This design comes from an exercise in tuning for small area and a short achievable clock period on the open sky130 flow, not from production work.
RTL that was checked went through simulation tests only; none was proved equivalent to the original.
Some runs may be left out. An edit can pass the tests and still lose a function that they never use.
Only the layout flow was run in runs 2 to 8; the RTL was not checked for function there.

Figure 1. Routed metal, one color a layer (run 1).
(2 px per um) Two of the layers only.
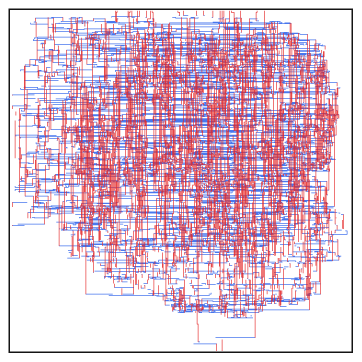
Figure 2. Track usage over the die (run 1).
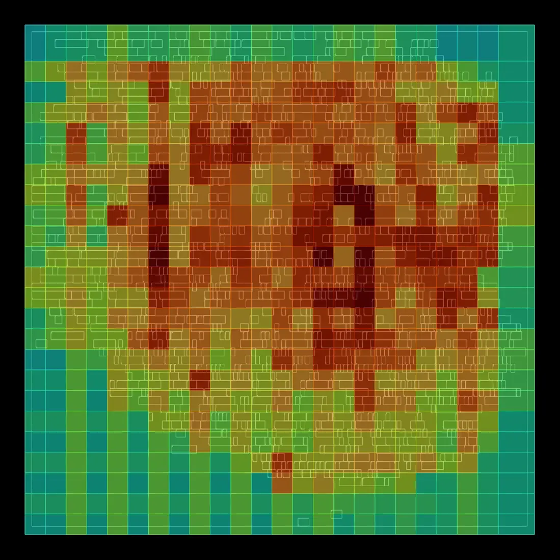
Figure 3. Signal routing as the flow saved it (run 1).
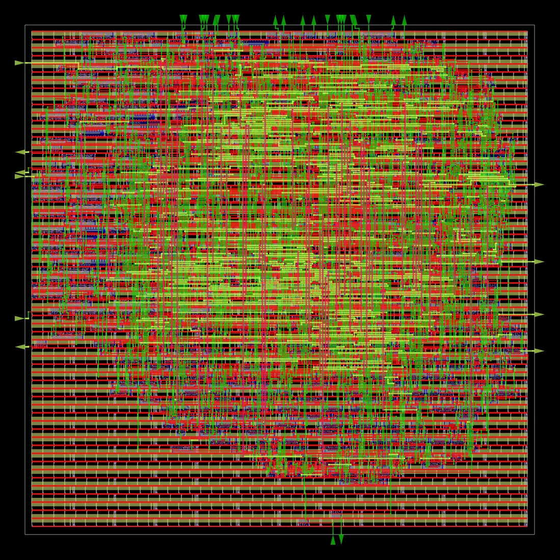
--- flow/run.sh ---
#!/bin/bash
# synth_recipe.tcl (not shown) runs the flow's synth.tcl, then flattens the netlist and writes it again
# the make line also repeats each setting of config.mk as NAME=value (left out here)
make -C /OpenROAD-flow-scripts/flow DESIGN_CONFIG=/design/flow/config.mk WORK_HOME=/design/flow/orfs CLKGATE_MAP_FILE= SYNTH_SCRIPT=/design/flow/synth_recipe.tcl finish
--- flow/config.mk ---
export PLATFORM = sky130hd
export DESIGN_NAME = opstack
export DESIGN_NICKNAME = opstack
export VERILOG_FILES = /design/flow/design.v
export SDC_FILE = /design/flow/constraint.sdc
export NUM_CORES = 4
export LEC_CHECK = 0
export CAP_MARGIN = 20
export CORE_MARGIN = 2
export CORE_UTILIZATION = 40
export SLEW_MARGIN = 20
--- flow/constraint.sdc ---
create_clock -name core_clock -period 7.0 [get_ports {clk}]
set_input_delay 1.4000 -clock core_clock [delete_from_list [all_inputs] [get_ports {clk}]]
set_output_delay 1.4000 -clock core_clock [all_outputs]
set_load 0.01 [all_outputs]
--- flow/design.v ---
module alu(a, b, f, s);
  input signed [15:0] a, b;  
  input [4:0] f;  
  output signed [15:0] s;  
  reg signed [15:0] s;  
  always @(a, b, f)
    case(f)
      5'b00000  : s = b + a;
      5'b00001  : s = b - a;
      5'b00010  : s = b * a;
      5'b00011  : s = b << a;
      5'b00100  : s = b >> a;
      5'b00101 : s = b & a;
      5'b00110  : s = b | a;
      5'b00111 : s = b ^ a;
      5'b01000  : s = b && a;
      5'b01001   : s = b || a;
      5'b01010   : s = b == a;
      5'b01011   : s = b != a;
      5'b01100   : s = b >= a;
      5'b01101   : s = b <= a;
      5'b01110   : s = b > a;
      5'b01111   : s = b < a;
      5'b10000  : s = -a;
      5'b10001 : s = ~a;
      5'b10010  : s = !a;
      default : s = 16'h0000;
    endcase
endmodule
module stack(clk, load, push, pop, d, qtop, qnext);
  parameter N=16;
  input clk, load, push, pop;
  input [N-1:0] d;
  output [N-1:0] qtop, qnext;
  reg [N-1:0] q[0:3];
  assign qtop=q[0];
  assign qnext=q[1];
  always @(posedge clk)
    begin
      if (load) q[0] <= d; else if (pop) q[0] <= q[1];
      if (push) q[1] <= q[0]; else if (pop) q[1] <= q[2];
      if (push) q[2] <= q[1]; else if (pop) q[2] <= q[3];
      if (push) q[3] <= q[2]; else if (pop) q[3] <= {N{1'b0}};
    end
endmodule
module opstack(clk, num, op, x, qtop);
  input clk, num, op;
  input [15:0] x;
  output [15:0] qtop;
  wire [15:0] qnext, s;
  wire load, push, pop;
  reg [15:0] d;
  alu alu0(.a(qtop), .b(qnext), .f(x[4:0]), .s(s));
  stack stack0(clk, load, push, pop, d, qtop, qnext);
  assign load=num|op;
  assign push=num;
  assign pop=op&~x[4];
  always @(num, op, x, s)
    if (num) d=x;
    else if (op) d=s;
    else d=16'hXXXX;
endmodule
==> metrics.md, run 1 <==
| Metric | Value |
|---|---|
| Post-synthesis adder-cell area fraction | `0.270` |
| Slew @ Worst Pin | `1.00 ns` |
| Initial core utilization | `0.404` |
| Post-DR vias/cell | `6.15` |
| Crit path capture type | `register` |
| Setup_tns | `0 ns` |
| Post-Syn Area | `0.0111 mm2` |
| Post-Syn Nets | `1542` |
| Metal2 WL | `17800 um` |
| Vias in the first global route | `10200` |
| Commonest cells in the synthesized netlist | `inv_1, nand2_1, nor2_1` |
| Die footprint | `0.0292 mm2` |
| Flop and latch count out of synthesis | `64` |
| Core outline area | `0.0276 mm2` |
| CP max stage delay | `0.87 ns` |
| Cells after DPL | `1689` |
| Sink Count | `64` |
| GRT overflow | `0` |
| Layout area overhead | `9.54%` |
| Number of synthesized flops with an enable pin | `64` |
| Slew margin rel. | `0.327` |
| WHS Path Cells | `1` |
| Slew Viols, Final | `0` |
| Routability cong. | `1.07` |
| Post-Synth Simple-Gate Area | `0.177` |
| Main combinational cell family by area after synthesis | `adder cells` |
| Fill cells | `2742` |
| Syn avg cell area | `8.36 um2` |
| Max Cap Viol | `0` |
| # rows | `61` |
| Pre-antenna DRT Iters | `5` |
| Commonest non-fill, non-tap cell in the layout | `inv_1` |
| Primary FF master, synth | `edfxtp_1` |
| FF-to-FF Start | `stack0.q[0][1]` |
| Share of layout cells above drive strength 1 | `0.0942` |
| Die width | `171 um` |
| Synth unique cells | `84` |
| Hold Path Origin | `stack0.q[3][4]` |
| Met1 WL | `17600 um` |
| Max reg flops | `64` |
| DRC viols | `0` |
| Clk slew on worst S/H paths | `0.06 ns` |
| Cells on worst reg2reg path | `23` |
| Crit start category | `register` |
| Compound-Gate Fraction of Synth Area | `0.163` |
| Post-Synthesis Cells | `1331` |
| CTS hold repair buffers | `0` |
| Hold_ws | `0.549 ns` |
| Nets | `1533` |
| Crit path time final | `6.22 ns` |
| Worst skew pair latency | `0.34 ns` |
| Antenna Diode Count | `0` |
| Post-CTS sizing | `0` |
| Multi-input gate area | `0.00819 mm2` |
| Crit Path Category | `register to register` |
| Status | `complete, no violations` |
| Post-synthesis mux area share | `0.0781` |
| Maximum clock rate | `0.161 GHz` |
| CTS H-Tree Depth | `3` |
| Layout Skew | `0.00640 ns` |
| Fin cells | `1705` |
| FF/Latch Area | `0.00192 mm2` |
| Final hold violations | `0` |
| Crit path DAT | `6.29 ns` |
About Figure 1:
[met2] red | wire length: 17800 um
[met1] blue | wire length: 17600 um

About Figure 2:
grt met3 use: 0.0828
M1 GR Usage: 0.409
Global Route Usage Sum: 0.300
fin util: 0.442
DR WL/cell: 25.3 um

About Figure 3:
wirelength, routed: 43200 um
Top Layer Used: met4

==> run 1: final cells by class <==
| class | count | share of cell area |
|---|---|---|
| multi-input cells | 1002 | 0.671 |
| inverters | 174 | 0.0536 |
| flip-flops and latches | 64 | 0.158 |
| clock inverters | 7 | 0.00975 |
| repair buffers | 71 | 0.0503 |
| well taps | 378 | 0.0388 |
| clock buffers | 9 | 0.0185 |
==> run 1: path summary, 6_finish.rpt <==
kind | end | slack [ns]
min reg2reg | stack0.q[2][4] | 0.55
max reg2reg | stack0.q[0][15] | 0.78
max | stack0.q[0][15] | 0.78
min | stack0.q[2][4] | 0.55
==> run 1: metrics by stage <==
stage	area, um2	worst slack (ns)	util
after floorplan	11100	0.588	-
after global placement	11800	0.936	0.430
after detailed placement	11800	0.896	0.430
after CTS	12200	0.877	0.442
after global routing	12200	0.465	0.442
final	12200	0.783	0.442
==> run 1: critical path: cells and delay by family, from the launching register on <==
kind                       cells  cell delay, ns
xor gates and xnor gates       1            0.24
AOI/OAI and AO/OA              7            1.57
buffers and inverters          7            0.44
DFF                            1            0.87
adders and majority gates      7            2.51
and+or+nand+nor                1            0.31
==> run 2: a larger rewrite; changed files in full <==
==> flow/design.v <==
module alu(a, b, f, s);
  input [15:0] a, b;
  input [4:0] f;
  output reg [15:0] s;
  wire add = (f == 5'b00000);
  wire neg = (f == 5'b10000);
  wire [15:0] bz = neg ? 16'h0000 : b;
  wire [15:0] ax = add ? a : ~a;
  wire [15:0] sum = bz + ax + {15'd0, ~add};
  wire [15:0] prod;
  mul_lo mul0(.a(a), .b(b), .p(prod));
  wire [15:0] bx = b ^ a;
  wire eq = ~|bx;
  wire anz = |a, bnz = |b;
  wire lt = (b[15] ^ a[15]) ? b[15] : sum[15];
  wire big = |a[15:4];
  wire [15:0] shl = big ? 16'h0000 : (b << a[3:0]);
  wire [15:0] shr = big ? 16'h0000 : (b >> a[3:0]);
  always @(*)
    case (f)
      5'b00000  : s = sum;
      5'b00001  : s = sum;
      5'b00010  : s = prod;
      5'b00011  : s = shl;
      5'b00100  : s = shr;
      5'b00101 : s = b & a;
      5'b00110  : s = b | a;
      5'b00111 : s = bx;
      5'b01000  : s = {15'd0, anz & bnz};
      5'b01001   : s = {15'd0, anz | bnz};
      5'b01010   : s = {15'd0, eq};
      5'b01011   : s = {15'd0, ~eq};
      5'b01100   : s = {15'd0, ~lt};
      5'b01101   : s = {15'd0, lt | eq};
      5'b01110   : s = {15'd0, ~(lt | eq)};
      5'b01111   : s = {15'd0, lt};
      5'b10000  : s = sum;
      5'b10001 : s = ~a;
      5'b10010  : s = {15'd0, ~anz};
      default : s = 16'h0000;
    endcase
endmodule
module mul_lo(a, b, p);
  input [15:0] a, b;
  output [15:0] p;
  wire [15:0] pp [0:15];
  genvar gi;
  generate for (gi = 0; gi < 16; gi = gi + 1) begin : g_pp
    assign pp[gi] = b & {16{a[gi]}};
  end endgenerate
  wire s1;
  wire c2;
  wire s3;
  wire c4;
  wire s5;
  wire c6;
  wire x7;
  wire x8;
  wire x9;
  wire x10;
  wire x11;
  wire s12;
  wire c13;
  wire s14;
  wire c15;
  wire s16;
  wire c17;
  wire s18;
  wire c19;
  wire s20;
  wire c21;
  wire s22;
  wire c23;
  wire s24;
  wire c25;
  wire s26;
  wire c27;
  wire s28;
  wire c29;
  wire s30;
  wire c31;
  wire s32;
  wire c33;
  wire s34;
  wire c35;
  wire s36;
  wire c37;
  wire s38;
  wire c39;
  wire s40;
  wire c41;
  wire s42;
  wire c43;
  wire s44;
  wire c45;
  wire s46;
  wire c47;
  wire x48;
  wire x49;
  wire x50;
  wire x51;
  wire x52;
  wire x53;
  wire s54;
  wire c55;
  wire s56;
  wire c57;
  wire s58;
  wire c59;
  wire s60;
  wire c61;
  wire s62;
  wire c63;
  wire s64;
  wire c65;
  wire s66;
  wire c67;
  wire s68;
  wire c69;
  wire s70;
  wire c71;
  wire s72;
  wire c73;
  wire s74;
  wire c75;
  wire s76;
  wire c77;
  wire s78;
  wire c79;
  wire s80;
  wire c81;
  wire s82;
  wire c83;
  wire s84;
  wire c85;
  wire s86;
  wire c87;
  wire s88;
  wire c89;
  wire s90;
  wire c91;
  wire s92;
  wire c93;
  wire s94;
  wire c95;
  wire s96;
  wire c97;
  wire s98;
  wire c99;
  wire s100;
  wire c101;
  wire x102;
  wire x103;
  wire x104;
  wire x105;
  wire x106;
  wire s107;
  wire c108;
  wire s109;
  wire c110;
  wire s111;
  wire c112;
  wire s113;
  wire c114;
  wire s115;
  wire c116;
  wire s117;
  wire c118;
  wire s119;
  wire c120;
  wire s121;
  wire c122;
  wire s123;
  wire c124;
  wire s125;
  wire c126;
  wire s127;
  wire c128;
  wire s129;
  wire c130;
  wire s131;
  wire c132;
  wire s133;
  wire c134;
  wire s135;
  wire c136;
  wire s137;
  wire c138;
  wire s139;
  wire c140;
  wire s141;
  wire c142;
  wire s143;
  wire c144;
  wire s145;
  wire c146;
  wire s147;
  wire c148;
  wire x149;
  wire x150;
  wire x151;
  wire x152;
  wire s153;
  wire c154;
  wire s155;
  wire c156;
  wire s157;
  wire c158;
  wire s159;
  wire c160;
  wire s161;
  wire c162;
  wire s163;
  wire c164;
  wire s165;
  wire c166;
  wire s167;
  wire c168;
  wire s169;
  wire c170;
  wire s171;
  wire c172;
  wire s173;
  wire c174;
  wire s175;
  wire c176;
  wire x177;
  wire x178;
  wire x179;
  wire s180;
  wire c181;
  wire s182;
  wire c183;
  wire s184;
  wire c185;
  wire s186;
  wire c187;
  wire s188;
  wire c189;
  wire s190;
  wire c191;
  wire s192;
  wire c193;
  wire s194;
  wire c195;
  wire s196;
  wire c197;
  wire s198;
  wire c199;
  wire s200;
  wire c201;
  wire s202;
  wire c203;
  wire s204;
  wire c205;
  wire x206;
  wire x207;
  wire x208;
  wire x209;
  assign s1 = pp[0][13] ^ pp[1][12];
  assign c2 = pp[0][13] & pp[1][12];
  assign s3 = pp[0][14] ^ pp[1][13] ^ pp[2][12];
  assign c4 = (pp[0][14] & pp[1][13]) | (pp[0][14] & pp[2][12]) | (pp[1][13] & pp[2][12]);
  assign s5 = pp[3][11] ^ pp[4][10];
  assign c6 = pp[3][11] & pp[4][10];
  assign x7 = pp[0][15] ^ pp[1][14];
  assign x8 = pp[2][13] ^ pp[3][12];
  assign x9 = pp[4][11] ^ pp[5][10];
  assign x10 = pp[6][9] ^ pp[7][8];
  assign x11 = pp[8][7] ^ pp[9][6];
  assign s12 = pp[0][9] ^ pp[1][8];
  assign c13 = pp[0][9] & pp[1][8];
  assign s14 = pp[0][10] ^ pp[1][9] ^ pp[2][8];
  assign c15 = (pp[0][10] & pp[1][9]) | (pp[0][10] & pp[2][8]) | (pp[1][9] & pp[2][8]);
  assign s16 = pp[3][7] ^ pp[4][6];
  assign c17 = pp[3][7] & pp[4][6];
  assign s18 = pp[0][11] ^ pp[1][10] ^ pp[2][9];
  assign c19 = (pp[0][11] & pp[1][10]) | (pp[0][11] & pp[2][9]) | (pp[1][10] & pp[2][9]);
  assign s20 = pp[3][8] ^ pp[4][7] ^ pp[5][6];
  assign c21 = (pp[3][8] & pp[4][7]) | (pp[3][8] & pp[5][6]) | (pp[4][7] & pp[5][6]);
  assign s22 = pp[6][5] ^ pp[7][4];
  assign c23 = pp[6][5] & pp[7][4];
  assign s24 = pp[0][12] ^ pp[1][11] ^ pp[2][10];
  assign c25 = (pp[0][12] & pp[1][11]) | (pp[0][12] & pp[2][10]) | (pp[1][11] & pp[2][10]);
  assign s26 = pp[3][9] ^ pp[4][8] ^ pp[5][7];
  assign c27 = (pp[3][9] & pp[4][8]) | (pp[3][9] & pp[5][7]) | (pp[4][8] & pp[5][7]);
  assign s28 = pp[6][6] ^ pp[7][5] ^ pp[8][4];
  assign c29 = (pp[6][6] & pp[7][5]) | (pp[6][6] & pp[8][4]) | (pp[7][5] & pp[8][4]);
  assign s30 = pp[9][3] ^ pp[10][2];
  assign c31 = pp[9][3] & pp[10][2];
  assign s32 = pp[2][11] ^ pp[3][10] ^ pp[4][9];
  assign c33 = (pp[2][11] & pp[3][10]) | (pp[2][11] & pp[4][9]) | (pp[3][10] & pp[4][9]);
  assign s34 = pp[5][8] ^ pp[6][7] ^ pp[7][6];
  assign c35 = (pp[5][8] & pp[6][7]) | (pp[5][8] & pp[7][6]) | (pp[6][7] & pp[7][6]);
  assign s36 = pp[8][5] ^ pp[9][4] ^ pp[10][3];
  assign c37 = (pp[8][5] & pp[9][4]) | (pp[8][5] & pp[10][3]) | (pp[9][4] & pp[10][3]);
  assign s38 = pp[11][2] ^ pp[12][1] ^ pp[13][0];
  assign c39 = (pp[11][2] & pp[12][1]) | (pp[11][2] & pp[13][0]) | (pp[12][1] & pp[13][0]);
  assign s40 = pp[5][9] ^ pp[6][8] ^ pp[7][7];
  assign c41 = (pp[5][9] & pp[6][8]) | (pp[5][9] & pp[7][7]) | (pp[6][8] & pp[7][7]);
  assign s42 = pp[8][6] ^ pp[9][5] ^ pp[10][4];
  assign c43 = (pp[8][6] & pp[9][5]) | (pp[8][6] & pp[10][4]) | (pp[9][5] & pp[10][4]);
  assign s44 = pp[11][3] ^ pp[12][2] ^ pp[13][1];
  assign c45 = (pp[11][3] & pp[12][2]) | (pp[11][3] & pp[13][1]) | (pp[12][2] & pp[13][1]);
  assign s46 = pp[14][0] ^ c2 ^ s3;
  assign c47 = (pp[14][0] & c2) | (pp[14][0] & s3) | (c2 & s3);
  assign x48 = pp[10][5] ^ pp[11][4];
  assign x49 = pp[12][3] ^ pp[13][2];
  assign x50 = pp[14][1] ^ pp[15][0];
  assign x51 = c4 ^ c6;
  assign x52 = x7 ^ x8;
  assign x53 = x9 ^ x10;
  assign s54 = pp[0][6] ^ pp[1][5];
  assign c55 = pp[0][6] & pp[1][5];
  assign s56 = pp[0][7] ^ pp[1][6] ^ pp[2][5];
  assign c57 = (pp[0][7] & pp[1][6]) | (pp[0][7] & pp[2][5]) | (pp[1][6] & pp[2][5]);
  assign s58 = pp[3][4] ^ pp[4][3];
  assign c59 = pp[3][4] & pp[4][3];
  assign s60 = pp[0][8] ^ pp[1][7] ^ pp[2][6];
  assign c61 = (pp[0][8] & pp[1][7]) | (pp[0][8] & pp[2][6]) | (pp[1][7] & pp[2][6]);
  assign s62 = pp[3][5] ^ pp[4][4] ^ pp[5][3];
  assign c63 = (pp[3][5] & pp[4][4]) | (pp[3][5] & pp[5][3]) | (pp[4][4] & pp[5][3]);
  assign s64 = pp[6][2] ^ pp[7][1];
  assign c65 = pp[6][2] & pp[7][1];
  assign s66 = pp[2][7] ^ pp[3][6] ^ pp[4][5];
  assign c67 = (pp[2][7] & pp[3][6]) | (pp[2][7] & pp[4][5]) | (pp[3][6] & pp[4][5]);
  assign s68 = pp[5][4] ^ pp[6][3] ^ pp[7][2];
  assign c69 = (pp[5][4] & pp[6][3]) | (pp[5][4] & pp[7][2]) | (pp[6][3] & pp[7][2]);
  assign s70 = pp[8][1] ^ pp[9][0] ^ s12;
  assign c71 = (pp[8][1] & pp[9][0]) | (pp[8][1] & s12) | (pp[9][0] & s12);
  assign s72 = pp[5][5] ^ pp[6][4] ^ pp[7][3];
  assign c73 = (pp[5][5] & pp[6][4]) | (pp[5][5] & pp[7][3]) | (pp[6][4] & pp[7][3]);
  assign s74 = pp[8][2] ^ pp[9][1] ^ pp[10][0];
  assign c75 = (pp[8][2] & pp[9][1]) | (pp[8][2] & pp[10][0]) | (pp[9][1] & pp[10][0]);
  assign s76 = c13 ^ s14 ^ s16;
  assign c77 = (c13 & s14) | (c13 & s16) | (s14 & s16);
  assign s78 = pp[8][3] ^ pp[9][2] ^ pp[10][1];
  assign c79 = (pp[8][3] & pp[9][2]) | (pp[8][3] & pp[10][1]) | (pp[9][2] & pp[10][1]);
  assign s80 = pp[11][0] ^ c15 ^ c17;
  assign c81 = (pp[11][0] & c15) | (pp[11][0] & c17) | (c15 & c17);
  assign s82 = s18 ^ s20 ^ s22;
  assign c83 = (s18 & s20) | (s18 & s22) | (s20 & s22);
  assign s84 = pp[11][1] ^ pp[12][0] ^ c19;
  assign c85 = (pp[11][1] & pp[12][0]) | (pp[11][1] & c19) | (pp[12][0] & c19);
  assign s86 = c21 ^ c23 ^ s24;
  assign c87 = (c21 & c23) | (c21 & s24) | (c23 & s24);
  assign s88 = s26 ^ s28 ^ s30;
  assign c89 = (s26 & s28) | (s26 & s30) | (s28 & s30);
  assign s90 = s1 ^ c25 ^ c27;
  assign c91 = (s1 & c25) | (s1 & c27) | (c25 & c27);
  assign s92 = c29 ^ c31 ^ s32;
  assign c93 = (c29 & c31) | (c29 & s32) | (c31 & s32);
  assign s94 = s34 ^ s36 ^ s38;
  assign c95 = (s34 & s36) | (s34 & s38) | (s36 & s38);
  assign s96 = s5 ^ c33 ^ c35;
  assign c97 = (s5 & c33) | (s5 & c35) | (c33 & c35);
  assign s98 = c37 ^ c39 ^ s40;
  assign c99 = (c37 & c39) | (c37 & s40) | (c39 & s40);
  assign s100 = s42 ^ s44 ^ s46;
  assign c101 = (s42 & s44) | (s42 & s46) | (s44 & s46);
  assign x102 = x11 ^ c41;
  assign x103 = c43 ^ c45;
  assign x104 = c47 ^ x48;
  assign x105 = x49 ^ x50;
  assign x106 = x51 ^ x52;
  assign s107 = pp[0][4] ^ pp[1][3];
  assign c108 = pp[0][4] & pp[1][3];
  assign s109 = pp[0][5] ^ pp[1][4] ^ pp[2][3];
  assign c110 = (pp[0][5] & pp[1][4]) | (pp[0][5] & pp[2][3]) | (pp[1][4] & pp[2][3]);
  assign s111 = pp[3][2] ^ pp[4][1];
  assign c112 = pp[3][2] & pp[4][1];
  assign s113 = pp[2][4] ^ pp[3][3] ^ pp[4][2];
  assign c114 = (pp[2][4] & pp[3][3]) | (pp[2][4] & pp[4][2]) | (pp[3][3] & pp[4][2]);
  assign s115 = pp[5][1] ^ pp[6][0] ^ s54;
  assign c116 = (pp[5][1] & pp[6][0]) | (pp[5][1] & s54) | (pp[6][0] & s54);
  assign s117 = pp[5][2] ^ pp[6][1] ^ pp[7][0];
  assign c118 = (pp[5][2] & pp[6][1]) | (pp[5][2] & pp[7][0]) | (pp[6][1] & pp[7][0]);
  assign s119 = c55 ^ s56 ^ s58;
  assign c120 = (c55 & s56) | (c55 & s58) | (s56 & s58);
  assign s121 = pp[8][0] ^ c57 ^ c59;
  assign c122 = (pp[8][0] & c57) | (pp[8][0] & c59) | (c57 & c59);
  assign s123 = s60 ^ s62 ^ s64;
  assign c124 = (s60 & s62) | (s60 & s64) | (s62 & s64);
  assign s125 = c61 ^ c63 ^ c65;
  assign c126 = (c61 & c63) | (c61 & c65) | (c63 & c65);
  assign s127 = s66 ^ s68 ^ s70;
  assign c128 = (s66 & s68) | (s66 & s70) | (s68 & s70);
  assign s129 = c67 ^ c69 ^ c71;
  assign c130 = (c67 & c69) | (c67 & c71) | (c69 & c71);
  assign s131 = s72 ^ s74 ^ s76;
  assign c132 = (s72 & s74) | (s72 & s76) | (s74 & s76);
  assign s133 = c73 ^ c75 ^ c77;
  assign c134 = (c73 & c75) | (c73 & c77) | (c75 & c77);
  assign s135 = s78 ^ s80 ^ s82;
  assign c136 = (s78 & s80) | (s78 & s82) | (s80 & s82);
  assign s137 = c79 ^ c81 ^ c83;
  assign c138 = (c79 & c81) | (c79 & c83) | (c81 & c83);
  assign s139 = s84 ^ s86 ^ s88;
  assign c140 = (s84 & s86) | (s84 & s88) | (s86 & s88);
  assign s141 = c85 ^ c87 ^ c89;
  assign c142 = (c85 & c87) | (c85 & c89) | (c87 & c89);
  assign s143 = s90 ^ s92 ^ s94;
  assign c144 = (s90 & s92) | (s90 & s94) | (s92 & s94);
  assign s145 = c91 ^ c93 ^ c95;
  assign c146 = (c91 & c93) | (c91 & c95) | (c93 & c95);
  assign s147 = s96 ^ s98 ^ s100;
  assign c148 = (s96 & s98) | (s96 & s100) | (s98 & s100);
  assign x149 = x53 ^ c97;
  assign x150 = c99 ^ c101;
  assign x151 = x102 ^ x103;
  assign x152 = x104 ^ x105;
  assign s153 = pp[0][3] ^ pp[1][2];
  assign c154 = pp[0][3] & pp[1][2];
  assign s155 = pp[2][2] ^ pp[3][1] ^ pp[4][0];
  assign c156 = (pp[2][2] & pp[3][1]) | (pp[2][2] & pp[4][0]) | (pp[3][1] & pp[4][0]);
  assign s157 = pp[5][0] ^ c108 ^ s109;
  assign c158 = (pp[5][0] & c108) | (pp[5][0] & s109) | (c108 & s109);
  assign s159 = c110 ^ c112 ^ s113;
  assign c160 = (c110 & c112) | (c110 & s113) | (c112 & s113);
  assign s161 = c114 ^ c116 ^ s117;
  assign c162 = (c114 & c116) | (c114 & s117) | (c116 & s117);
  assign s163 = c118 ^ c120 ^ s121;
  assign c164 = (c118 & c120) | (c118 & s121) | (c120 & s121);
  assign s165 = c122 ^ c124 ^ s125;
  assign c166 = (c122 & c124) | (c122 & s125) | (c124 & s125);
  assign s167 = c126 ^ c128 ^ s129;
  assign c168 = (c126 & c128) | (c126 & s129) | (c128 & s129);
  assign s169 = c130 ^ c132 ^ s133;
  assign c170 = (c130 & c132) | (c130 & s133) | (c132 & s133);
  assign s171 = c134 ^ c136 ^ s137;
  assign c172 = (c134 & c136) | (c134 & s137) | (c136 & s137);
  assign s173 = c138 ^ c140 ^ s141;
  assign c174 = (c138 & c140) | (c138 & s141) | (c140 & s141);
  assign s175 = c142 ^ c144 ^ s145;
  assign c176 = (c142 & c144) | (c142 & s145) | (c144 & s145);
  assign x177 = x106 ^ c146;
  assign x178 = c148 ^ x149;
  assign x179 = x150 ^ x151;
  assign s180 = pp[0][2] ^ pp[1][1];
  assign c181 = pp[0][2] & pp[1][1];
  assign s182 = pp[2][1] ^ pp[3][0] ^ s153;
  assign c183 = (pp[2][1] & pp[3][0]) | (pp[2][1] & s153) | (pp[3][0] & s153);
  assign s184 = s107 ^ c154 ^ s155;
  assign c185 = (s107 & c154) | (s107 & s155) | (c154 & s155);
  assign s186 = s111 ^ c156 ^ s157;
  assign c187 = (s111 & c156) | (s111 & s157) | (c156 & s157);
  assign s188 = s115 ^ c158 ^ s159;
  assign c189 = (s115 & c158) | (s115 & s159) | (c158 & s159);
  assign s190 = s119 ^ c160 ^ s161;
  assign c191 = (s119 & c160) | (s119 & s161) | (c160 & s161);
  assign s192 = s123 ^ c162 ^ s163;
  assign c193 = (s123 & c162) | (s123 & s163) | (c162 & s163);
  assign s194 = s127 ^ c164 ^ s165;
  assign c195 = (s127 & c164) | (s127 & s165) | (c164 & s165);
  assign s196 = s131 ^ c166 ^ s167;
  assign c197 = (s131 & c166) | (s131 & s167) | (c166 & s167);
  assign s198 = s135 ^ c168 ^ s169;
  assign c199 = (s135 & c168) | (s135 & s169) | (c168 & s169);
  assign s200 = s139 ^ c170 ^ s171;
  assign c201 = (s139 & c170) | (s139 & s171) | (c170 & s171);
  assign s202 = s143 ^ c172 ^ s173;
  assign c203 = (s143 & c172) | (s143 & s173) | (c172 & s173);
  assign s204 = s147 ^ c174 ^ s175;
  assign c205 = (s147 & c174) | (s147 & s175) | (c174 & s175);
  assign x206 = x152 ^ c176;
  assign x207 = x177 ^ x178;
  assign x208 = x179 ^ c205;
  assign x209 = x206 ^ x207;
  wire [15:0] ra = {x208, c203, c201, c199, c197, c195, c193, c191, c189, c187, c185, c183, c181, pp[2][0], pp[0][1], pp[0][0]};
  wire [15:0] rb = {x209, s204, s202, s200, s198, s196, s194, s192, s190, s188, s186, s184, s182, s180, pp[1][0], 1'b0};
  assign p = ra + rb;
endmodule
module stack(clk, load, push, pop, d, qtop, qnext);
  parameter N=16;
  input clk, load, push, pop;
  input [N-1:0] d;
  output [N-1:0] qtop, qnext;
  reg [N-1:0] q[0:3];
  assign qtop=q[0];
  assign qnext=q[1];
  always @(posedge clk)
    begin
      if (load) q[0] <= d;
      if (push) q[1] <= q[0]; else if (pop) q[1] <= q[2];
      if (push) q[2] <= q[1]; else if (pop) q[2] <= q[3];
      if (push) q[3] <= q[2]; else if (pop) q[3] <= {N{1'b0}};
    end
endmodule
module opstack(clk, num, op, x, qtop);
  input clk, num, op;
  input [15:0] x;
  output [15:0] qtop;
  wire [15:0] qnext, s, d;
  wire load, push, pop;
  alu alu0(.a(qtop), .b(qnext), .f(x[4:0]), .s(s));
  stack stack0(clk, load, push, pop, d, qtop, qnext);
  assign load=num|op;
  assign push=num;
  assign pop=op&~x[4];
  assign d = num ? x : s;
endmodule
==> run 2 against run 1 <==
Still clean on timing, DRC and antenna; core utilization up 0.54 points; register-to-register slack better by 0.38 ns; die area is 9.7% lower; global-route usage shrank 3.2 points; synthesized area down 9.9%; first-iteration DRC count is 37% lower; design area decreased by 10%; critical endpoint unchanged; highest routed layer is now met5.
==> metrics.md, run 2 <==
| Metric | Value |
|---|---|
| Status | `complete, no violations (unchanged)` |
| Syn avg cell area | `8.63 um2 (was 8.36 um2)` |
| Post-layout worst setup margin | `1.17 ns (was 0.783 ns)` |
| Primary FF master, synth | `edfxtp_1 (unchanged)` |
| Place WS | `1.27 ns (was 0.896 ns)` |
| Metal2 WL | `15300 um (was 17800 um)` |
| Core outline area | `0.0245 mm2 (was 0.0276 mm2)` |
| Post-DR vias/cell | `6.04 (was 6.15)` |
| Max Cap Viol | `0 (unchanged)` |
| Crit path DAT | `5.95 ns (was 6.29 ns)` |
| Layout Skew | `0.0101 ns (was 0.00640 ns)` |
| Clk slew on worst S/H paths | `0.07 ns (was 0.06 ns)` |
| Main combinational cell family by area after synthesis | `adder cells (unchanged)` |
| Number of synthesized flops with an enable pin | `64 (unchanged)` |
| Routability cong. | `0.967 (was 1.07)` |
| Antenna Diode Count | `0 (unchanged)` |
| Compound-Gate Fraction of Synth Area | `0.156 (was 0.163)` |
| Initial core utilization | `0.410 (was 0.404)` |
| DRC viols | `0 (unchanged)` |
| Fin cells | `1486 (was 1705)` |
| Max reg flops | `64 (unchanged)` |
| Crit path capture type | `register (unchanged)` |
| CP max stage delay | `0.68 ns (was 0.87 ns)` |
| Share of layout cells above drive strength 1 | `0.104 (was 0.0942)` |
| Synth unique cells | `80 (was 84)` |
| Wirelength, routed | `34900 um (was 43200 um)` |
| Post-Synthesis Cells | `1162 (was 1331)` |
| Final hold violations | `0 (unchanged)` |
| Crit start category | `register (unchanged)` |
| Cells after DPL | `1470 (was 1689)` |
| # rows | `57 (was 61)` |
| Vias in the first global route | `8700 (was 10200)` |
| Worst skew pair latency | `0.37 ns (was 0.34 ns)` |
| Worst path top cell family by delay | `adder cells (unchanged)` |
| Setup_tns | `0 ns (unchanged)` |
| Flop and latch count out of synthesis | `64 (unchanged)` |
| Fin area | `0.0110 mm2 (was 0.0122 mm2)` |
| Pre-antenna DRT Iters | `5 (unchanged)` |
| Post-CTS sizing | `0 (unchanged)` |
## run 2: changes by cell type after synthesis, moves of 11 or more
| cell | delta |
|---|---|
| a21oi_1 | -18 |
| a31oi_1 | +13 |
| clkbuf_1 | -20 |
| ha_1 | -38 |
| inv_1 | -31 |
| nand2_1 | +12 |
| nor3_1 | -31 |
| o21bai_1 | -11 |
## run 2: cells by family after synthesis
family / count (synthesis)
simple gates: 369
compound gates: 225
buf+inv: 219
fa+ha+maj: 154
mux: 69
flops: 64
xor+xnor: 62
## run 2: cell type report
cell class	count	area [um2]
fillers	2450	13500
multi-input cells	879	7210
flip-flops and latches	64	1920
repair buffers	61	538
inverters	142	533
well taps	324	405
clock buffers	9	225
clock inverters	7	125
## run 2: worst paths after layout
kind | endpoint | slack [ns] | cells past startpoint | from
max | stack0.q[0][15] | 1.17 | 16 | stack0.q[1][6]
min | stack0.q[2][14] | 0.55 | 1 | stack0.q[3][14]
max reg2reg | stack0.q[0][15] | 1.17 | 16 | stack0.q[1][6]
min reg2reg | stack0.q[2][14] | 0.55 | 1 | stack0.q[3][14]
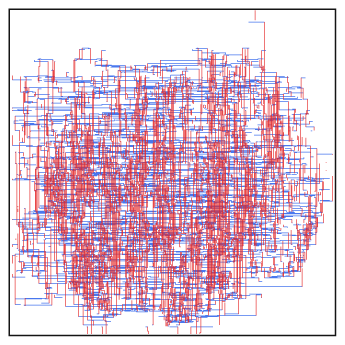
Figure 4: run 2, routed metal, one color a layer.
(2 px per um) Two of the layers only.
[met1] blue | wire length: 14700 um
[met2] red | wire length: 15300 um

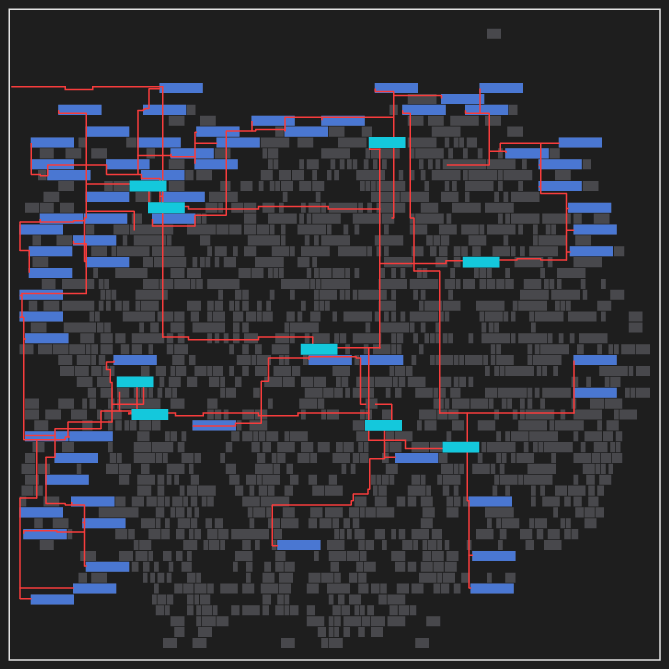
Figure 5: run 2, clock network drawn from the DEF.
(4 px per um)
[flip-flops] blue | count: 64
[clock wires] red | length: 1550 um
[cells driving clock nets] cyan | count: 9
routed clock nets: 10

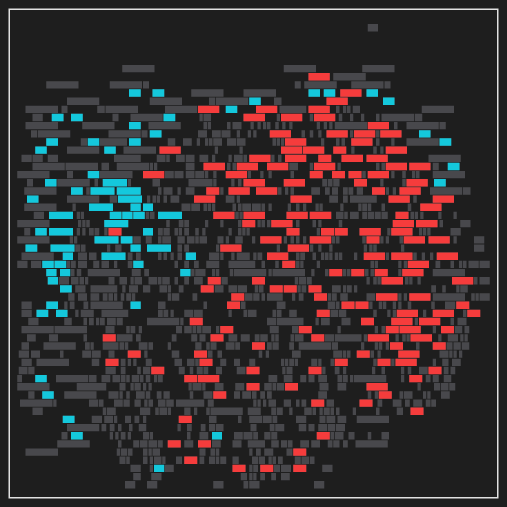
Figure 6: run 2, gate families picked out.
(3 px per um)
[multiplexers] cyan | cells: 69
[adder and majority cells] red | cells: 154

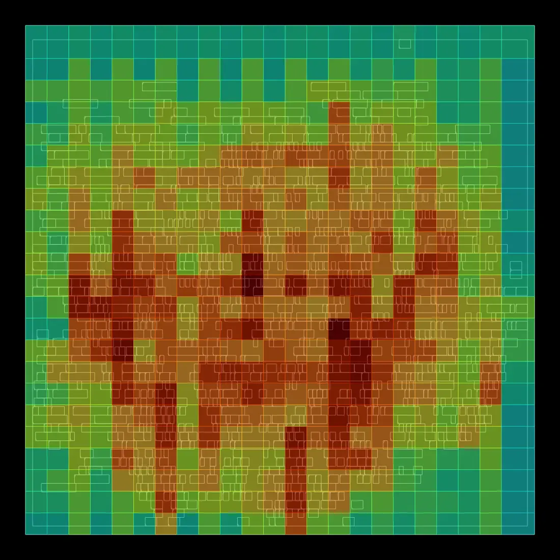
Figure 7: run 2, track usage over the die.
Global Route Usage Sum: 0.268
M1 GR Usage: 0.364
grt met3 use: 0.0697
fin util: 0.448

--- run 3 (diff from run 2) ---
--- a/flow/config.mk
+++ b/flow/config.mk
@@ -5,6 +5,7 @@
 export SDC_FILE = /design/flow/constraint.sdc
 export NUM_CORES = 4
 export LEC_CHECK = 0
+export ABC_CLOCK_PERIOD_IN_PS = 5000
 export CAP_MARGIN = 20
 export CORE_MARGIN = 2
 export CORE_UTILIZATION = 40
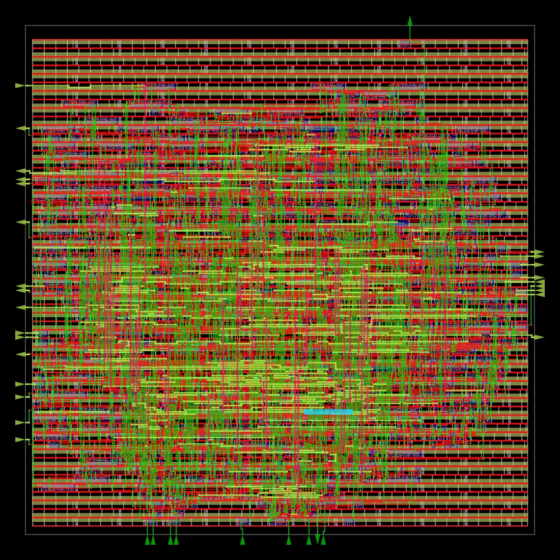
Figure 8: run 3, signal routing as the flow saved it.
wirelength, routed: 34900 um
routed length on met3: 3470 um
metal2 WL: 15300 um
routed vias: 8971

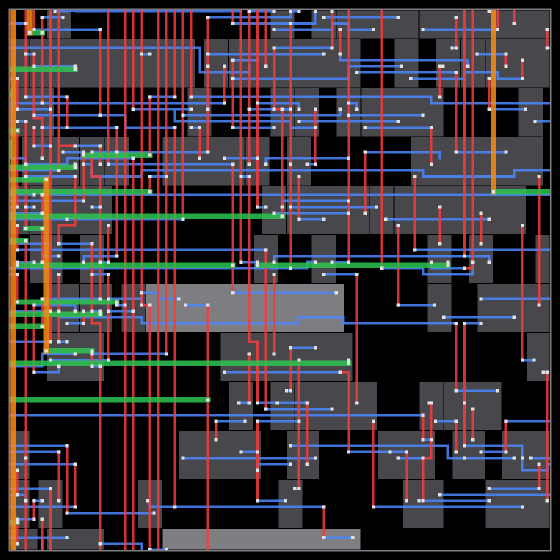
Figure 9: run 3, layout detail.
Window x 107 to 137, y 26 to 56 um. Cells in gray, sequential cells in the stronger gray; small squares are vias.
[met2] red
[met3] green
[met1] blue
[met4] orange
netlist names of flops here include: `stack0.q` (1)
cells with their middle in the window: 62
most frequent: nor2_1 (14), inv_1 (13), ha_1 (9)
sequential cells in the window: 1

==> run 3 against run 2 <==
Sequential cell count unchanged; critical path depth unchanged; count of clock-buffer cells in the layout is the same; sequential share of layout area stayed put; wire length did not move; critical path type unchanged.
==> metrics.md, run 3 <==
| Metric | Value |
|---|---|
| Worst path top cell family by delay | `adder cells (unchanged)` |
| CTS H-Tree Depth | `3 (unchanged)` |
| Layout area overhead | `9.29% (unchanged)` |
| Antenna Diode Count | `0 (unchanged)` |
| # rows | `57 (unchanged)` |
| Fin area | `0.0110 mm2 (unchanged)` |
| WHS Path Cells | `1 (unchanged)` |
| Fin cells | `1486 (unchanged)` |
| Die width | `162 um (unchanged)` |
| Post-layout worst setup margin | `1.17 ns (unchanged)` |
| FF/Latch Area | `0.00192 mm2 (unchanged)` |
| M1 GR Usage | `0.364 (unchanged)` |
| Number of synthesized flops with an enable pin | `64 (unchanged)` |
| R2r setup slk | `1.17 ns (about the same)` |
| Fill cells | `2450 (unchanged)` |
| DRC viols | `0 (unchanged)` |
| CP max stage delay | `0.68 ns (about the same)` |
| Core outline area | `0.0245 mm2 (unchanged)` |
| Commonest non-fill, non-tap cell in the layout | `nand2_1 (unchanged)` |
| Sink Count | `64 (unchanged)` |
| Routability cong. | `0.967 (unchanged)` |
| Crit Path Category | `register to register (unchanged)` |
| Final hold violations | `0 (unchanged)` |
| Syn avg cell area | `8.63 um2 (unchanged)` |
| Slew margin rel. | `0.394 (unchanged)` |
| Flop and latch count out of synthesis | `64 (unchanged)` |
| Synth unique cells | `80 (unchanged)` |
| FF-to-FF Start | `stack0.q[1][6] (unchanged)` |
| Status | `complete, no violations (unchanged)` |
| Commonest cells in the synthesized netlist | `nand2_1, inv_1, nor2_1 (unchanged)` |
| GRT overflow | `0 (unchanged)` |
| Post-Syn Area | `0.0100 mm2 (unchanged)` |
| Post-CTS sizing | `0 (unchanged)` |
| Initial core utilization | `0.410 (unchanged)` |
| R2R Path End | `stack0.q[0][15] (unchanged)` |
| Multi-input gate area | `0.00721 mm2 (unchanged)` |
| Nets | `1330 (unchanged)` |
| Slew Viols, Final | `0 (unchanged)` |
| Grt met3 use | `0.0697 (unchanged)` |
| Crit path time final | `5.83 ns (unchanged)` |
| Crit path DAT | `5.95 ns (about the same)` |
| Layout Skew | `0.0101 ns (unchanged)` |
| Global Route Usage Sum | `0.268 (unchanged)` |
| Post-DR vias/cell | `6.04 (unchanged)` |
| Share of layout cells above drive strength 1 | `0.104 (unchanged)` |
| Worst skew pair latency | `0.37 ns (about the same)` |
| Crit start category | `register (unchanged)` |
| Slew @ Worst Pin | `0.909 ns (unchanged)` |
| Cells on worst reg2reg path | `16 (unchanged)` |
| Setup_tns | `0 ns (unchanged)` |
| Crit path capture type | `register (unchanged)` |
| Primary FF master, synth | `edfxtp_1 (unchanged)` |
| Met1 WL | `14700 um (unchanged)` |
| Placed Area | `0.0106 mm2 (unchanged)` |
==> run 3: cell counts in the layout (fill, tap and decap cells not counted) <==
Identical to the previous run, type by type.
==> run 3: kinds of logic (layout without fill, tap and decap cells) <==
family,Yosys count,in the layout,share of synthesized area
AOI/OAI and AO/OA,225,225,0.156
xor gates and xnor gates,62,62,0.0555
adders and majority gates,154,154,0.252
buffers and inverters,219,219,0.0897
DFF,64,64,0.192
muxes,69,69,0.0902
and+or+nand+nor,369,369,0.164
==> run 3: how the worst max path moves through the flow <==
stage                     depth (start not counted)              end           start
after global placement                           16  stack0.q[0][15]  stack0.q[1][6]
after detailed placement                         16  stack0.q[0][15]  stack0.q[1][6]
after global routing                             17  stack0.q[0][15]  stack0.q[0][1]
after floorplan                                  19  stack0.q[0][15]  stack0.q[0][2]
final                                            16  stack0.q[0][15]  stack0.q[1][6]
after CTS                                        16  stack0.q[0][15]  stack0.q[1][6]
==> run 3: layout make-up <==
type                            instances  share of cell area
Multi-Input combinational cell        879               0.658
Sequential cell                        64               0.175
Timing Repair Buffer                   61              0.0491
Inverter                              142              0.0486
Tap cell                              324              0.0370
Clock buffer                            9              0.0206
Clock inverter                          7              0.0114
--- run 4 (diff from run 3) ---
--- a/flow/config.mk
+++ b/flow/config.mk
@@ -5,8 +5,8 @@
 export SDC_FILE = /design/flow/constraint.sdc
 export NUM_CORES = 4
 export LEC_CHECK = 0
-export ABC_CLOCK_PERIOD_IN_PS = 5000
 export CAP_MARGIN = 20
 export CORE_MARGIN = 2
 export CORE_UTILIZATION = 40
+export SETUP_SLACK_MARGIN = 1.5
 export SLEW_MARGIN = 20
==> run 4 against run 3 <==
Highest routed layer unchanged; sequential cell count did not move; final cell count rose by 1.5%; non-clock buffer count rose by 23; synthesized cell count did not move.
==> metrics.md, run 4 <==
| Metric | Value |
|---|---|
| Status | `complete, no violations (unchanged)` |
| Share of layout cells above drive strength 1 | `0.127 (was 0.104)` |
| Crit path capture type | `register (unchanged)` |
| Antenna Diode Count | `0 (unchanged)` |
| Hold_ws | `0.548 ns (was 0.546 ns)` |
| Num sequential | `64 (unchanged)` |
| Max Cap Viol | `0 (unchanged)` |
| Post-DR vias/cell | `6.02 (was 6.04)` |
| Non-clock buffer count | `84 (was 61)` |
| Core outline area | `0.0245 mm2 (unchanged)` |
| CP max stage delay | `0.83 ns (was 0.68 ns)` |
| Worst Path Buf+Inv | `3 (unchanged)` |
| Crit start category | `register (unchanged)` |
| FF/Latch Area | `0.00192 mm2 (unchanged)` |
| Maximum clock rate | `0.181 GHz (was 0.171 GHz)` |
| Primary FF master, synth | `edfxtp_1 (unchanged)` |
| Die width | `162 um (unchanged)` |
| Post-layout worst setup margin | `1.49 ns (was 1.17 ns)` |
| Pre-antenna DRT Iters | `5 (unchanged)` |
| Max reg flops | `64 (unchanged)` |
| Setup_tns | `0 ns (unchanged)` |
| Post-Syn Area | `0.0100 mm2 (unchanged)` |
| Crit Path Category | `register to register (unchanged)` |
| Slew Viols, Final | `0 (unchanged)` |
| Fin area | `0.0112 mm2 (was 0.0110 mm2)` |
| Clock-cell share | `0.0313 (was 0.0320)` |
| Cells on worst reg2reg path | `16 (unchanged)` |
| Worst path top cell family by delay | `adder cells (unchanged)` |
| WP depth | `16 (unchanged)` |
| Multi-input gates | `879 (unchanged)` |
| Nets | `1353 (was 1330)` |
| Number of clock buffers in the layout | `9 (unchanged)` |
| CTS hold repair buffers | `0 (unchanged)` |
| Layout area overhead | `11.6% (was 9.29%)` |
| Vias in the first global route | `8801 (was 8700)` |
| Commonest non-fill, non-tap cell in the layout | `nand2_1 (unchanged)` |
| Final hold violations | `0 (unchanged)` |
| Cells after DPL | `1470 (unchanged)` |
| Placed Area | `0.0106 mm2 (unchanged)` |
| Fraction of area in multi-input gates | `0.645 (was 0.658)` |
| Commonest cells in the synthesized netlist | `nand2_1, inv_1, nor2_1 (unchanged)` |
| Routed vias | `9079 (was 8971)` |
| Wirelength, routed | `35700 um (was 34900 um)` |
| GRT overflow | `0 (unchanged)` |
| # rows | `57 (unchanged)` |
| Inverters | `142 (unchanged)` |
| Multi-input gate area | `0.00722 mm2 (was 0.00721 mm2)` |
[run 4: final timing paths]
check / to / slack, ns / from
setup / recovery: stack0.q[0][15] / 1.49 / stack0.q[0][7]
hold / removal: stack0.q[2][0] / 0.55 / stack0.q[3][0]
setup reg to reg: stack0.q[0][15] / 1.49 / stack0.q[0][7]
hold reg to reg: stack0.q[2][0] / 0.55 / stack0.q[3][0]
[run 4: kinds of logic (layout without fill, tap and decap cells)]
group	count (synthesis)	in the layout	synth area share
mux	69	69	0.0902
xor+xnor	62	62	0.0555
compound gates	225	225	0.156
flops	64	64	0.192
simple gates	369	369	0.164
buf+inv	219	242	0.0897
fa+ha+maj	154	154	0.252
[run 4: routing by layer]
metal | wire, um | part of all wire | GRT usage | vias up
met5 | 23 | 0.00064 | 0 | -
met4 | 1550 | 0.043 | 0.110 | 4
li1 | - | - | - | 4010
met1 | 14500 | 0.41 | 0.363 | 4428
met2 | 15600 | 0.44 | 0.416 | 515
met3 | 4030 | 0.11 | 0.0804 | 122
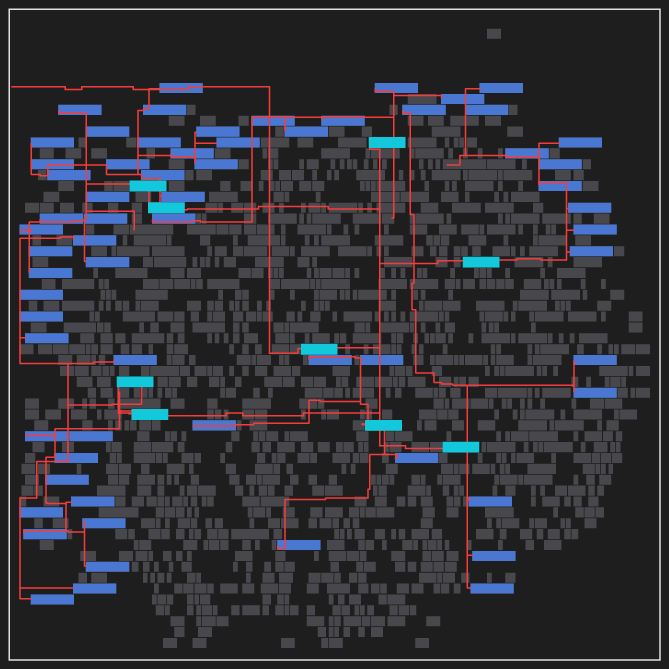
Figure 10: run 4, clock network drawn from the DEF.
(4 px per um)
[cells driving clock nets] cyan | count: 9
[flip-flops] blue | count: 64
[clock wires] red | length: 1530 um
flops lie: spread over the die

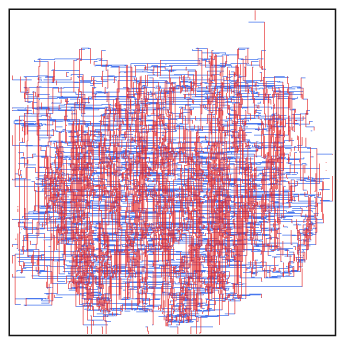
Figure 11: run 4, routed metal, one color a layer.
(2 px per um) Two of the layers only.
[met1] blue | wire length: 14500 um
[met2] red | wire length: 15600 um

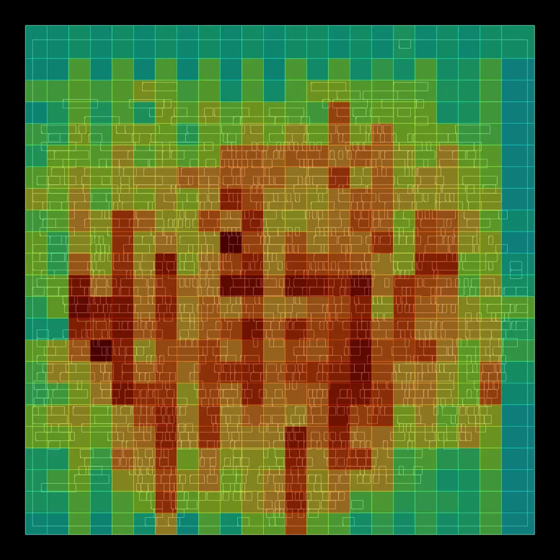
Figure 12: run 4, track usage over the die.
Global Route Usage Sum: 0.273
met2 GRT Util: 0.416
grt met3 use: 0.0804
DR WL/cell: 23.6 um
GRT busiest layer: met2

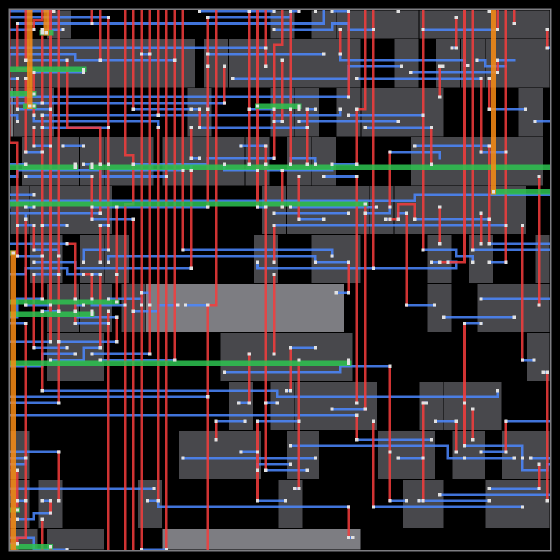
Figure 13: run 4, layout detail.
Window x 107 to 137, y 26 to 56 um. Cells in gray, sequential cells in the stronger gray; small squares are vias.
[met2] red
[met4] orange
[met1] blue
[met3] green
netlist names of flops here include: `stack0.q` (1)
most frequent: nor2_1 (14), inv_1 (13), ha_1 (9)
cells with their middle in the window: 64
sequential cells in the window: 1

--- run 5 (diff from run 4) ---
--- a/flow/design.v
+++ b/flow/design.v
@@ -1,44 +1,100 @@
-module alu(a, b, f, s);
+module alu(a, b, f, x, push, s);
   input [15:0] a, b;
   input [4:0] f;
-  output reg [15:0] s;
-  wire add = (f == 5'b00000);
-  wire neg = (f == 5'b10000);
-  wire [15:0] bz = neg ? 16'h0000 : b;
-  wire [15:0] ax = add ? a : ~a;
-  wire [15:0] sum = bz + ax + {15'd0, ~add};
-  wire [15:0] prod;
-  mul_lo mul0(.a(a), .b(b), .p(prod));
-  wire [15:0] bx = b ^ a;
-  wire eq = ~|bx;
+  input [15:0] x;
+  input push;
+  output [15:0] s;
+  wire f_add  = (f == 5'b00000);
+  wire f_sub  = (f == 5'b00001);
+  wire f_mul  = (f == 5'b00010);
+  wire f_shl  = (f == 5'b00011);
+  wire f_shr  = (f == 5'b00100);
+  wire f_band = (f == 5'b00101);
+  wire f_bor  = (f == 5'b00110);
+  wire f_bxor = (f == 5'b00111);
+  wire f_and  = (f == 5'b01000);
+  wire f_or   = (f == 5'b01001);
+  wire f_eq   = (f == 5'b01010);
+  wire f_ne   = (f == 5'b01011);
+  wire f_ge   = (f == 5'b01100);
+  wire f_le   = (f == 5'b01101);
+  wire f_gt   = (f == 5'b01110);
+  wire f_lt   = (f == 5'b01111);
+  wire f_neg  = (f == 5'b10000);
+  wire f_bnot = (f == 5'b10001);
+  wire f_not  = (f == 5'b10010);
+  wire inv = ~(f_add | f_band | f_bor | f_bxor);
+  wire zb  = f_neg | f_bnot;
+  wire [15:0] bz = zb ? 16'h0000 : b;
+  wire [15:0] ax = inv ? ~a : a;
+  wire [15:0] p = bz ^ ax;
+  wire [15:0] g = bz & ax;
+  wire [16:0] c;
+  assign c[0] = inv;
+  wire [15:0] G0, P0, G1, P1, G2, P2, G3, P3, G4, P4;
+  assign G0 = {g[15:1], g[0] | (p[0] & inv)};
+  assign P0 = {p[15:1], 1'b0};
+  genvar i;
+  generate
+    for (i = 0; i < 16; i = i + 1) begin : g_pre
+      if ((i % 2) >= 1) begin : l1
+        assign G1[i] = G0[i] | (P0[i] & G0[(i/2)*2 + 0]);
+        assign P1[i] = P0[i] & P0[(i/2)*2 + 0];
+      end else begin : l1n
+        assign G1[i] = G0[i]; assign P1[i] = P0[i];
+      end
+      if ((i % 4) >= 2) begin : l2
+        assign G2[i] = G1[i] | (P1[i] & G1[(i/4)*4 + 1]);
+        assign P2[i] = P1[i] & P1[(i/4)*4 + 1];
+      end else begin : l2n
+        assign G2[i] = G1[i]; assign P2[i] = P1[i];
+      end
+      if ((i % 8) >= 4) begin : l3
+        assign G3[i] = G2[i] | (P2[i] & G2[(i/8)*8 + 3]);
+        assign P3[i] = P2[i] & P2[(i/8)*8 + 3];
+      end else begin : l3n
+        assign G3[i] = G2[i]; assign P3[i] = P2[i];
+      end
+      if ((i % 16) >= 8) begin : l4
+        assign G4[i] = G3[i] | (P3[i] & G3[7]);
+        assign P4[i] = P3[i] & P3[7];
+      end else begin : l4n
+        assign G4[i] = G3[i]; assign P4[i] = P3[i];
+      end
+      assign c[i+1] = G4[i];
+    end
+  endgenerate
+  wire [15:0] sum = p ^ c[15:0];
+  wire eq = &p;
+  wire lt = (b[15] ^ a[15]) ? b[15] : sum[15];    
   wire anz = |a, bnz = |b;
-  wire lt = (b[15] ^ a[15]) ? b[15] : sum[15];
+  wire bit0 = (f_and & anz & bnz) | (f_or & (anz | bnz)) | (f_eq & eq) |
+              (f_ne & ~eq) | (f_ge & ~lt) | (f_le & (lt | eq)) |
+              (f_gt & ~(lt | eq)) | (f_lt & lt) | (f_not & ~anz);
   wire big = |a[15:4];
-  wire [15:0] shl = big ? 16'h0000 : (b << a[3:0]);
-  wire [15:0] shr = big ? 16'h0000 : (b >> a[3:0]);
-  always @(*)
-    case (f)
-      5'b00000  : s = sum;
-      5'b00001  : s = sum;
-      5'b00010  : s = prod;
-      5'b00011  : s = shl;
-      5'b00100  : s = shr;
-      5'b00101 : s = b & a;
-      5'b00110  : s = b | a;
-      5'b00111 : s = bx;
-      5'b01000  : s = {15'd0, anz & bnz};
-      5'b01001   : s = {15'd0, anz | bnz};
-      5'b01010   : s = {15'd0, eq};
-      5'b01011   : s = {15'd0, ~eq};
-      5'b01100   : s = {15'd0, ~lt};
-      5'b01101   : s = {15'd0, lt | eq};
-      5'b01110   : s = {15'd0, ~(lt | eq)};
-      5'b01111   : s = {15'd0, lt};
-      5'b10000  : s = sum;
-      5'b10001 : s = ~a;
-      5'b10010  : s = {15'd0, ~anz};
-      default : s = 16'h0000;
-    endcase
+  wire [15:0] br;
+  generate for (i = 0; i < 16; i = i + 1) begin : g_rev
+    assign br[i] = b[15 - i];
+  end endgenerate
+  wire [15:0] bs = f_shr ? br : b;
+  wire [15:0] sh = bs << a[3:0];
+  wire [15:0] shr;
+  generate for (i = 0; i < 16; i = i + 1) begin : g_rev2
+    assign shr[i] = sh[15 - i];
+  end endgenerate
+  wire [15:0] prod;
+  mul_lo mul0(.a(a), .b(b), .p(prod));
+  wire op_ok = ~push;
+  wire s_sum = op_ok & (f_add | f_sub | f_neg);
+  wire s_mul = op_ok & f_mul;
+  wire s_shl = op_ok & f_shl & ~big;
+  wire s_shr = op_ok & f_shr & ~big;
+  wire s_p   = op_ok & (f_bxor | f_bor | f_bnot);
+  wire s_g   = op_ok & (f_band | f_bor);
+  wire s_b0  = op_ok;
+  assign s = ({16{push}} & x) | ({16{s_sum}} & sum) | ({16{s_mul}} & prod) |
+             ({16{s_shl}} & sh) | ({16{s_shr}} & shr) | ({16{s_p}} & p) |
+             ({16{s_g}} & g) | {15'd0, s_b0 & bit0};
 endmodule
 module mul_lo(a, b, p);
   input [15:0] a, b;
@@ -490,12 +546,11 @@
   input clk, num, op;
   input [15:0] x;
   output [15:0] qtop;
-  wire [15:0] qnext, s, d;
+  wire [15:0] qnext, d;
   wire load, push, pop;
-  alu alu0(.a(qtop), .b(qnext), .f(x[4:0]), .s(s));
+  alu alu0(.a(qtop), .b(qnext), .f(x[4:0]), .x(x), .push(num), .s(d));
   stack stack0(clk, load, push, pop, d, qtop, qnext);
   assign load=num|op;
   assign push=num;
   assign pop=op&~x[4];
-  assign d = num ? x : s;
 endmodule
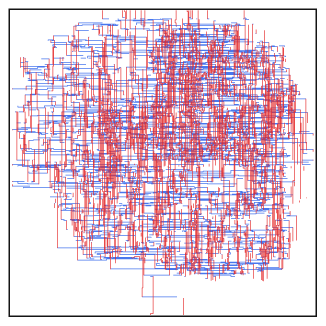
Figure 14: run 5, routed metal, one color a layer.
(2 px per um) Two of the layers only.
[met2] red | wire length: 12300 um
[met1] blue | wire length: 11700 um

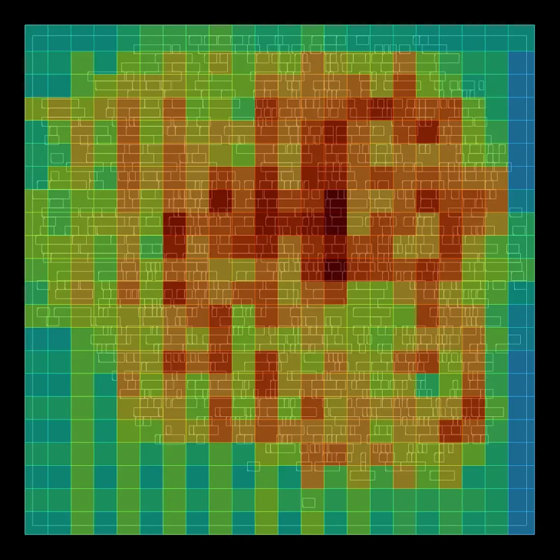
Figure 15: run 5, track usage over the die.
grt met3 use: 0.0597
fin util: 0.457
DR WL/cell: 21.9 um
Global Route Usage Sum: 0.236
met2 GRT Util: 0.364

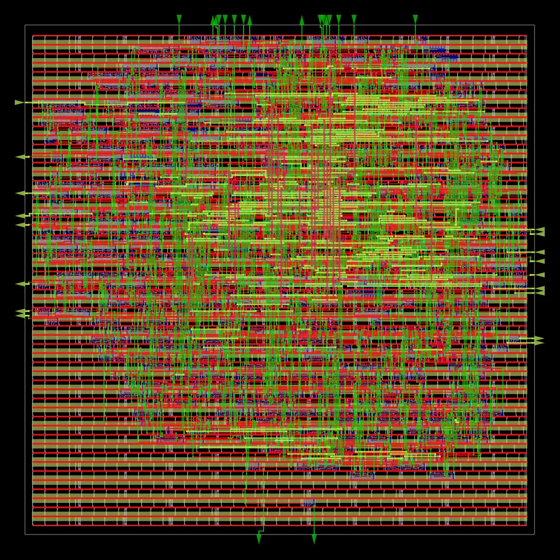
Figure 16: run 5, signal routing as the flow saved it.
wirelength, routed: 27500 um
routed length on met3: 2810 um

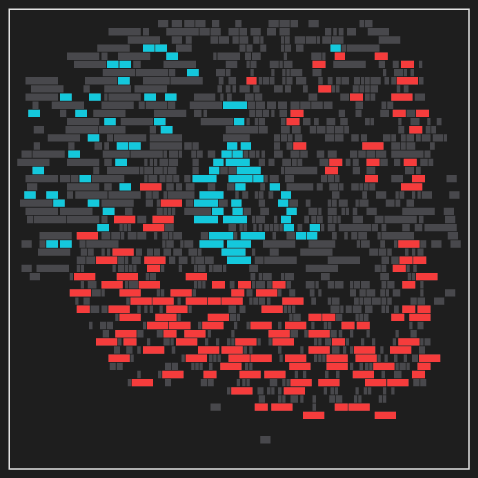
Figure 17: run 5, gate families picked out.
(3 px per um)
[adder and majority cells] red | cells: 128
[multiplexers] cyan | cells: 69

==> run 5 against run 4 <==
Still clean on timing, DRC and antenna; sequential cell count unchanged; via count decreased by 18%; non-clock buffer count decreased by 9; worst hold slack about the same; critical endpoint unchanged; largest cell class unchanged; highest routed layer is now met4.
==> metrics.md, run 5 <==
| Metric | Value |
|---|---|
| Clk slew on worst S/H paths | `0.06 ns (was 0.07 ns)` |
| Setup_tns | `0 ns (unchanged)` |
| Core outline area | `0.0218 mm2 (was 0.0245 mm2)` |
| Vias in the first global route | `7451 (was 8801)` |
| Num CTS Buffers | `9 (unchanged)` |
| Slew @ Worst Pin | `0.883 ns (was 0.912 ns)` |
| Initial core utilization | `0.407 (was 0.410)` |
| GRT busiest layer | `met2 (unchanged)` |
| Crit path time final | `5.21 ns (was 5.51 ns)` |
| Worst Path Buf+Inv | `3 (unchanged)` |
| Post-Syn Area | `0.00885 mm2 (was 0.0100 mm2)` |
| WP depth | `15 (was 16)` |
| Commonest cells in the synthesized netlist | `nand2_1, inv_1, fa_1 (was nand2_1, inv_1, nor2_1)` |
| FF-to-FF Start | `stack0.q[0][5] (was stack0.q[0][7])` |
| Die width | `153 um (was 162 um)` |
| Crit start category | `register (unchanged)` |
| WHS Path Cells | `1 (unchanged)` |
| Crit Path Category | `register to register (unchanged)` |
| Synth async-reset ratio | `0 (unchanged)` |
| Deepest clock path buffer count | `2 (unchanged)` |
| Largest net degree at the start of global routing | `73 (was 71)` |
| R2r setup slk | `1.79 ns (was 1.49 ns)` |
| Final hold violations | `0 (unchanged)` |
| Post-Syn Nets | `1098 (was 1335)` |
| Routability cong. | `0.966 (was 0.967)` |
| Hold Path Origin | `stack0.q[3][10] (was stack0.q[3][0])` |
| Cells after DPL | `1212 (was 1470)` |
| CTS hold repair buffers | `0 (unchanged)` |
| Post-DR vias/cell | `5.91 (was 6.02)` |
| Worst path top cell family by delay | `adder cells (unchanged)` |
| Worst setup path endpoint | `stack0.q[0][15] (unchanged)` |
| Worst skew pair latency | `0.35 ns (was 0.37 ns)` |
| Max Cap Viol | `0 (unchanged)` |
| Syn avg cell area | `9.29 um2 (was 8.63 um2)` |
| M1 GR Usage | `0.333 (was 0.363)` |
| Multi-input gate area | `0.00627 mm2 (was 0.00722 mm2)` |
| Nets | `1115 (was 1353)` |
| Crit path DAT | `5.24 ns (was 5.63 ns)` |
| Placed Area | `0.00939 mm2 (was 0.0106 mm2)` |
| First-pass GRT wire length | `43100 um (was 53400 um)` |
| Number of synthesized flops with an enable pin | `64 (unchanged)` |
| Synth area leaders | `edfxtp_1, fa_1, ha_1 (unchanged)` |
| Crit path capture type | `register (unchanged)` |
| FF/Latch Area | `0.00192 mm2 (unchanged)` |
| Critical path origin | `stack0.q[0][5] (was stack0.q[0][7])` |
| CTS H-Tree Depth | `3 (unchanged)` |
| Antenna Diode Count | `0 (unchanged)` |
| Sink Count | `64 (unchanged)` |
| Cells on worst reg2reg path | `15 (was 16)` |
| Primary FF master, synth | `edfxtp_1 (unchanged)` |
| GRT overflow | `0 (unchanged)` |
| Layout area overhead | `12.3% (was 11.6%)` |
| Flop and latch count out of synthesis | `64 (unchanged)` |
| Status | `complete, no violations (unchanged)` |
| Area leader, netlist | `edfxtp_1 (unchanged)` |
| Hold EP | `stack0.q[2][10] (was stack0.q[2][0])` |
| Slew margin rel. | `0.411 (was 0.392)` |
| Commonest non-fill, non-tap cell in the layout | `nand2_1 (unchanged)` |
| Die footprint | `0.0233 mm2 (was 0.0263 mm2)` |
| Fin cells | `1255 (was 1509)` |
| Routed Antenna Nets | `0 (unchanged)` |
| Fill cells | `2090 (was 2433)` |
| Top Layer Used | `met4 (was met5)` |
| Synth unique cells | `62 (was 80)` |
| Met1 WL | `11700 um (was 14500 um)` |
| Layout Skew | `0.0158 ns (was 0.0116 ns)` |
| Metal2 WL | `12300 um (was 15600 um)` |
| Max reg flops | `64 (unchanged)` |
| Maximum clock rate | `0.192 GHz (was 0.181 GHz)` |
| Slew Viols, Final | `0 (unchanged)` |
| DRC viols | `0 (unchanged)` |
| R2R Path End | `stack0.q[0][15] (unchanged)` |
| Share of layout cells above drive strength 1 | `0.121 (was 0.127)` |
| # rows | `54 (was 57)` |
| Routed vias | `7419 (was 9079)` |
| CP max stage delay | `0.93 ns (was 0.83 ns)` |
| Post-CTS sizing | `0 (was 5)` |
## run 5: changes by cell type in the layout (fill, tap and decap cells not counted), moves of 11 or more
| cell | change |
|---|---|
| xor2_1 | +11 |
| o21ai_1 | -11 |
| a21oi_1 | -13 |
| inv_1 | -27 |
| nor2b_1 | +11 |
| xnor2_1 | -11 |
| and2_1 | +57 |
| ha_1 | -31 |
| a31oi_1 | -16 |
| nand2_1 | -32 |
| nor2_1 | -89 |
## run 5: area by class of cell
class                           instances  area share
Multi-Input combinational cell        710       0.631
Sequential cell                        64       0.193
Timing Repair Buffer                   75      0.0697
Inverter                              110      0.0415
Tap cell                              280      0.0352
Clock buffer                            9      0.0226
Clock inverter                          7     0.00717
## run 5: per-stage QoR
step	setup slack (ns)	hold slack [ns]
final	1.79	0.548
after global routing	1.51	0.564
after CTS	1.57	0.548
after detailed placement	1.23	0.536
after global placement	1.28	0.526
after floorplan	1.61	0.525
## run 5: cell families after synthesis
group / Yosys count / share of synthesized area
mux: 69 / 0.104
compound gates: 146 / 0.116
flops: 64 / 0.217
buf+inv: 179 / 0.0767
simple gates: 307 / 0.176
fa+ha+maj: 128 / 0.251
xor+xnor: 60 / 0.0593
--- run 6 (diff from run 5) ---
--- a/flow/config.mk
+++ b/flow/config.mk
@@ -8,5 +8,4 @@
 export CAP_MARGIN = 20
 export CORE_MARGIN = 2
 export CORE_UTILIZATION = 40
-export SETUP_SLACK_MARGIN = 1.5
 export SLEW_MARGIN = 20
==> run 6 against run 5 <==
Wire length is 1.4% lower; sequential share of layout area up 0.51 points; first-iteration DRC count fell by 7.6%.
==> metrics.md, run 6 <==
| Metric | Value |
|---|---|
| Initial core utilization | `0.407 (unchanged)` |
| Num CTS Buffers | `9 (unchanged)` |
| CP max stage delay | `0.99 ns (was 0.93 ns)` |
| Fin cells | `1228 (was 1255)` |
| Synth area leaders | `edfxtp_1, fa_1, ha_1 (unchanged)` |
| Post-Syn Nets | `1098 (unchanged)` |
| Post-Synth Simple-Gate Area | `0.176 (unchanged)` |
| Primary FF master, synth | `edfxtp_1 (unchanged)` |
| GRT overflow | `0 (unchanged)` |
| Root Buffer | `clkbuf_16 (unchanged)` |
| Crit path top cell by count | `fa_1 (unchanged)` |
| Crit path capture type | `register (unchanged)` |
| Fin util | `0.445 (was 0.457)` |
| Layout area overhead | `9.41% (was 12.3%)` |
| Worst Path Buf+Inv | `2 (was 3)` |
| Hold_ws | `0.545 ns (was 0.548 ns)` |
| Worst skew pair latency | `0.34 ns (was 0.35 ns)` |
| Routability cong. | `0.966 (unchanged)` |
| Status | `complete, no violations (unchanged)` |
| Fin area | `0.00969 mm2 (was 0.00995 mm2)` |
| Commonest non-fill, non-tap cell in the layout | `nand2_1 (unchanged)` |
| WHS Path Cells | `1 (unchanged)` |
| Number of synthesized flops with an enable pin | `64 (unchanged)` |
| WP depth | `15 (unchanged)` |
| Max reg flops | `64 (unchanged)` |
| Share of layout cells above drive strength 1 | `0.0949 (was 0.121)` |
| Slew Viols, Final | `0 (unchanged)` |
| Main combinational cell family by area after synthesis | `adder cells (unchanged)` |
| Core outline area | `0.0218 mm2 (unchanged)` |
| Pre-antenna DRT Iters | `6 (was 5)` |
| RSZ-0062 raised after global routing | `no (unchanged)` |
| Number of port buffers | `34 (unchanged)` |
| Hold Path Origin | `stack0.q[2][0] (was stack0.q[3][10])` |
| Crit start category | `register (unchanged)` |
| Largest Register | `stack0.q (unchanged)` |
| Initial DRC count | `830 (was 898)` |
| Layout Skew | `0.0125 ns (was 0.0158 ns)` |
| Clk slew on worst S/H paths | `0.07 ns (was 0.06 ns)` |
| Slew @ Worst Pin | `0.990 ns (was 0.883 ns)` |
| # rows | `54 (unchanged)` |
| First-pass GRT wire length | `43000 um (was 43100 um)` |
| CP max stage cell | `edfxtp_1 (unchanged)` |
| Die footprint | `0.0233 mm2 (unchanged)` |
| CTS tree | `yes (unchanged)` |
| Largest registers | `stack0.q x64 (unchanged)` |
| Detailed placer's ending HPWL | `18600 um (unchanged)` |
| Met2 GRT Util | `0.364 (unchanged)` |
| R2r setup slk | `1.44 ns (was 1.79 ns)` |
| Crit path DAT | `5.58 ns (was 5.24 ns)` |
| Yosys warns | `3 (unchanged)` |
| Crit path time final | `5.56 ns (was 5.21 ns)` |
| Post-Synthesis Cells | `953 (unchanged)` |
| Die H | `153 um (unchanged)` |
| Post-synth top area share | `0.217 (unchanged)` |
| Commonest cells in the synthesized netlist | `nand2_1, inv_1, fa_1 (unchanged)` |
| CP Data Required Time | `7.02 ns (about the same)` |
| Maximum clock rate | `0.180 GHz (was 0.192 GHz)` |
| Vias in the first global route | `7453 (was 7451)` |
| I/O pin total | `35 (unchanged)` |
| CTS H-Tree Depth | `3 (unchanged)` |
| Slew margin rel. | `0.340 (was 0.411)` |
| Antenna Diode Count | `0 (unchanged)` |
| Worst min-delay path category | `register to register (unchanged)` |
| Placed Area | `0.00939 mm2 (unchanged)` |
| Final setup viols | `0 (unchanged)` |
| Crit Path Category | `register to register (unchanged)` |
| Post-layout worst setup margin | `1.44 ns (was 1.79 ns)` |
| Post-synthesis mux area share | `0.104 (unchanged)` |
| Post-DR vias/cell | `5.93 (was 5.91)` |
| Post-CTS Setup Inserts | `0 (was 3)` |
| Antenna violations before repair | `0 (unchanged)` |
| Post-Synth XOR/XNOR Area | `0.0593 (unchanged)` |
| Synth unique cells | `62 (unchanged)` |
| Final critical-path share of the clock period | `0.794 (was 0.744)` |
| Post-CTS sizing | `0 (unchanged)` |
| Post-synthesis adder-cell area fraction | `0.251 (unchanged)` |
| Critical path origin | `stack0.q[0][0] (was stack0.q[0][5])` |
| Post-Syn Area | `0.00885 mm2 (unchanged)` |
| Synth async-reset ratio | `0 (unchanged)` |
| DRC viols | `0 (unchanged)` |
| Worst path top cell family by delay | `adder cells (unchanged)` |
| Sink Count | `64 (unchanged)` |
| Grt met3 use | `0.0586 (was 0.0597)` |
| Final hold violations | `0 (unchanged)` |
| Area leader, netlist | `edfxtp_1 (unchanged)` |
| Die width | `153 um (unchanged)` |
| Global Route Usage Sum | `0.236 (about the same)` |
| Routed Antenna Nets | `0 (unchanged)` |
| CTS hold repair buffers | `0 (unchanged)` |
| Flop and latch count out of synthesis | `64 (unchanged)` |
| M1 GR Usage | `0.332 (was 0.333)` |
| Setup_tns | `0 ns (unchanged)` |
| Compound-Gate Fraction of Synth Area | `0.116 (unchanged)` |
| Count leader, synth | `nand2_1 (unchanged)` |
| Place WS | `1.23 ns (unchanged)` |
| Cells on worst reg2reg path | `15 (unchanged)` |
| Syn avg cell area | `9.29 um2 (unchanged)` |
| Deepest clock path buffer count | `2 (unchanged)` |
| Max Cap Viol | `0 (unchanged)` |
| Cells after DPL | `1212 (unchanged)` |
| GRT busiest layer | `met2 (unchanged)` |
| Largest net degree at the start of global routing | `73 (unchanged)` |
| Nets | `1088 (was 1115)` |
| FF-to-FF Start | `stack0.q[0][0] (was stack0.q[0][5])` |
==> run 6: cell counts after synthesis <==
Identical to the previous run, type by type.
==> run 6: final timing paths <==
| check | end |
|---|---|
| worst min-delay path | stack0.q[3][0] |
| worst max register to register | stack0.q[0][15] |
| worst min register to register | stack0.q[3][0] |
| worst max-delay path | stack0.q[0][15] |
==> run 6: per-layer routing <==
| layer | part of all wire | wire length [um] |
|---|---|---|
| met4 | 0.026 | 705 |
| met2 | 0.45 | 12200 |
| met1 | 0.43 | 11800 |
| met5 | 0 | 0 |
| met3 | 0.091 | 2470 |
==> run 6: area by class of cell <==
cell class	instances	area, um2
fillers	2103	12100
flip-flops and latches	64	1920
clock inverters	7	71.3
repair buffers	48	440
well taps	280	350
multi-input cells	710	6270
inverters	110	413
clock buffers	9	225
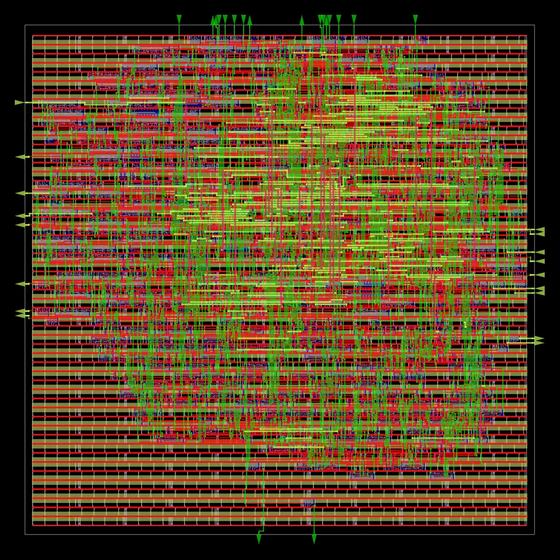
Figure 18: run 6, signal routing as the flow saved it.
routed vias: 7282
wirelength, routed: 27100 um
DR WL/cell: 22.1 um
metal2 WL: 12200 um

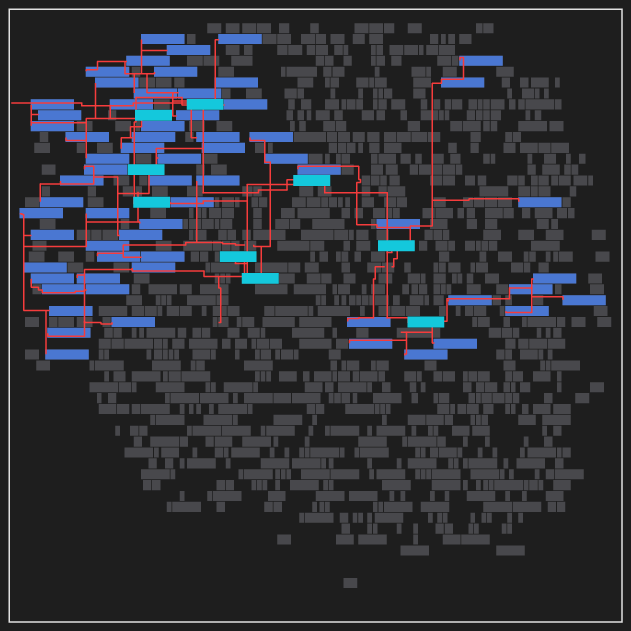
Figure 19: run 6, clock network drawn from the DEF.
(4 px per um)
[clock wires] red | length: 1110 um
[cells driving clock nets] cyan | count: 9
[flip-flops] blue | count: 64
routed clock nets: 10

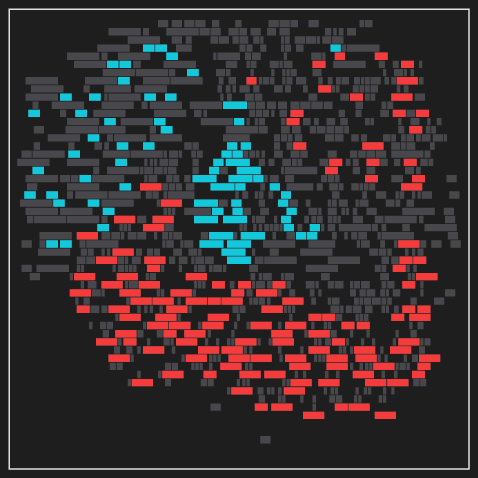
Figure 20: run 6, gate families picked out.
(3 px per um)
[multiplexers] cyan | cells: 69
[adder and majority cells] red | cells: 128

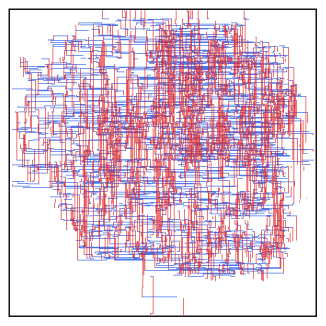
Figure 21: run 6, routed metal, one color a layer.
(2 px per um) Two of the layers only.
[met2] red | wire length: 12200 um
[met1] blue | wire length: 11800 um

## Run 7: files that changed since run 6, shown whole
==> flow/design.v <==
module alu(a, b, f, x, push, s);
  input [15:0] a, b;
  input [4:0] f;
  input [15:0] x;
  input push;
  output [15:0] s;
  wire f_add  = (f == 5'b00000);
  wire f_sub  = (f == 5'b00001);
  wire f_mul  = (f == 5'b00010);
  wire f_shl  = (f == 5'b00011);
  wire f_shr  = (f == 5'b00100);
  wire f_band = (f == 5'b00101);
  wire f_bor  = (f == 5'b00110);
  wire f_bxor = (f == 5'b00111);
  wire f_and  = (f == 5'b01000);
  wire f_or   = (f == 5'b01001);
  wire f_eq   = (f == 5'b01010);
  wire f_ne   = (f == 5'b01011);
  wire f_ge   = (f == 5'b01100);
  wire f_le   = (f == 5'b01101);
  wire f_gt   = (f == 5'b01110);
  wire f_lt   = (f == 5'b01111);
  wire f_neg  = (f == 5'b10000);
  wire f_bnot = (f == 5'b10001);
  wire f_not  = (f == 5'b10010);
  wire inv = ~(f_add | f_band | f_bor | f_bxor);
  wire zb  = f_neg | f_bnot;
  wire [15:0] bz = zb ? 16'h0000 : b;
  wire [15:0] ax = inv ? ~a : a;
  wire [15:0] p = bz ^ ax;
  wire [15:0] g = bz & ax;
  wire [16:0] c;
  assign c[0] = inv;
  wire [15:0] G0, P0, G1, P1, G2, P2, G3, P3, G4, P4;
  assign G0 = {g[15:1], g[0] | (p[0] & inv)};
  assign P0 = {p[15:1], 1'b0};
  genvar i;
  generate
    for (i = 0; i < 16; i = i + 1) begin : g_pre
      if ((i % 2) >= 1) begin : l1
        assign G1[i] = G0[i] | (P0[i] & G0[(i/2)*2 + 0]);
        assign P1[i] = P0[i] & P0[(i/2)*2 + 0];
      end else begin : l1n
        assign G1[i] = G0[i]; assign P1[i] = P0[i];
      end
      if ((i % 4) >= 2) begin : l2
        assign G2[i] = G1[i] | (P1[i] & G1[(i/4)*4 + 1]);
        assign P2[i] = P1[i] & P1[(i/4)*4 + 1];
      end else begin : l2n
        assign G2[i] = G1[i]; assign P2[i] = P1[i];
      end
      if ((i % 8) >= 4) begin : l3
        assign G3[i] = G2[i] | (P2[i] & G2[(i/8)*8 + 3]);
        assign P3[i] = P2[i] & P2[(i/8)*8 + 3];
      end else begin : l3n
        assign G3[i] = G2[i]; assign P3[i] = P2[i];
      end
      if ((i % 16) >= 8) begin : l4
        assign G4[i] = G3[i] | (P3[i] & G3[7]);
        assign P4[i] = P3[i] & P3[7];
      end else begin : l4n
        assign G4[i] = G3[i]; assign P4[i] = P3[i];
      end
      assign c[i+1] = G4[i];
    end
  endgenerate
  wire [15:0] sum = p ^ c[15:0];
  wire eq = &p;
  wire lt = (b[15] ^ a[15]) ? b[15] : sum[15];    
  wire anz = |a, bnz = |b;
  wire bit0 = (f_and & anz & bnz) | (f_or & (anz | bnz)) | (f_eq & eq) |
              (f_ne & ~eq) | (f_ge & ~lt) | (f_le & (lt | eq)) |
              (f_gt & ~(lt | eq)) | (f_lt & lt) | (f_not & ~anz);
  wire big = |a[15:4];
  wire [15:0] br;
  generate for (i = 0; i < 16; i = i + 1) begin : g_rev
    assign br[i] = b[15 - i];
  end endgenerate
  wire [15:0] bs = f_shr ? br : b;
  wire [15:0] sh = bs << a[3:0];
  wire [15:0] shr;
  generate for (i = 0; i < 16; i = i + 1) begin : g_rev2
    assign shr[i] = sh[15 - i];
  end endgenerate
  wire [15:0] prod;
  mul_lo mul0(.a(a), .b(b), .p(prod));
  wire op_ok = ~push;
  wire s_sum = op_ok & (f_add | f_sub | f_neg);
  wire s_mul = op_ok & f_mul;
  wire s_shl = op_ok & f_shl & ~big;
  wire s_shr = op_ok & f_shr & ~big;
  wire s_p   = op_ok & (f_bxor | f_bor | f_bnot);
  wire s_g   = op_ok & (f_band | f_bor);
  wire s_b0  = op_ok;
  assign s = ({16{push}} & x) | ({16{s_sum}} & sum) | ({16{s_mul}} & prod) |
             ({16{s_shl}} & sh) | ({16{s_shr}} & shr) | ({16{s_p}} & p) |
             ({16{s_g}} & g) | {15'd0, s_b0 & bit0};
endmodule
module mul_lo(a, b, p);
  input [15:0] a, b;
  output [15:0] p;
  wire [15:0] npp [0:15];
  genvar gi;
  generate for (gi = 0; gi < 16; gi = gi + 1) begin : g_pp
    assign npp[gi] = ~(b & {16{a[gi]}});
  end endgenerate
  wire s1;
  wire c2;
  wire s3;
  wire c4;
  wire s5;
  wire c6;
  wire x7;
  wire x8;
  wire x9;
  wire x10;
  wire x11;
  wire s12;
  wire c13;
  wire s14;
  wire c15;
  wire s16;
  wire c17;
  wire s18;
  wire c19;
  wire s20;
  wire c21;
  wire s22;
  wire c23;
  wire s24;
  wire c25;
  wire s26;
  wire c27;
  wire s28;
  wire c29;
  wire s30;
  wire c31;
  wire s32;
  wire c33;
  wire s34;
  wire c35;
  wire s36;
  wire c37;
  wire s38;
  wire c39;
  wire s40;
  wire c41;
  wire s42;
  wire c43;
  wire s44;
  wire c45;
  wire s46;
  wire c47;
  wire x48;
  wire x49;
  wire x50;
  wire x51;
  wire x52;
  wire x53;
  wire s54;
  wire c55;
  wire s56;
  wire c57;
  wire s58;
  wire c59;
  wire s60;
  wire c61;
  wire s62;
  wire c63;
  wire s64;
  wire c65;
  wire s66;
  wire c67;
  wire s68;
  wire c69;
  wire s70;
  wire c71;
  wire s72;
  wire c73;
  wire s74;
  wire c75;
  wire s76;
  wire c77;
  wire s78;
  wire c79;
  wire s80;
  wire c81;
  wire s82;
  wire c83;
  wire s84;
  wire c85;
  wire s86;
  wire c87;
  wire s88;
  wire c89;
  wire s90;
  wire c91;
  wire s92;
  wire c93;
  wire s94;
  wire c95;
  wire s96;
  wire c97;
  wire s98;
  wire c99;
  wire s100;
  wire c101;
  wire x102;
  wire x103;
  wire x104;
  wire x105;
  wire x106;
  wire s107;
  wire c108;
  wire s109;
  wire c110;
  wire s111;
  wire c112;
  wire s113;
  wire c114;
  wire s115;
  wire c116;
  wire s117;
  wire c118;
  wire s119;
  wire c120;
  wire s121;
  wire c122;
  wire s123;
  wire c124;
  wire s125;
  wire c126;
  wire s127;
  wire c128;
  wire s129;
  wire c130;
  wire s131;
  wire c132;
  wire s133;
  wire c134;
  wire s135;
  wire c136;
  wire s137;
  wire c138;
  wire s139;
  wire c140;
  wire s141;
  wire c142;
  wire s143;
  wire c144;
  wire s145;
  wire c146;
  wire s147;
  wire c148;
  wire x149;
  wire x150;
  wire x151;
  wire x152;
  wire s153;
  wire c154;
  wire s155;
  wire c156;
  wire s157;
  wire c158;
  wire s159;
  wire c160;
  wire s161;
  wire c162;
  wire s163;
  wire c164;
  wire s165;
  wire c166;
  wire s167;
  wire c168;
  wire s169;
  wire c170;
  wire s171;
  wire c172;
  wire s173;
  wire c174;
  wire s175;
  wire c176;
  wire x177;
  wire x178;
  wire x179;
  wire s180;
  wire c181;
  wire s182;
  wire c183;
  wire s184;
  wire c185;
  wire s186;
  wire c187;
  wire s188;
  wire c189;
  wire s190;
  wire c191;
  wire s192;
  wire c193;
  wire s194;
  wire c195;
  wire s196;
  wire c197;
  wire s198;
  wire c199;
  wire s200;
  wire c201;
  wire s202;
  wire c203;
  wire s204;
  wire c205;
  wire x206;
  wire x207;
  wire x208;
  wire x209;
  nha us1(.a(npp[0][13]), .b(npp[1][12]), .s(s1), .co(c2));
  fa us3(.a(npp[0][14]), .b(npp[1][13]), .c(npp[2][12]), .s(s3), .co(c4));
  nha us5(.a(npp[3][11]), .b(npp[4][10]), .s(s5), .co(c6));
  assign x7 = npp[0][15] ^ npp[1][14];
  assign x8 = npp[2][13] ^ npp[3][12];
  assign x9 = npp[4][11] ^ npp[5][10];
  assign x10 = npp[6][9] ^ npp[7][8];
  assign x11 = npp[8][7] ^ npp[9][6];
  nha us12(.a(npp[0][9]), .b(npp[1][8]), .s(s12), .co(c13));
  fa us14(.a(npp[0][10]), .b(npp[1][9]), .c(npp[2][8]), .s(s14), .co(c15));
  nha us16(.a(npp[3][7]), .b(npp[4][6]), .s(s16), .co(c17));
  fa us18(.a(npp[0][11]), .b(npp[1][10]), .c(npp[2][9]), .s(s18), .co(c19));
  fa us20(.a(npp[3][8]), .b(npp[4][7]), .c(npp[5][6]), .s(s20), .co(c21));
  nha us22(.a(npp[6][5]), .b(npp[7][4]), .s(s22), .co(c23));
  fa us24(.a(npp[0][12]), .b(npp[1][11]), .c(npp[2][10]), .s(s24), .co(c25));
  fa us26(.a(npp[3][9]), .b(npp[4][8]), .c(npp[5][7]), .s(s26), .co(c27));
  fa us28(.a(npp[6][6]), .b(npp[7][5]), .c(npp[8][4]), .s(s28), .co(c29));
  nha us30(.a(npp[9][3]), .b(npp[10][2]), .s(s30), .co(c31));
  fa us32(.a(npp[2][11]), .b(npp[3][10]), .c(npp[4][9]), .s(s32), .co(c33));
  fa us34(.a(npp[5][8]), .b(npp[6][7]), .c(npp[7][6]), .s(s34), .co(c35));
  fa us36(.a(npp[8][5]), .b(npp[9][4]), .c(npp[10][3]), .s(s36), .co(c37));
  fa us38(.a(npp[11][2]), .b(npp[12][1]), .c(npp[13][0]), .s(s38), .co(c39));
  fa us40(.a(npp[5][9]), .b(npp[6][8]), .c(npp[7][7]), .s(s40), .co(c41));
  fa us42(.a(npp[8][6]), .b(npp[9][5]), .c(npp[10][4]), .s(s42), .co(c43));
  fa us44(.a(npp[11][3]), .b(npp[12][2]), .c(npp[13][1]), .s(s44), .co(c45));
  fa us46(.a(npp[14][0]), .b(c2), .c(s3), .s(s46), .co(c47));
  assign x48 = npp[10][5] ^ npp[11][4];
  assign x49 = npp[12][3] ^ npp[13][2];
  assign x50 = npp[14][1] ^ npp[15][0];
  assign x51 = c4 ^ c6;
  assign x52 = x7 ^ x8;
  assign x53 = x9 ^ x10;
  nha us54(.a(npp[0][6]), .b(npp[1][5]), .s(s54), .co(c55));
  fa us56(.a(npp[0][7]), .b(npp[1][6]), .c(npp[2][5]), .s(s56), .co(c57));
  nha us58(.a(npp[3][4]), .b(npp[4][3]), .s(s58), .co(c59));
  fa us60(.a(npp[0][8]), .b(npp[1][7]), .c(npp[2][6]), .s(s60), .co(c61));
  fa us62(.a(npp[3][5]), .b(npp[4][4]), .c(npp[5][3]), .s(s62), .co(c63));
  nha us64(.a(npp[6][2]), .b(npp[7][1]), .s(s64), .co(c65));
  fa us66(.a(npp[2][7]), .b(npp[3][6]), .c(npp[4][5]), .s(s66), .co(c67));
  fa us68(.a(npp[5][4]), .b(npp[6][3]), .c(npp[7][2]), .s(s68), .co(c69));
  fa us70(.a(npp[8][1]), .b(npp[9][0]), .c(s12), .s(s70), .co(c71));
  fa us72(.a(npp[5][5]), .b(npp[6][4]), .c(npp[7][3]), .s(s72), .co(c73));
  fa us74(.a(npp[8][2]), .b(npp[9][1]), .c(npp[10][0]), .s(s74), .co(c75));
  fa us76(.a(c13), .b(s14), .c(s16), .s(s76), .co(c77));
  fa us78(.a(npp[8][3]), .b(npp[9][2]), .c(npp[10][1]), .s(s78), .co(c79));
  fa us80(.a(npp[11][0]), .b(c15), .c(c17), .s(s80), .co(c81));
  fa us82(.a(s18), .b(s20), .c(s22), .s(s82), .co(c83));
  fa us84(.a(npp[11][1]), .b(npp[12][0]), .c(c19), .s(s84), .co(c85));
  fa us86(.a(c21), .b(c23), .c(s24), .s(s86), .co(c87));
  fa us88(.a(s26), .b(s28), .c(s30), .s(s88), .co(c89));
  fa us90(.a(s1), .b(c25), .c(c27), .s(s90), .co(c91));
  fa us92(.a(c29), .b(c31), .c(s32), .s(s92), .co(c93));
  fa us94(.a(s34), .b(s36), .c(s38), .s(s94), .co(c95));
  fa us96(.a(s5), .b(c33), .c(c35), .s(s96), .co(c97));
  fa us98(.a(c37), .b(c39), .c(s40), .s(s98), .co(c99));
  fa us100(.a(s42), .b(s44), .c(s46), .s(s100), .co(c101));
  assign x102 = x11 ^ c41;
  assign x103 = c43 ^ c45;
  assign x104 = c47 ^ x48;
  assign x105 = x49 ^ x50;
  assign x106 = x51 ^ x52;
  nha us107(.a(npp[0][4]), .b(npp[1][3]), .s(s107), .co(c108));
  fa us109(.a(npp[0][5]), .b(npp[1][4]), .c(npp[2][3]), .s(s109), .co(c110));
  nha us111(.a(npp[3][2]), .b(npp[4][1]), .s(s111), .co(c112));
  fa us113(.a(npp[2][4]), .b(npp[3][3]), .c(npp[4][2]), .s(s113), .co(c114));
  fa us115(.a(npp[5][1]), .b(npp[6][0]), .c(s54), .s(s115), .co(c116));
  fa us117(.a(npp[5][2]), .b(npp[6][1]), .c(npp[7][0]), .s(s117), .co(c118));
  fa us119(.a(c55), .b(s56), .c(s58), .s(s119), .co(c120));
  fa us121(.a(npp[8][0]), .b(c57), .c(c59), .s(s121), .co(c122));
  fa us123(.a(s60), .b(s62), .c(s64), .s(s123), .co(c124));
  fa us125(.a(c61), .b(c63), .c(c65), .s(s125), .co(c126));
  fa us127(.a(s66), .b(s68), .c(s70), .s(s127), .co(c128));
  fa us129(.a(c67), .b(c69), .c(c71), .s(s129), .co(c130));
  fa us131(.a(s72), .b(s74), .c(s76), .s(s131), .co(c132));
  fa us133(.a(c73), .b(c75), .c(c77), .s(s133), .co(c134));
  fa us135(.a(s78), .b(s80), .c(s82), .s(s135), .co(c136));
  fa us137(.a(c79), .b(c81), .c(c83), .s(s137), .co(c138));
  fa us139(.a(s84), .b(s86), .c(s88), .s(s139), .co(c140));
  fa us141(.a(c85), .b(c87), .c(c89), .s(s141), .co(c142));
  fa us143(.a(s90), .b(s92), .c(s94), .s(s143), .co(c144));
  fa us145(.a(c91), .b(c93), .c(c95), .s(s145), .co(c146));
  fa us147(.a(s96), .b(s98), .c(s100), .s(s147), .co(c148));
  assign x149 = x53 ^ c97;
  assign x150 = c99 ^ c101;
  assign x151 = x102 ^ x103;
  assign x152 = x104 ^ x105;
  nha us153(.a(npp[0][3]), .b(npp[1][2]), .s(s153), .co(c154));
  fa us155(.a(npp[2][2]), .b(npp[3][1]), .c(npp[4][0]), .s(s155), .co(c156));
  fa us157(.a(npp[5][0]), .b(c108), .c(s109), .s(s157), .co(c158));
  fa us159(.a(c110), .b(c112), .c(s113), .s(s159), .co(c160));
  fa us161(.a(c114), .b(c116), .c(s117), .s(s161), .co(c162));
  fa us163(.a(c118), .b(c120), .c(s121), .s(s163), .co(c164));
  fa us165(.a(c122), .b(c124), .c(s125), .s(s165), .co(c166));
  fa us167(.a(c126), .b(c128), .c(s129), .s(s167), .co(c168));
  fa us169(.a(c130), .b(c132), .c(s133), .s(s169), .co(c170));
  fa us171(.a(c134), .b(c136), .c(s137), .s(s171), .co(c172));
  fa us173(.a(c138), .b(c140), .c(s141), .s(s173), .co(c174));
  fa us175(.a(c142), .b(c144), .c(s145), .s(s175), .co(c176));
  assign x177 = x106 ^ c146;
  assign x178 = c148 ^ x149;
  assign x179 = x150 ^ x151;
  nha us180(.a(npp[0][2]), .b(npp[1][1]), .s(s180), .co(c181));
  fa us182(.a(npp[2][1]), .b(npp[3][0]), .c(s153), .s(s182), .co(c183));
  fa us184(.a(s107), .b(c154), .c(s155), .s(s184), .co(c185));
  fa us186(.a(s111), .b(c156), .c(s157), .s(s186), .co(c187));
  fa us188(.a(s115), .b(c158), .c(s159), .s(s188), .co(c189));
  fa us190(.a(s119), .b(c160), .c(s161), .s(s190), .co(c191));
  fa us192(.a(s123), .b(c162), .c(s163), .s(s192), .co(c193));
  fa us194(.a(s127), .b(c164), .c(s165), .s(s194), .co(c195));
  fa us196(.a(s131), .b(c166), .c(s167), .s(s196), .co(c197));
  fa us198(.a(s135), .b(c168), .c(s169), .s(s198), .co(c199));
  fa us200(.a(s139), .b(c170), .c(s171), .s(s200), .co(c201));
  fa us202(.a(s143), .b(c172), .c(s173), .s(s202), .co(c203));
  fa us204(.a(s147), .b(c174), .c(s175), .s(s204), .co(c205));
  assign x206 = x152 ^ c176;
  assign x207 = x177 ^ x178;
  assign x208 = x179 ^ c205;
  assign x209 = x206 ^ x207;
  wire [15:0] ra = {x208, ~c203, ~c201, ~c199, ~c197, ~c195, ~c193, ~c191, ~c189, ~c187, ~c185, ~c183, ~c181, ~npp[2][0], ~npp[0][1], ~npp[0][0]};
  wire [15:0] rb = {~x209, ~s204, ~s202, ~s200, ~s198, ~s196, ~s194, ~s192, ~s190, ~s188, ~s186, ~s184, ~s182, ~s180, ~npp[1][0], 1'b0};
  assign p = ra + rb;
endmodule
module fa(a, b, c, s, co);
  input a, b, c;
  output s, co;
  assign s = a ^ b ^ c;
  assign co = (a & b) | (a & c) | (b & c);
endmodule
module nha(a, b, s, co);
  input a, b;
  output s, co;
  assign s = ~(a ^ b);
  assign co = a | b;
endmodule
module stack(clk, load, push, pop, d, qtop, qnext);
  parameter N=16;
  input clk, load, push, pop;
  input [N-1:0] d;
  output [N-1:0] qtop, qnext;
  reg [N-1:0] q[0:3];
  assign qtop=q[0];
  assign qnext=q[1];
  always @(posedge clk)
    begin
      if (load) q[0] <= d;
      if (push) q[1] <= q[0]; else if (pop) q[1] <= q[2];
      if (push) q[2] <= q[1]; else if (pop) q[2] <= q[3];
      if (push) q[3] <= q[2]; else if (pop) q[3] <= {N{1'b0}};
    end
endmodule
module opstack(clk, num, op, x, qtop);
  input clk, num, op;
  input [15:0] x;
  output [15:0] qtop;
  wire [15:0] qnext, d;
  wire load, push, pop;
  alu alu0(.a(qtop), .b(qnext), .f(x[4:0]), .x(x), .push(num), .s(d));
  stack stack0(clk, load, push, pop, d, qtop, qnext);
  assign load=num|op;
  assign push=num;
  assign pop=op&~x[4];
endmodule
==> flow/config.mk <==
export PLATFORM = sky130hd
export DESIGN_NAME = opstack
export DESIGN_NICKNAME = opstack
export VERILOG_FILES = /design/flow/design.v
export SDC_FILE = /design/flow/constraint.sdc
export NUM_CORES = 4
export LEC_CHECK = 0
export CAP_MARGIN = 20
export CORE_MARGIN = 2
export CORE_UTILIZATION = 40
export SETUP_SLACK_MARGIN = 1.5
export SLEW_MARGIN = 20
export SYNTH_HIERARCHICAL = 1
==> run 7 against run 6 <==
Die area up 0.84%; global-route usage up 0.32 points; sequential share of layout area down 1.5 points; core utilization up 3.3 points; worst hold slack about the same; wire length up 3.6%; final cell count up 6.2%; clock skew up 0.0020 ns; largest cell class unchanged.
==> metrics.md, run 7 <==
| Metric | Value |
|---|---|
| Die footprint | `0.0235 mm2 (was 0.0233 mm2)` |
| Routed vias | `7597 (was 7282)` |
| Crit path time final | `5.39 ns (was 5.56 ns)` |
| CTS H-Tree Depth | `3 (unchanged)` |
| Setup_tns | `0 ns (unchanged)` |
| Primary FF master, synth | `edfxtp_1 (unchanged)` |
| Post-Syn Nets | `1081 (was 1098)` |
| Final critical-path share of the clock period | `0.770 (was 0.794)` |
| Largest registers | `stack0.q x64 (unchanged)` |
| R2r setup slk | `1.61 ns (was 1.44 ns)` |
| Metal2 WL | `12800 um (was 12200 um)` |
| Final hold violations | `0 (unchanged)` |
| Synth async-reset ratio | `0 (unchanged)` |
| Cells on worst reg2reg path | `17 (was 15)` |
| Post-DR vias/cell | `5.83 (was 5.93)` |
| Post-synth top area share | `0.215 (was 0.217)` |
| Crit Path Category | `register to register (unchanged)` |
| Syn avg cell area | `9.54 um2 (was 9.29 um2)` |
| FF-to-FF Start | `stack0.q[0][8] (was stack0.q[0][0])` |
| Number of port buffers | `34 (unchanged)` |
| Worst Path Buf+Inv | `0 (was 2)` |
| Slew Viols, Final | `0 (unchanged)` |
| Post-Synth Simple-Gate Area | `0.166 (was 0.176)` |
| Layout area overhead | `17.3% (was 9.41%)` |
| Largest Register | `stack0.q (unchanged)` |
| Status | `complete, no violations (unchanged)` |
| Num CTS Buffers | `9 (unchanged)` |
| CP max stage delay | `0.65 ns (was 0.99 ns)` |
| Fill cells | `2109 (was 2103)` |
| Slew @ Worst Pin | `0.958 ns (was 0.990 ns)` |
| Antenna Diode Count | `0 (unchanged)` |
| Commonest cells in the synthesized netlist | `nand2_1, inv_1, fa_1 (unchanged)` |
| Hold_ws | `0.544 ns (was 0.545 ns)` |
| Sink Count | `64 (unchanged)` |
| Hold Path Origin | `stack0.q[2][12] (was stack0.q[2][0])` |
| Place WS | `0.900 ns (was 1.23 ns)` |
| Synth unique cells | `79 (was 62)` |
| First-pass GRT wire length | `43300 um (was 43000 um)` |
| Crit path DAT | `5.44 ns (was 5.58 ns)` |
| Post-Synthesis Cells | `936 (was 953)` |
| Crit path top cell by count | `xnor2_1 (was fa_1)` |
| Routed Antenna Nets | `0 (unchanged)` |
| Die H | `153 um (about the same)` |
| Routed length on met3 | `2380 um (was 2470 um)` |
[run 7: cell count changes after synthesis, sizes merged, moves of 7 or more]
| cell | delta |
|---|---|
| clkbuf | -28 |
| o21ai | -7 |
| nor3 | -7 |
| buf | +11 |
| and2 | -36 |
| o211ai | +7 |
| inv | -12 |
| nand2 | +51 |
| nor2b | -11 |
[run 7: area by class of cell]
type / instances / area, um2 / share of cell area
timing repair buffer: 124 / 1080 / 0.103
clock buffer: 9 / 225 / 0.0215
clock inverter: 7 / 77.6 / 0.00740
multi-input combinational: 721 / 6450 / 0.615
inverter: 99 / 372 / 0.0355
tap: 280 / 350 / 0.0334
sequential: 64 / 1920 / 0.183
[run 7: how the worst max path moves through the flow]
| stage | endpoint | cells past startpoint |
|---|---|---|
| after floorplan | stack0.q[0][13] | 19 |
| after global placement | stack0.q[0][11] | 13 |
| after detailed placement | stack0.q[0][4] | 13 |
| after CTS | stack0.q[0][15] | 17 |
| after global routing | stack0.q[0][15] | 17 |
| final | stack0.q[0][15] | 17 |
[run 7: routing by layer]
layer / vias to the layer above / track usage
met1: 3774 / 0.335
li1: 3454 / -
met3: 40 / 0.0491
met4: 0 / 0.0799
met5: - / 0
met2: 329 / 0.372
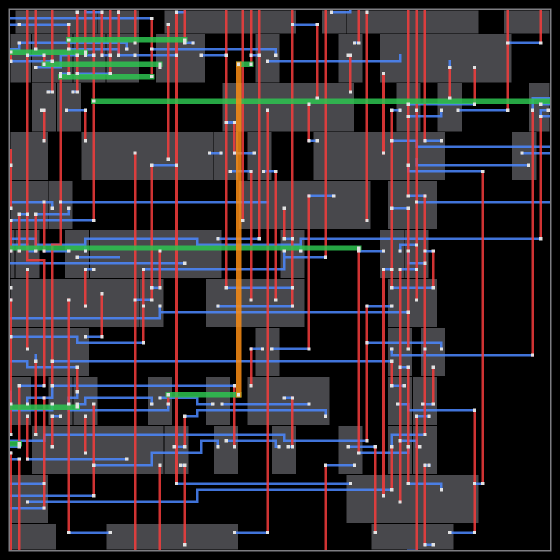
Figure 22: run 7, layout detail.
Window x 100 to 130, y 23 to 53 um. Cells in gray, sequential cells in the stronger gray; small squares are vias.
[met4] orange
[met2] red
[met3] green
[met1] blue
sequential cells in the window: 0
cells with their middle in the window: 55
most frequent: nand2_1 (19), inv_1 (14), fa_1 (11)

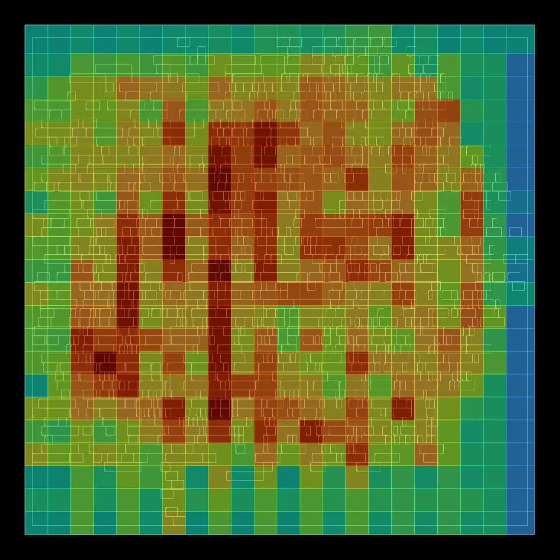
Figure 23: run 7, track usage over the die.
fin util: 0.479
DR WL/cell: 21.6 um

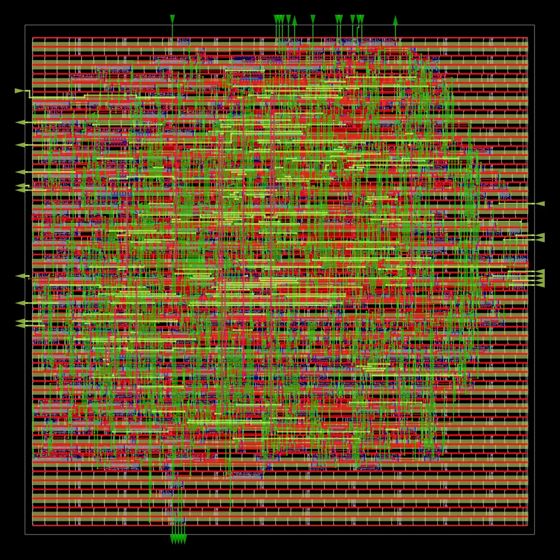
Figure 24: run 7, signal routing as the flow saved it.
Global Route Usage Sum: 0.239
met1 WL: 12300 um

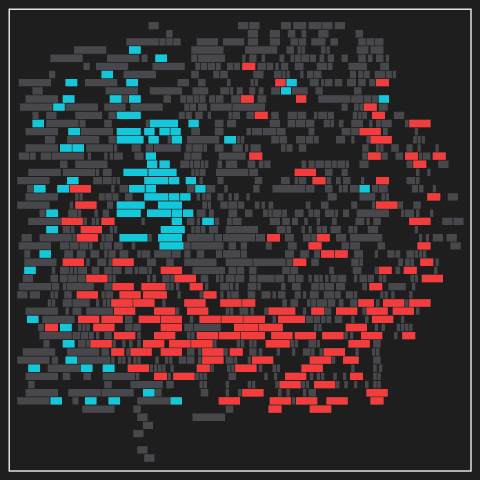
Figure 25: run 7, gate families picked out.
(3 px per um)
[multiplexers] cyan | cells: 73
[adder and majority cells] red | cells: 128

--- run 8 (diff from run 7) ---
--- a/flow/design.v
+++ b/flow/design.v
@@ -1,8 +1,8 @@
-module alu(a, b, f, x, push, s);
+module alu(a, b, f, x, push, op, s);
   input [15:0] a, b;
   input [4:0] f;
   input [15:0] x;
-  input push;
+  input push, op;
   output [15:0] s;
   wire f_add  = (f == 5'b00000);
   wire f_sub  = (f == 5'b00001);
@@ -84,7 +84,8 @@
   end endgenerate
   wire [15:0] prod;
   mul_lo mul0(.a(a), .b(b), .p(prod));
-  wire op_ok = ~push;
+  wire op_ok = ~push & op;
+  wire hold = ~push & ~op;
   wire s_sum = op_ok & (f_add | f_sub | f_neg);
   wire s_mul = op_ok & f_mul;
   wire s_shl = op_ok & f_shl & ~big;
@@ -94,7 +95,7 @@
   wire s_b0  = op_ok;
   assign s = ({16{push}} & x) | ({16{s_sum}} & sum) | ({16{s_mul}} & prod) |
              ({16{s_shl}} & sh) | ({16{s_shr}} & shr) | ({16{s_p}} & p) |
-             ({16{s_g}} & g) | {15'd0, s_b0 & bit0};
+             ({16{s_g}} & g) | {15'd0, s_b0 & bit0} | ({16{hold}} & a);
 endmodule
 module mul_lo(a, b, p);
   input [15:0] a, b;
@@ -447,20 +448,23 @@
   assign s = ~(a ^ b);
   assign co = a | b;
 endmodule
-module stack(clk, load, push, pop, d, qtop, qnext);
+module stack(clk, push, pop, d, qtop, qnext);
   parameter N=16;
-  input clk, load, push, pop;
+  input clk, push, pop;
   input [N-1:0] d;
   output [N-1:0] qtop, qnext;
   reg [N-1:0] q[0:3];
   assign qtop=q[0];
   assign qnext=q[1];
+  wire dn = push;             
+  wire up = pop & ~push;      
+  wire hd = ~push & ~pop;     
   always @(posedge clk)
     begin
-      if (load) q[0] <= d;
-      if (push) q[1] <= q[0]; else if (pop) q[1] <= q[2];
-      if (push) q[2] <= q[1]; else if (pop) q[2] <= q[3];
-      if (push) q[3] <= q[2]; else if (pop) q[3] <= {N{1'b0}};
+      q[0] <= d;
+      q[1] <= ({N{dn}} & q[0]) | ({N{up}} & q[2]) | ({N{hd}} & q[1]);
+      q[2] <= ({N{dn}} & q[1]) | ({N{up}} & q[3]) | ({N{hd}} & q[2]);
+      q[3] <= ({N{dn}} & q[2]) | ({N{hd}} & q[3]);
     end
 endmodule
 module opstack(clk, num, op, x, qtop);
@@ -468,10 +472,9 @@
   input [15:0] x;
   output [15:0] qtop;
   wire [15:0] qnext, d;
-  wire load, push, pop;
-  alu alu0(.a(qtop), .b(qnext), .f(x[4:0]), .x(x), .push(num), .s(d));
-  stack stack0(clk, load, push, pop, d, qtop, qnext);
-  assign load=num|op;
+  wire push, pop;
+  alu alu0(.a(qtop), .b(qnext), .f(x[4:0]), .x(x), .push(num), .op(op), .s(d));
+  stack stack0(clk, push, pop, d, qtop, qnext);
   assign push=num;
   assign pop=op&~x[4];
 endmodule
==> run 8 against run 7 <==
Still clean on timing, DRC and antenna; worst setup slack gained 0.086 ns; non-clock buffer count down 66; synthesized area rose by 0.57%; design area down 6.1%; wire length about the same; worst hold slack got worse by 0.082 ns; via count rose by 6.0%; sequential share of layout area is 5.0 points lower; fmax rose by 1.6%.
==> metrics.md, run 8 <==
| Metric | Value |
|---|---|
| Largest net degree at the start of global routing | `89 (was 75)` |
| Post-CTS Setup Inserts | `0 (was 24)` |
| Clk slew on worst S/H paths | `0.07 ns (about the same)` |
| Deepest clock path buffer count | `2 (unchanged)` |
| Met1 WL | `12400 um (was 12300 um)` |
| Crit path capture type | `register (unchanged)` |
| Crit path DAT | `5.52 ns (was 5.44 ns)` |
| Fin util | `0.448 (was 0.479)` |
| Worst Path Buf+Inv | `1 (was 0)` |
| Post-Synth XOR/XNOR Area | `0.0593 (was 0.0577)` |
| Yosys warns | `9 (unchanged)` |
| Post-synthesis adder-cell area fraction | `0.246 (was 0.249)` |
| Compound-Gate Fraction of Synth Area | `0.171 (was 0.127)` |
| Placed Area | `0.00949 mm2 (was 0.00951 mm2)` |
| Post-Synth Simple-Gate Area | `0.186 (was 0.166)` |
| Area leader, netlist | `fa_1 (was edfxtp_1)` |
| RSZ-0062 raised after global routing | `no (unchanged)` |
| Sink Count | `64 (unchanged)` |
| Commonest non-fill, non-tap cell in the layout | `nand2_1 (unchanged)` |
| Worst path top cell family by delay | `adder cells (unchanged)` |
| Primary FF master, synth | `dfxtp_1 (was edfxtp_1)` |
| Routability cong. | `0.942 (was 0.943)` |
| Synth unique cells | `84 (was 79)` |
| WHS Path Cells | `2 (was 1)` |
| First-pass GRT wire length | `45000 um (was 43300 um)` |
| Status | `complete, no violations (unchanged)` |
| Die H | `154 um (was 153 um)` |
| Vias in the first global route | `7995 (was 7595)` |
| Crit start category | `register (unchanged)` |
| Slew Viols, Final | `0 (unchanged)` |
| Crit Path Category | `register to register (unchanged)` |
| Count leader, synth | `nand2_1 (unchanged)` |
| Syn avg cell area | `8.33 um2 (was 9.54 um2)` |
| Cells on worst reg2reg path | `17 (unchanged)` |
| Core outline area | `0.0220 mm2 (was 0.0219 mm2)` |
| CTS tree | `yes (unchanged)` |
| Grt met3 use | `0.0465 (was 0.0491)` |
| Hold Path Origin | `stack0.q[2][13] (was stack0.q[2][12])` |
| Post-Syn Nets | `1223 (was 1081)` |
| Maximum clock rate | `0.189 GHz (was 0.186 GHz)` |
| Synth async-reset ratio | `0 (unchanged)` |
| Largest registers | `stack0.q x64 (unchanged)` |
| Number of synthesized flops with an enable pin | `0 (was 64)` |
| Die width | `154 um (was 153 um)` |
| GRT overflow | `0 (unchanged)` |
| Post-Synthesis Cells | `1078 (was 936)` |
| Hold EP | `stack0.q[3][13] (was stack0.q[3][12])` |
| Crit path top cell by count | `xnor2_1 (unchanged)` |
| Main combinational cell family by area after synthesis | `adder cells (unchanged)` |
| Crit path time final | `5.30 ns (was 5.39 ns)` |
| Final setup viols | `0 (unchanged)` |
| Initial core utilization | `0.409 (was 0.408)` |
| Max reg flops | `64 (unchanged)` |
| CTS H-Tree Depth | `3 (unchanged)` |
| Synth area leaders | `fa_1, dfxtp_1, nand2_1 (was edfxtp_1, fa_1, nand2_1)` |
| WP depth | `17 (unchanged)` |
| CP max stage cell | `fa_1 (was edfxtp_1)` |
| FF-to-FF Start | `stack0.q[0][1] (was stack0.q[0][8])` |
| Antenna violations before repair | `0 (unchanged)` |
| Detailed placer's ending HPWL | `20200 um (was 19400 um)` |
| Num CTS Buffers | `9 (unchanged)` |
| Flop and latch count out of synthesis | `64 (unchanged)` |
| CTS hold repair buffers | `0 (unchanged)` |
| Layout area overhead | `9.58% (was 17.3%)` |
| Final hold violations | `0 (unchanged)` |
| Largest Register | `stack0.q (unchanged)` |
| DRC viols | `0 (unchanged)` |
| Worst min-delay path category | `register to register (unchanged)` |
| Max Cap Viol | `0 (unchanged)` |
| Post-synthesis mux area share | `0.108 (was 0.112)` |
| Slew margin rel. | `0.392 (was 0.361)` |
| R2R Path End | `stack0.q[0][15] (unchanged)` |
| Number of port buffers | `34 (unchanged)` |
| Post-CTS sizing | `3 (was 2)` |
| Routed vias | `8054 (was 7597)` |
| Post-layout worst setup margin | `1.70 ns (was 1.61 ns)` |
| Layout Skew | `0.0148 ns (was 0.0145 ns)` |
| Commonest cells in the synthesized netlist | `nand2_1, inv_1, fa_1 (unchanged)` |
| Place WS | `1.17 ns (was 0.900 ns)` |
[run 8: how the worst max path moves through the flow]
stage                                 end           start
after floorplan           stack0.q[0][15]  stack0.q[0][0]
after global placement     stack0.q[0][5]            x[1]
after detailed placement   stack0.q[0][5]            x[1]
after CTS                 stack0.q[0][14]  stack0.q[0][4]
after global routing      stack0.q[0][15]  stack0.q[0][1]
final                     stack0.q[0][15]  stack0.q[0][1]
[run 8: per-module statistics from Yosys (local to each module, per instance)]
module,flops+latches,cell area (um2),cells inside,copies in the design
alu,0,3240,417,1
fa,0,20.0,1,78
mul_lo,0,1600,295,1
nha,0,27.5,5,13
opstack,0,13.8,1,1
stack,64,2200,222,1
[run 8: layout make-up]
type / instances / area (um2)
sequential: 64 / 1310
clock inverter: 6 / 60.1
multi-input combinational: 836 / 6940
timing repair buffer: 58 / 527
tap: 280 / 350
clock buffer: 10 / 229
fill: 2182 / 12100
inverter: 112 / 420
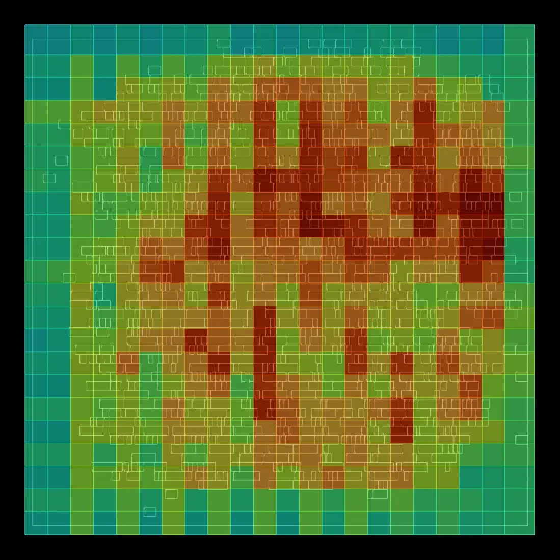
Figure 26: run 8, track usage over the die.
M1 GR Usage: 0.336
Global Route Usage Sum: 0.241

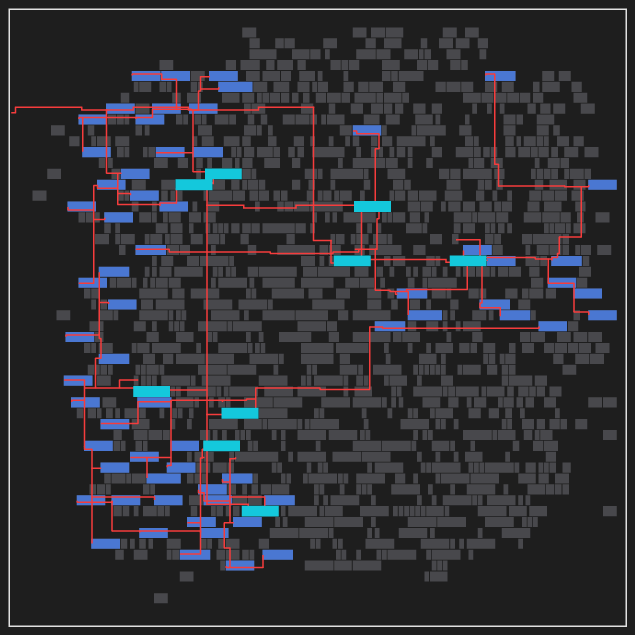
Figure 27: run 8, clock network drawn from the DEF.
(4 px per um)
[clock wires] red | length: 1320 um
[cells driving clock nets] cyan | count: 9
[flip-flops] blue | count: 64
flops lie: spread over the die

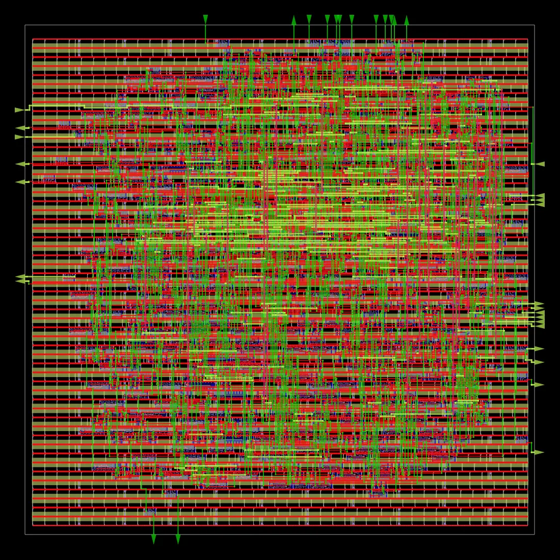
Figure 28: run 8, signal routing as the flow saved it.
wirelength, routed: 28100 um
DR WL/cell: 20.6 um
routed length on met3: 2330 um

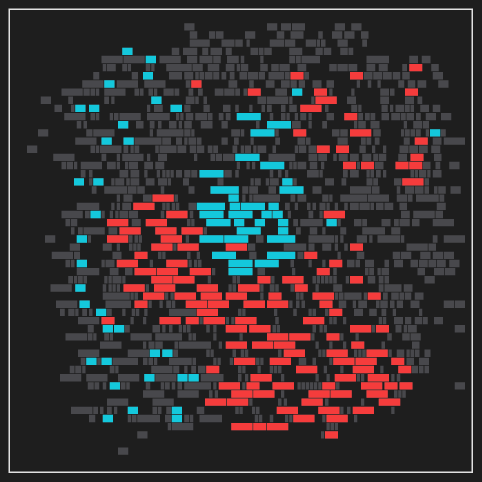
Figure 29: run 8, gate families picked out.
(3 px per um)
[adder and majority cells] red | cells: 127
[multiplexers] cyan | cells: 68


==> notes/layouts.md <==
Pictures saved along the way, in no particular order.

Clock network drawn from the DEF.
(4 px per um)
shot_01.png
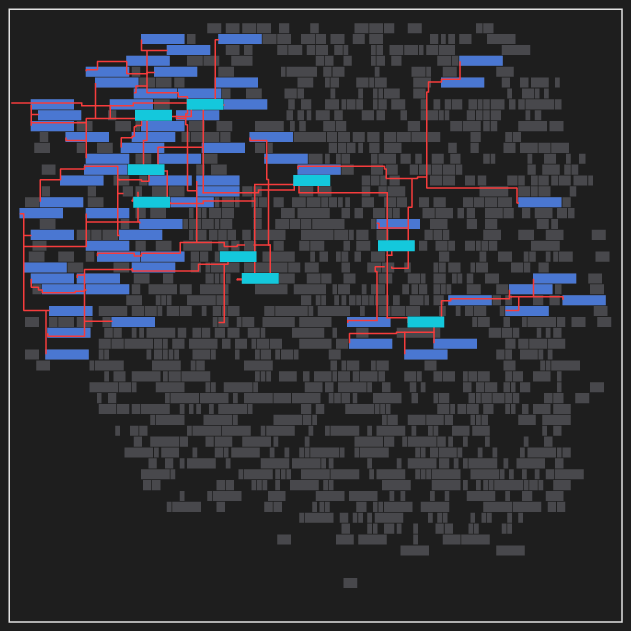
shot_02.png
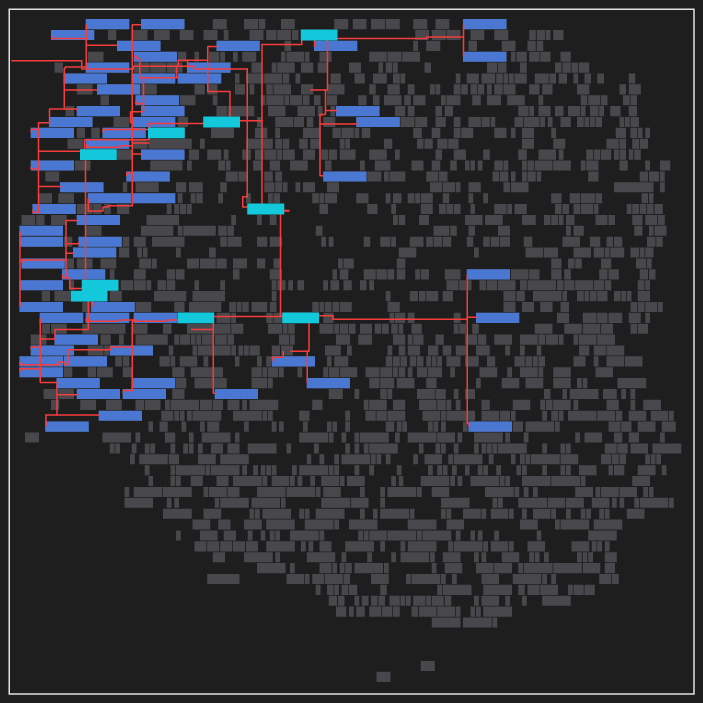
shot_03.png
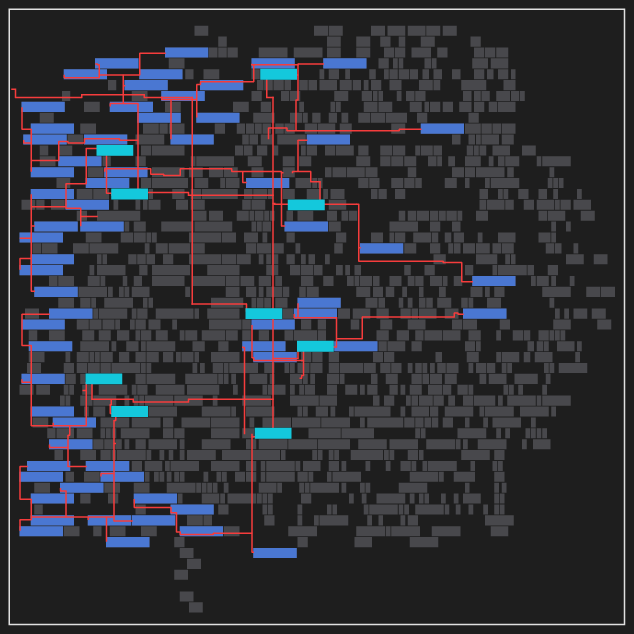
| from | picture |
|---|---|
| run 5 | shot_01.png |
| run 7 | shot_03.png |
| run 1 | shot_02.png |

Key to shot_03.png:
[flip-flops] blue | count: 64
[cells driving clock nets] cyan | count: 9
[clock wires] red | length: 1220 um
routed clock nets: 10

[separate check: timing with driven ports]
The results above use ideal ports. As a check the final layouts listed here were re-extracted and re-timed, cells and wires unchanged.
Step 1: set_driving_cell puts a clkbuf_16 on clk and a buf_2 on each other input, an assumption about the parent block.
Step 2 times the ports against the registers' clock, not the clock port: input delays grow and output delays shrink by t, the midpoint of the rising clock arrivals with the driver on.
Slacks: no drivers / after step 1 / after step 2; pairs: no drivers / after step 1.
run | t (ns) | setup slack, ns | worst setup path after step 2
run 1 | 0.378 | 0.783 / 0.783 / 0.783 | register to register
run 2 | 0.408 | 1.167 / 1.167 / 1.167 | register to register
run 3 | 0.408 | 1.167 / 1.167 / 1.167 | register to register
run 4 | 0.408 | 1.486 / 1.486 / 1.486 | register to register
run 5 | 0.379 | 1.789 / 1.789 / 1.507 | input to register
run 6 | 0.373 | 1.443 / 1.443 / 1.157 | input to register
run 7 | 0.389 | 1.613 / 1.613 / 1.348 | input to register
run 8 | 0.386 | 1.699 / 1.699 / 1.444 | input to register
After both steps every run listed still meets setup and hold. For run 6, which loses most, drivers alone change the setup slack by 0.000 ns; drivers and shift together by -0.286 ns.
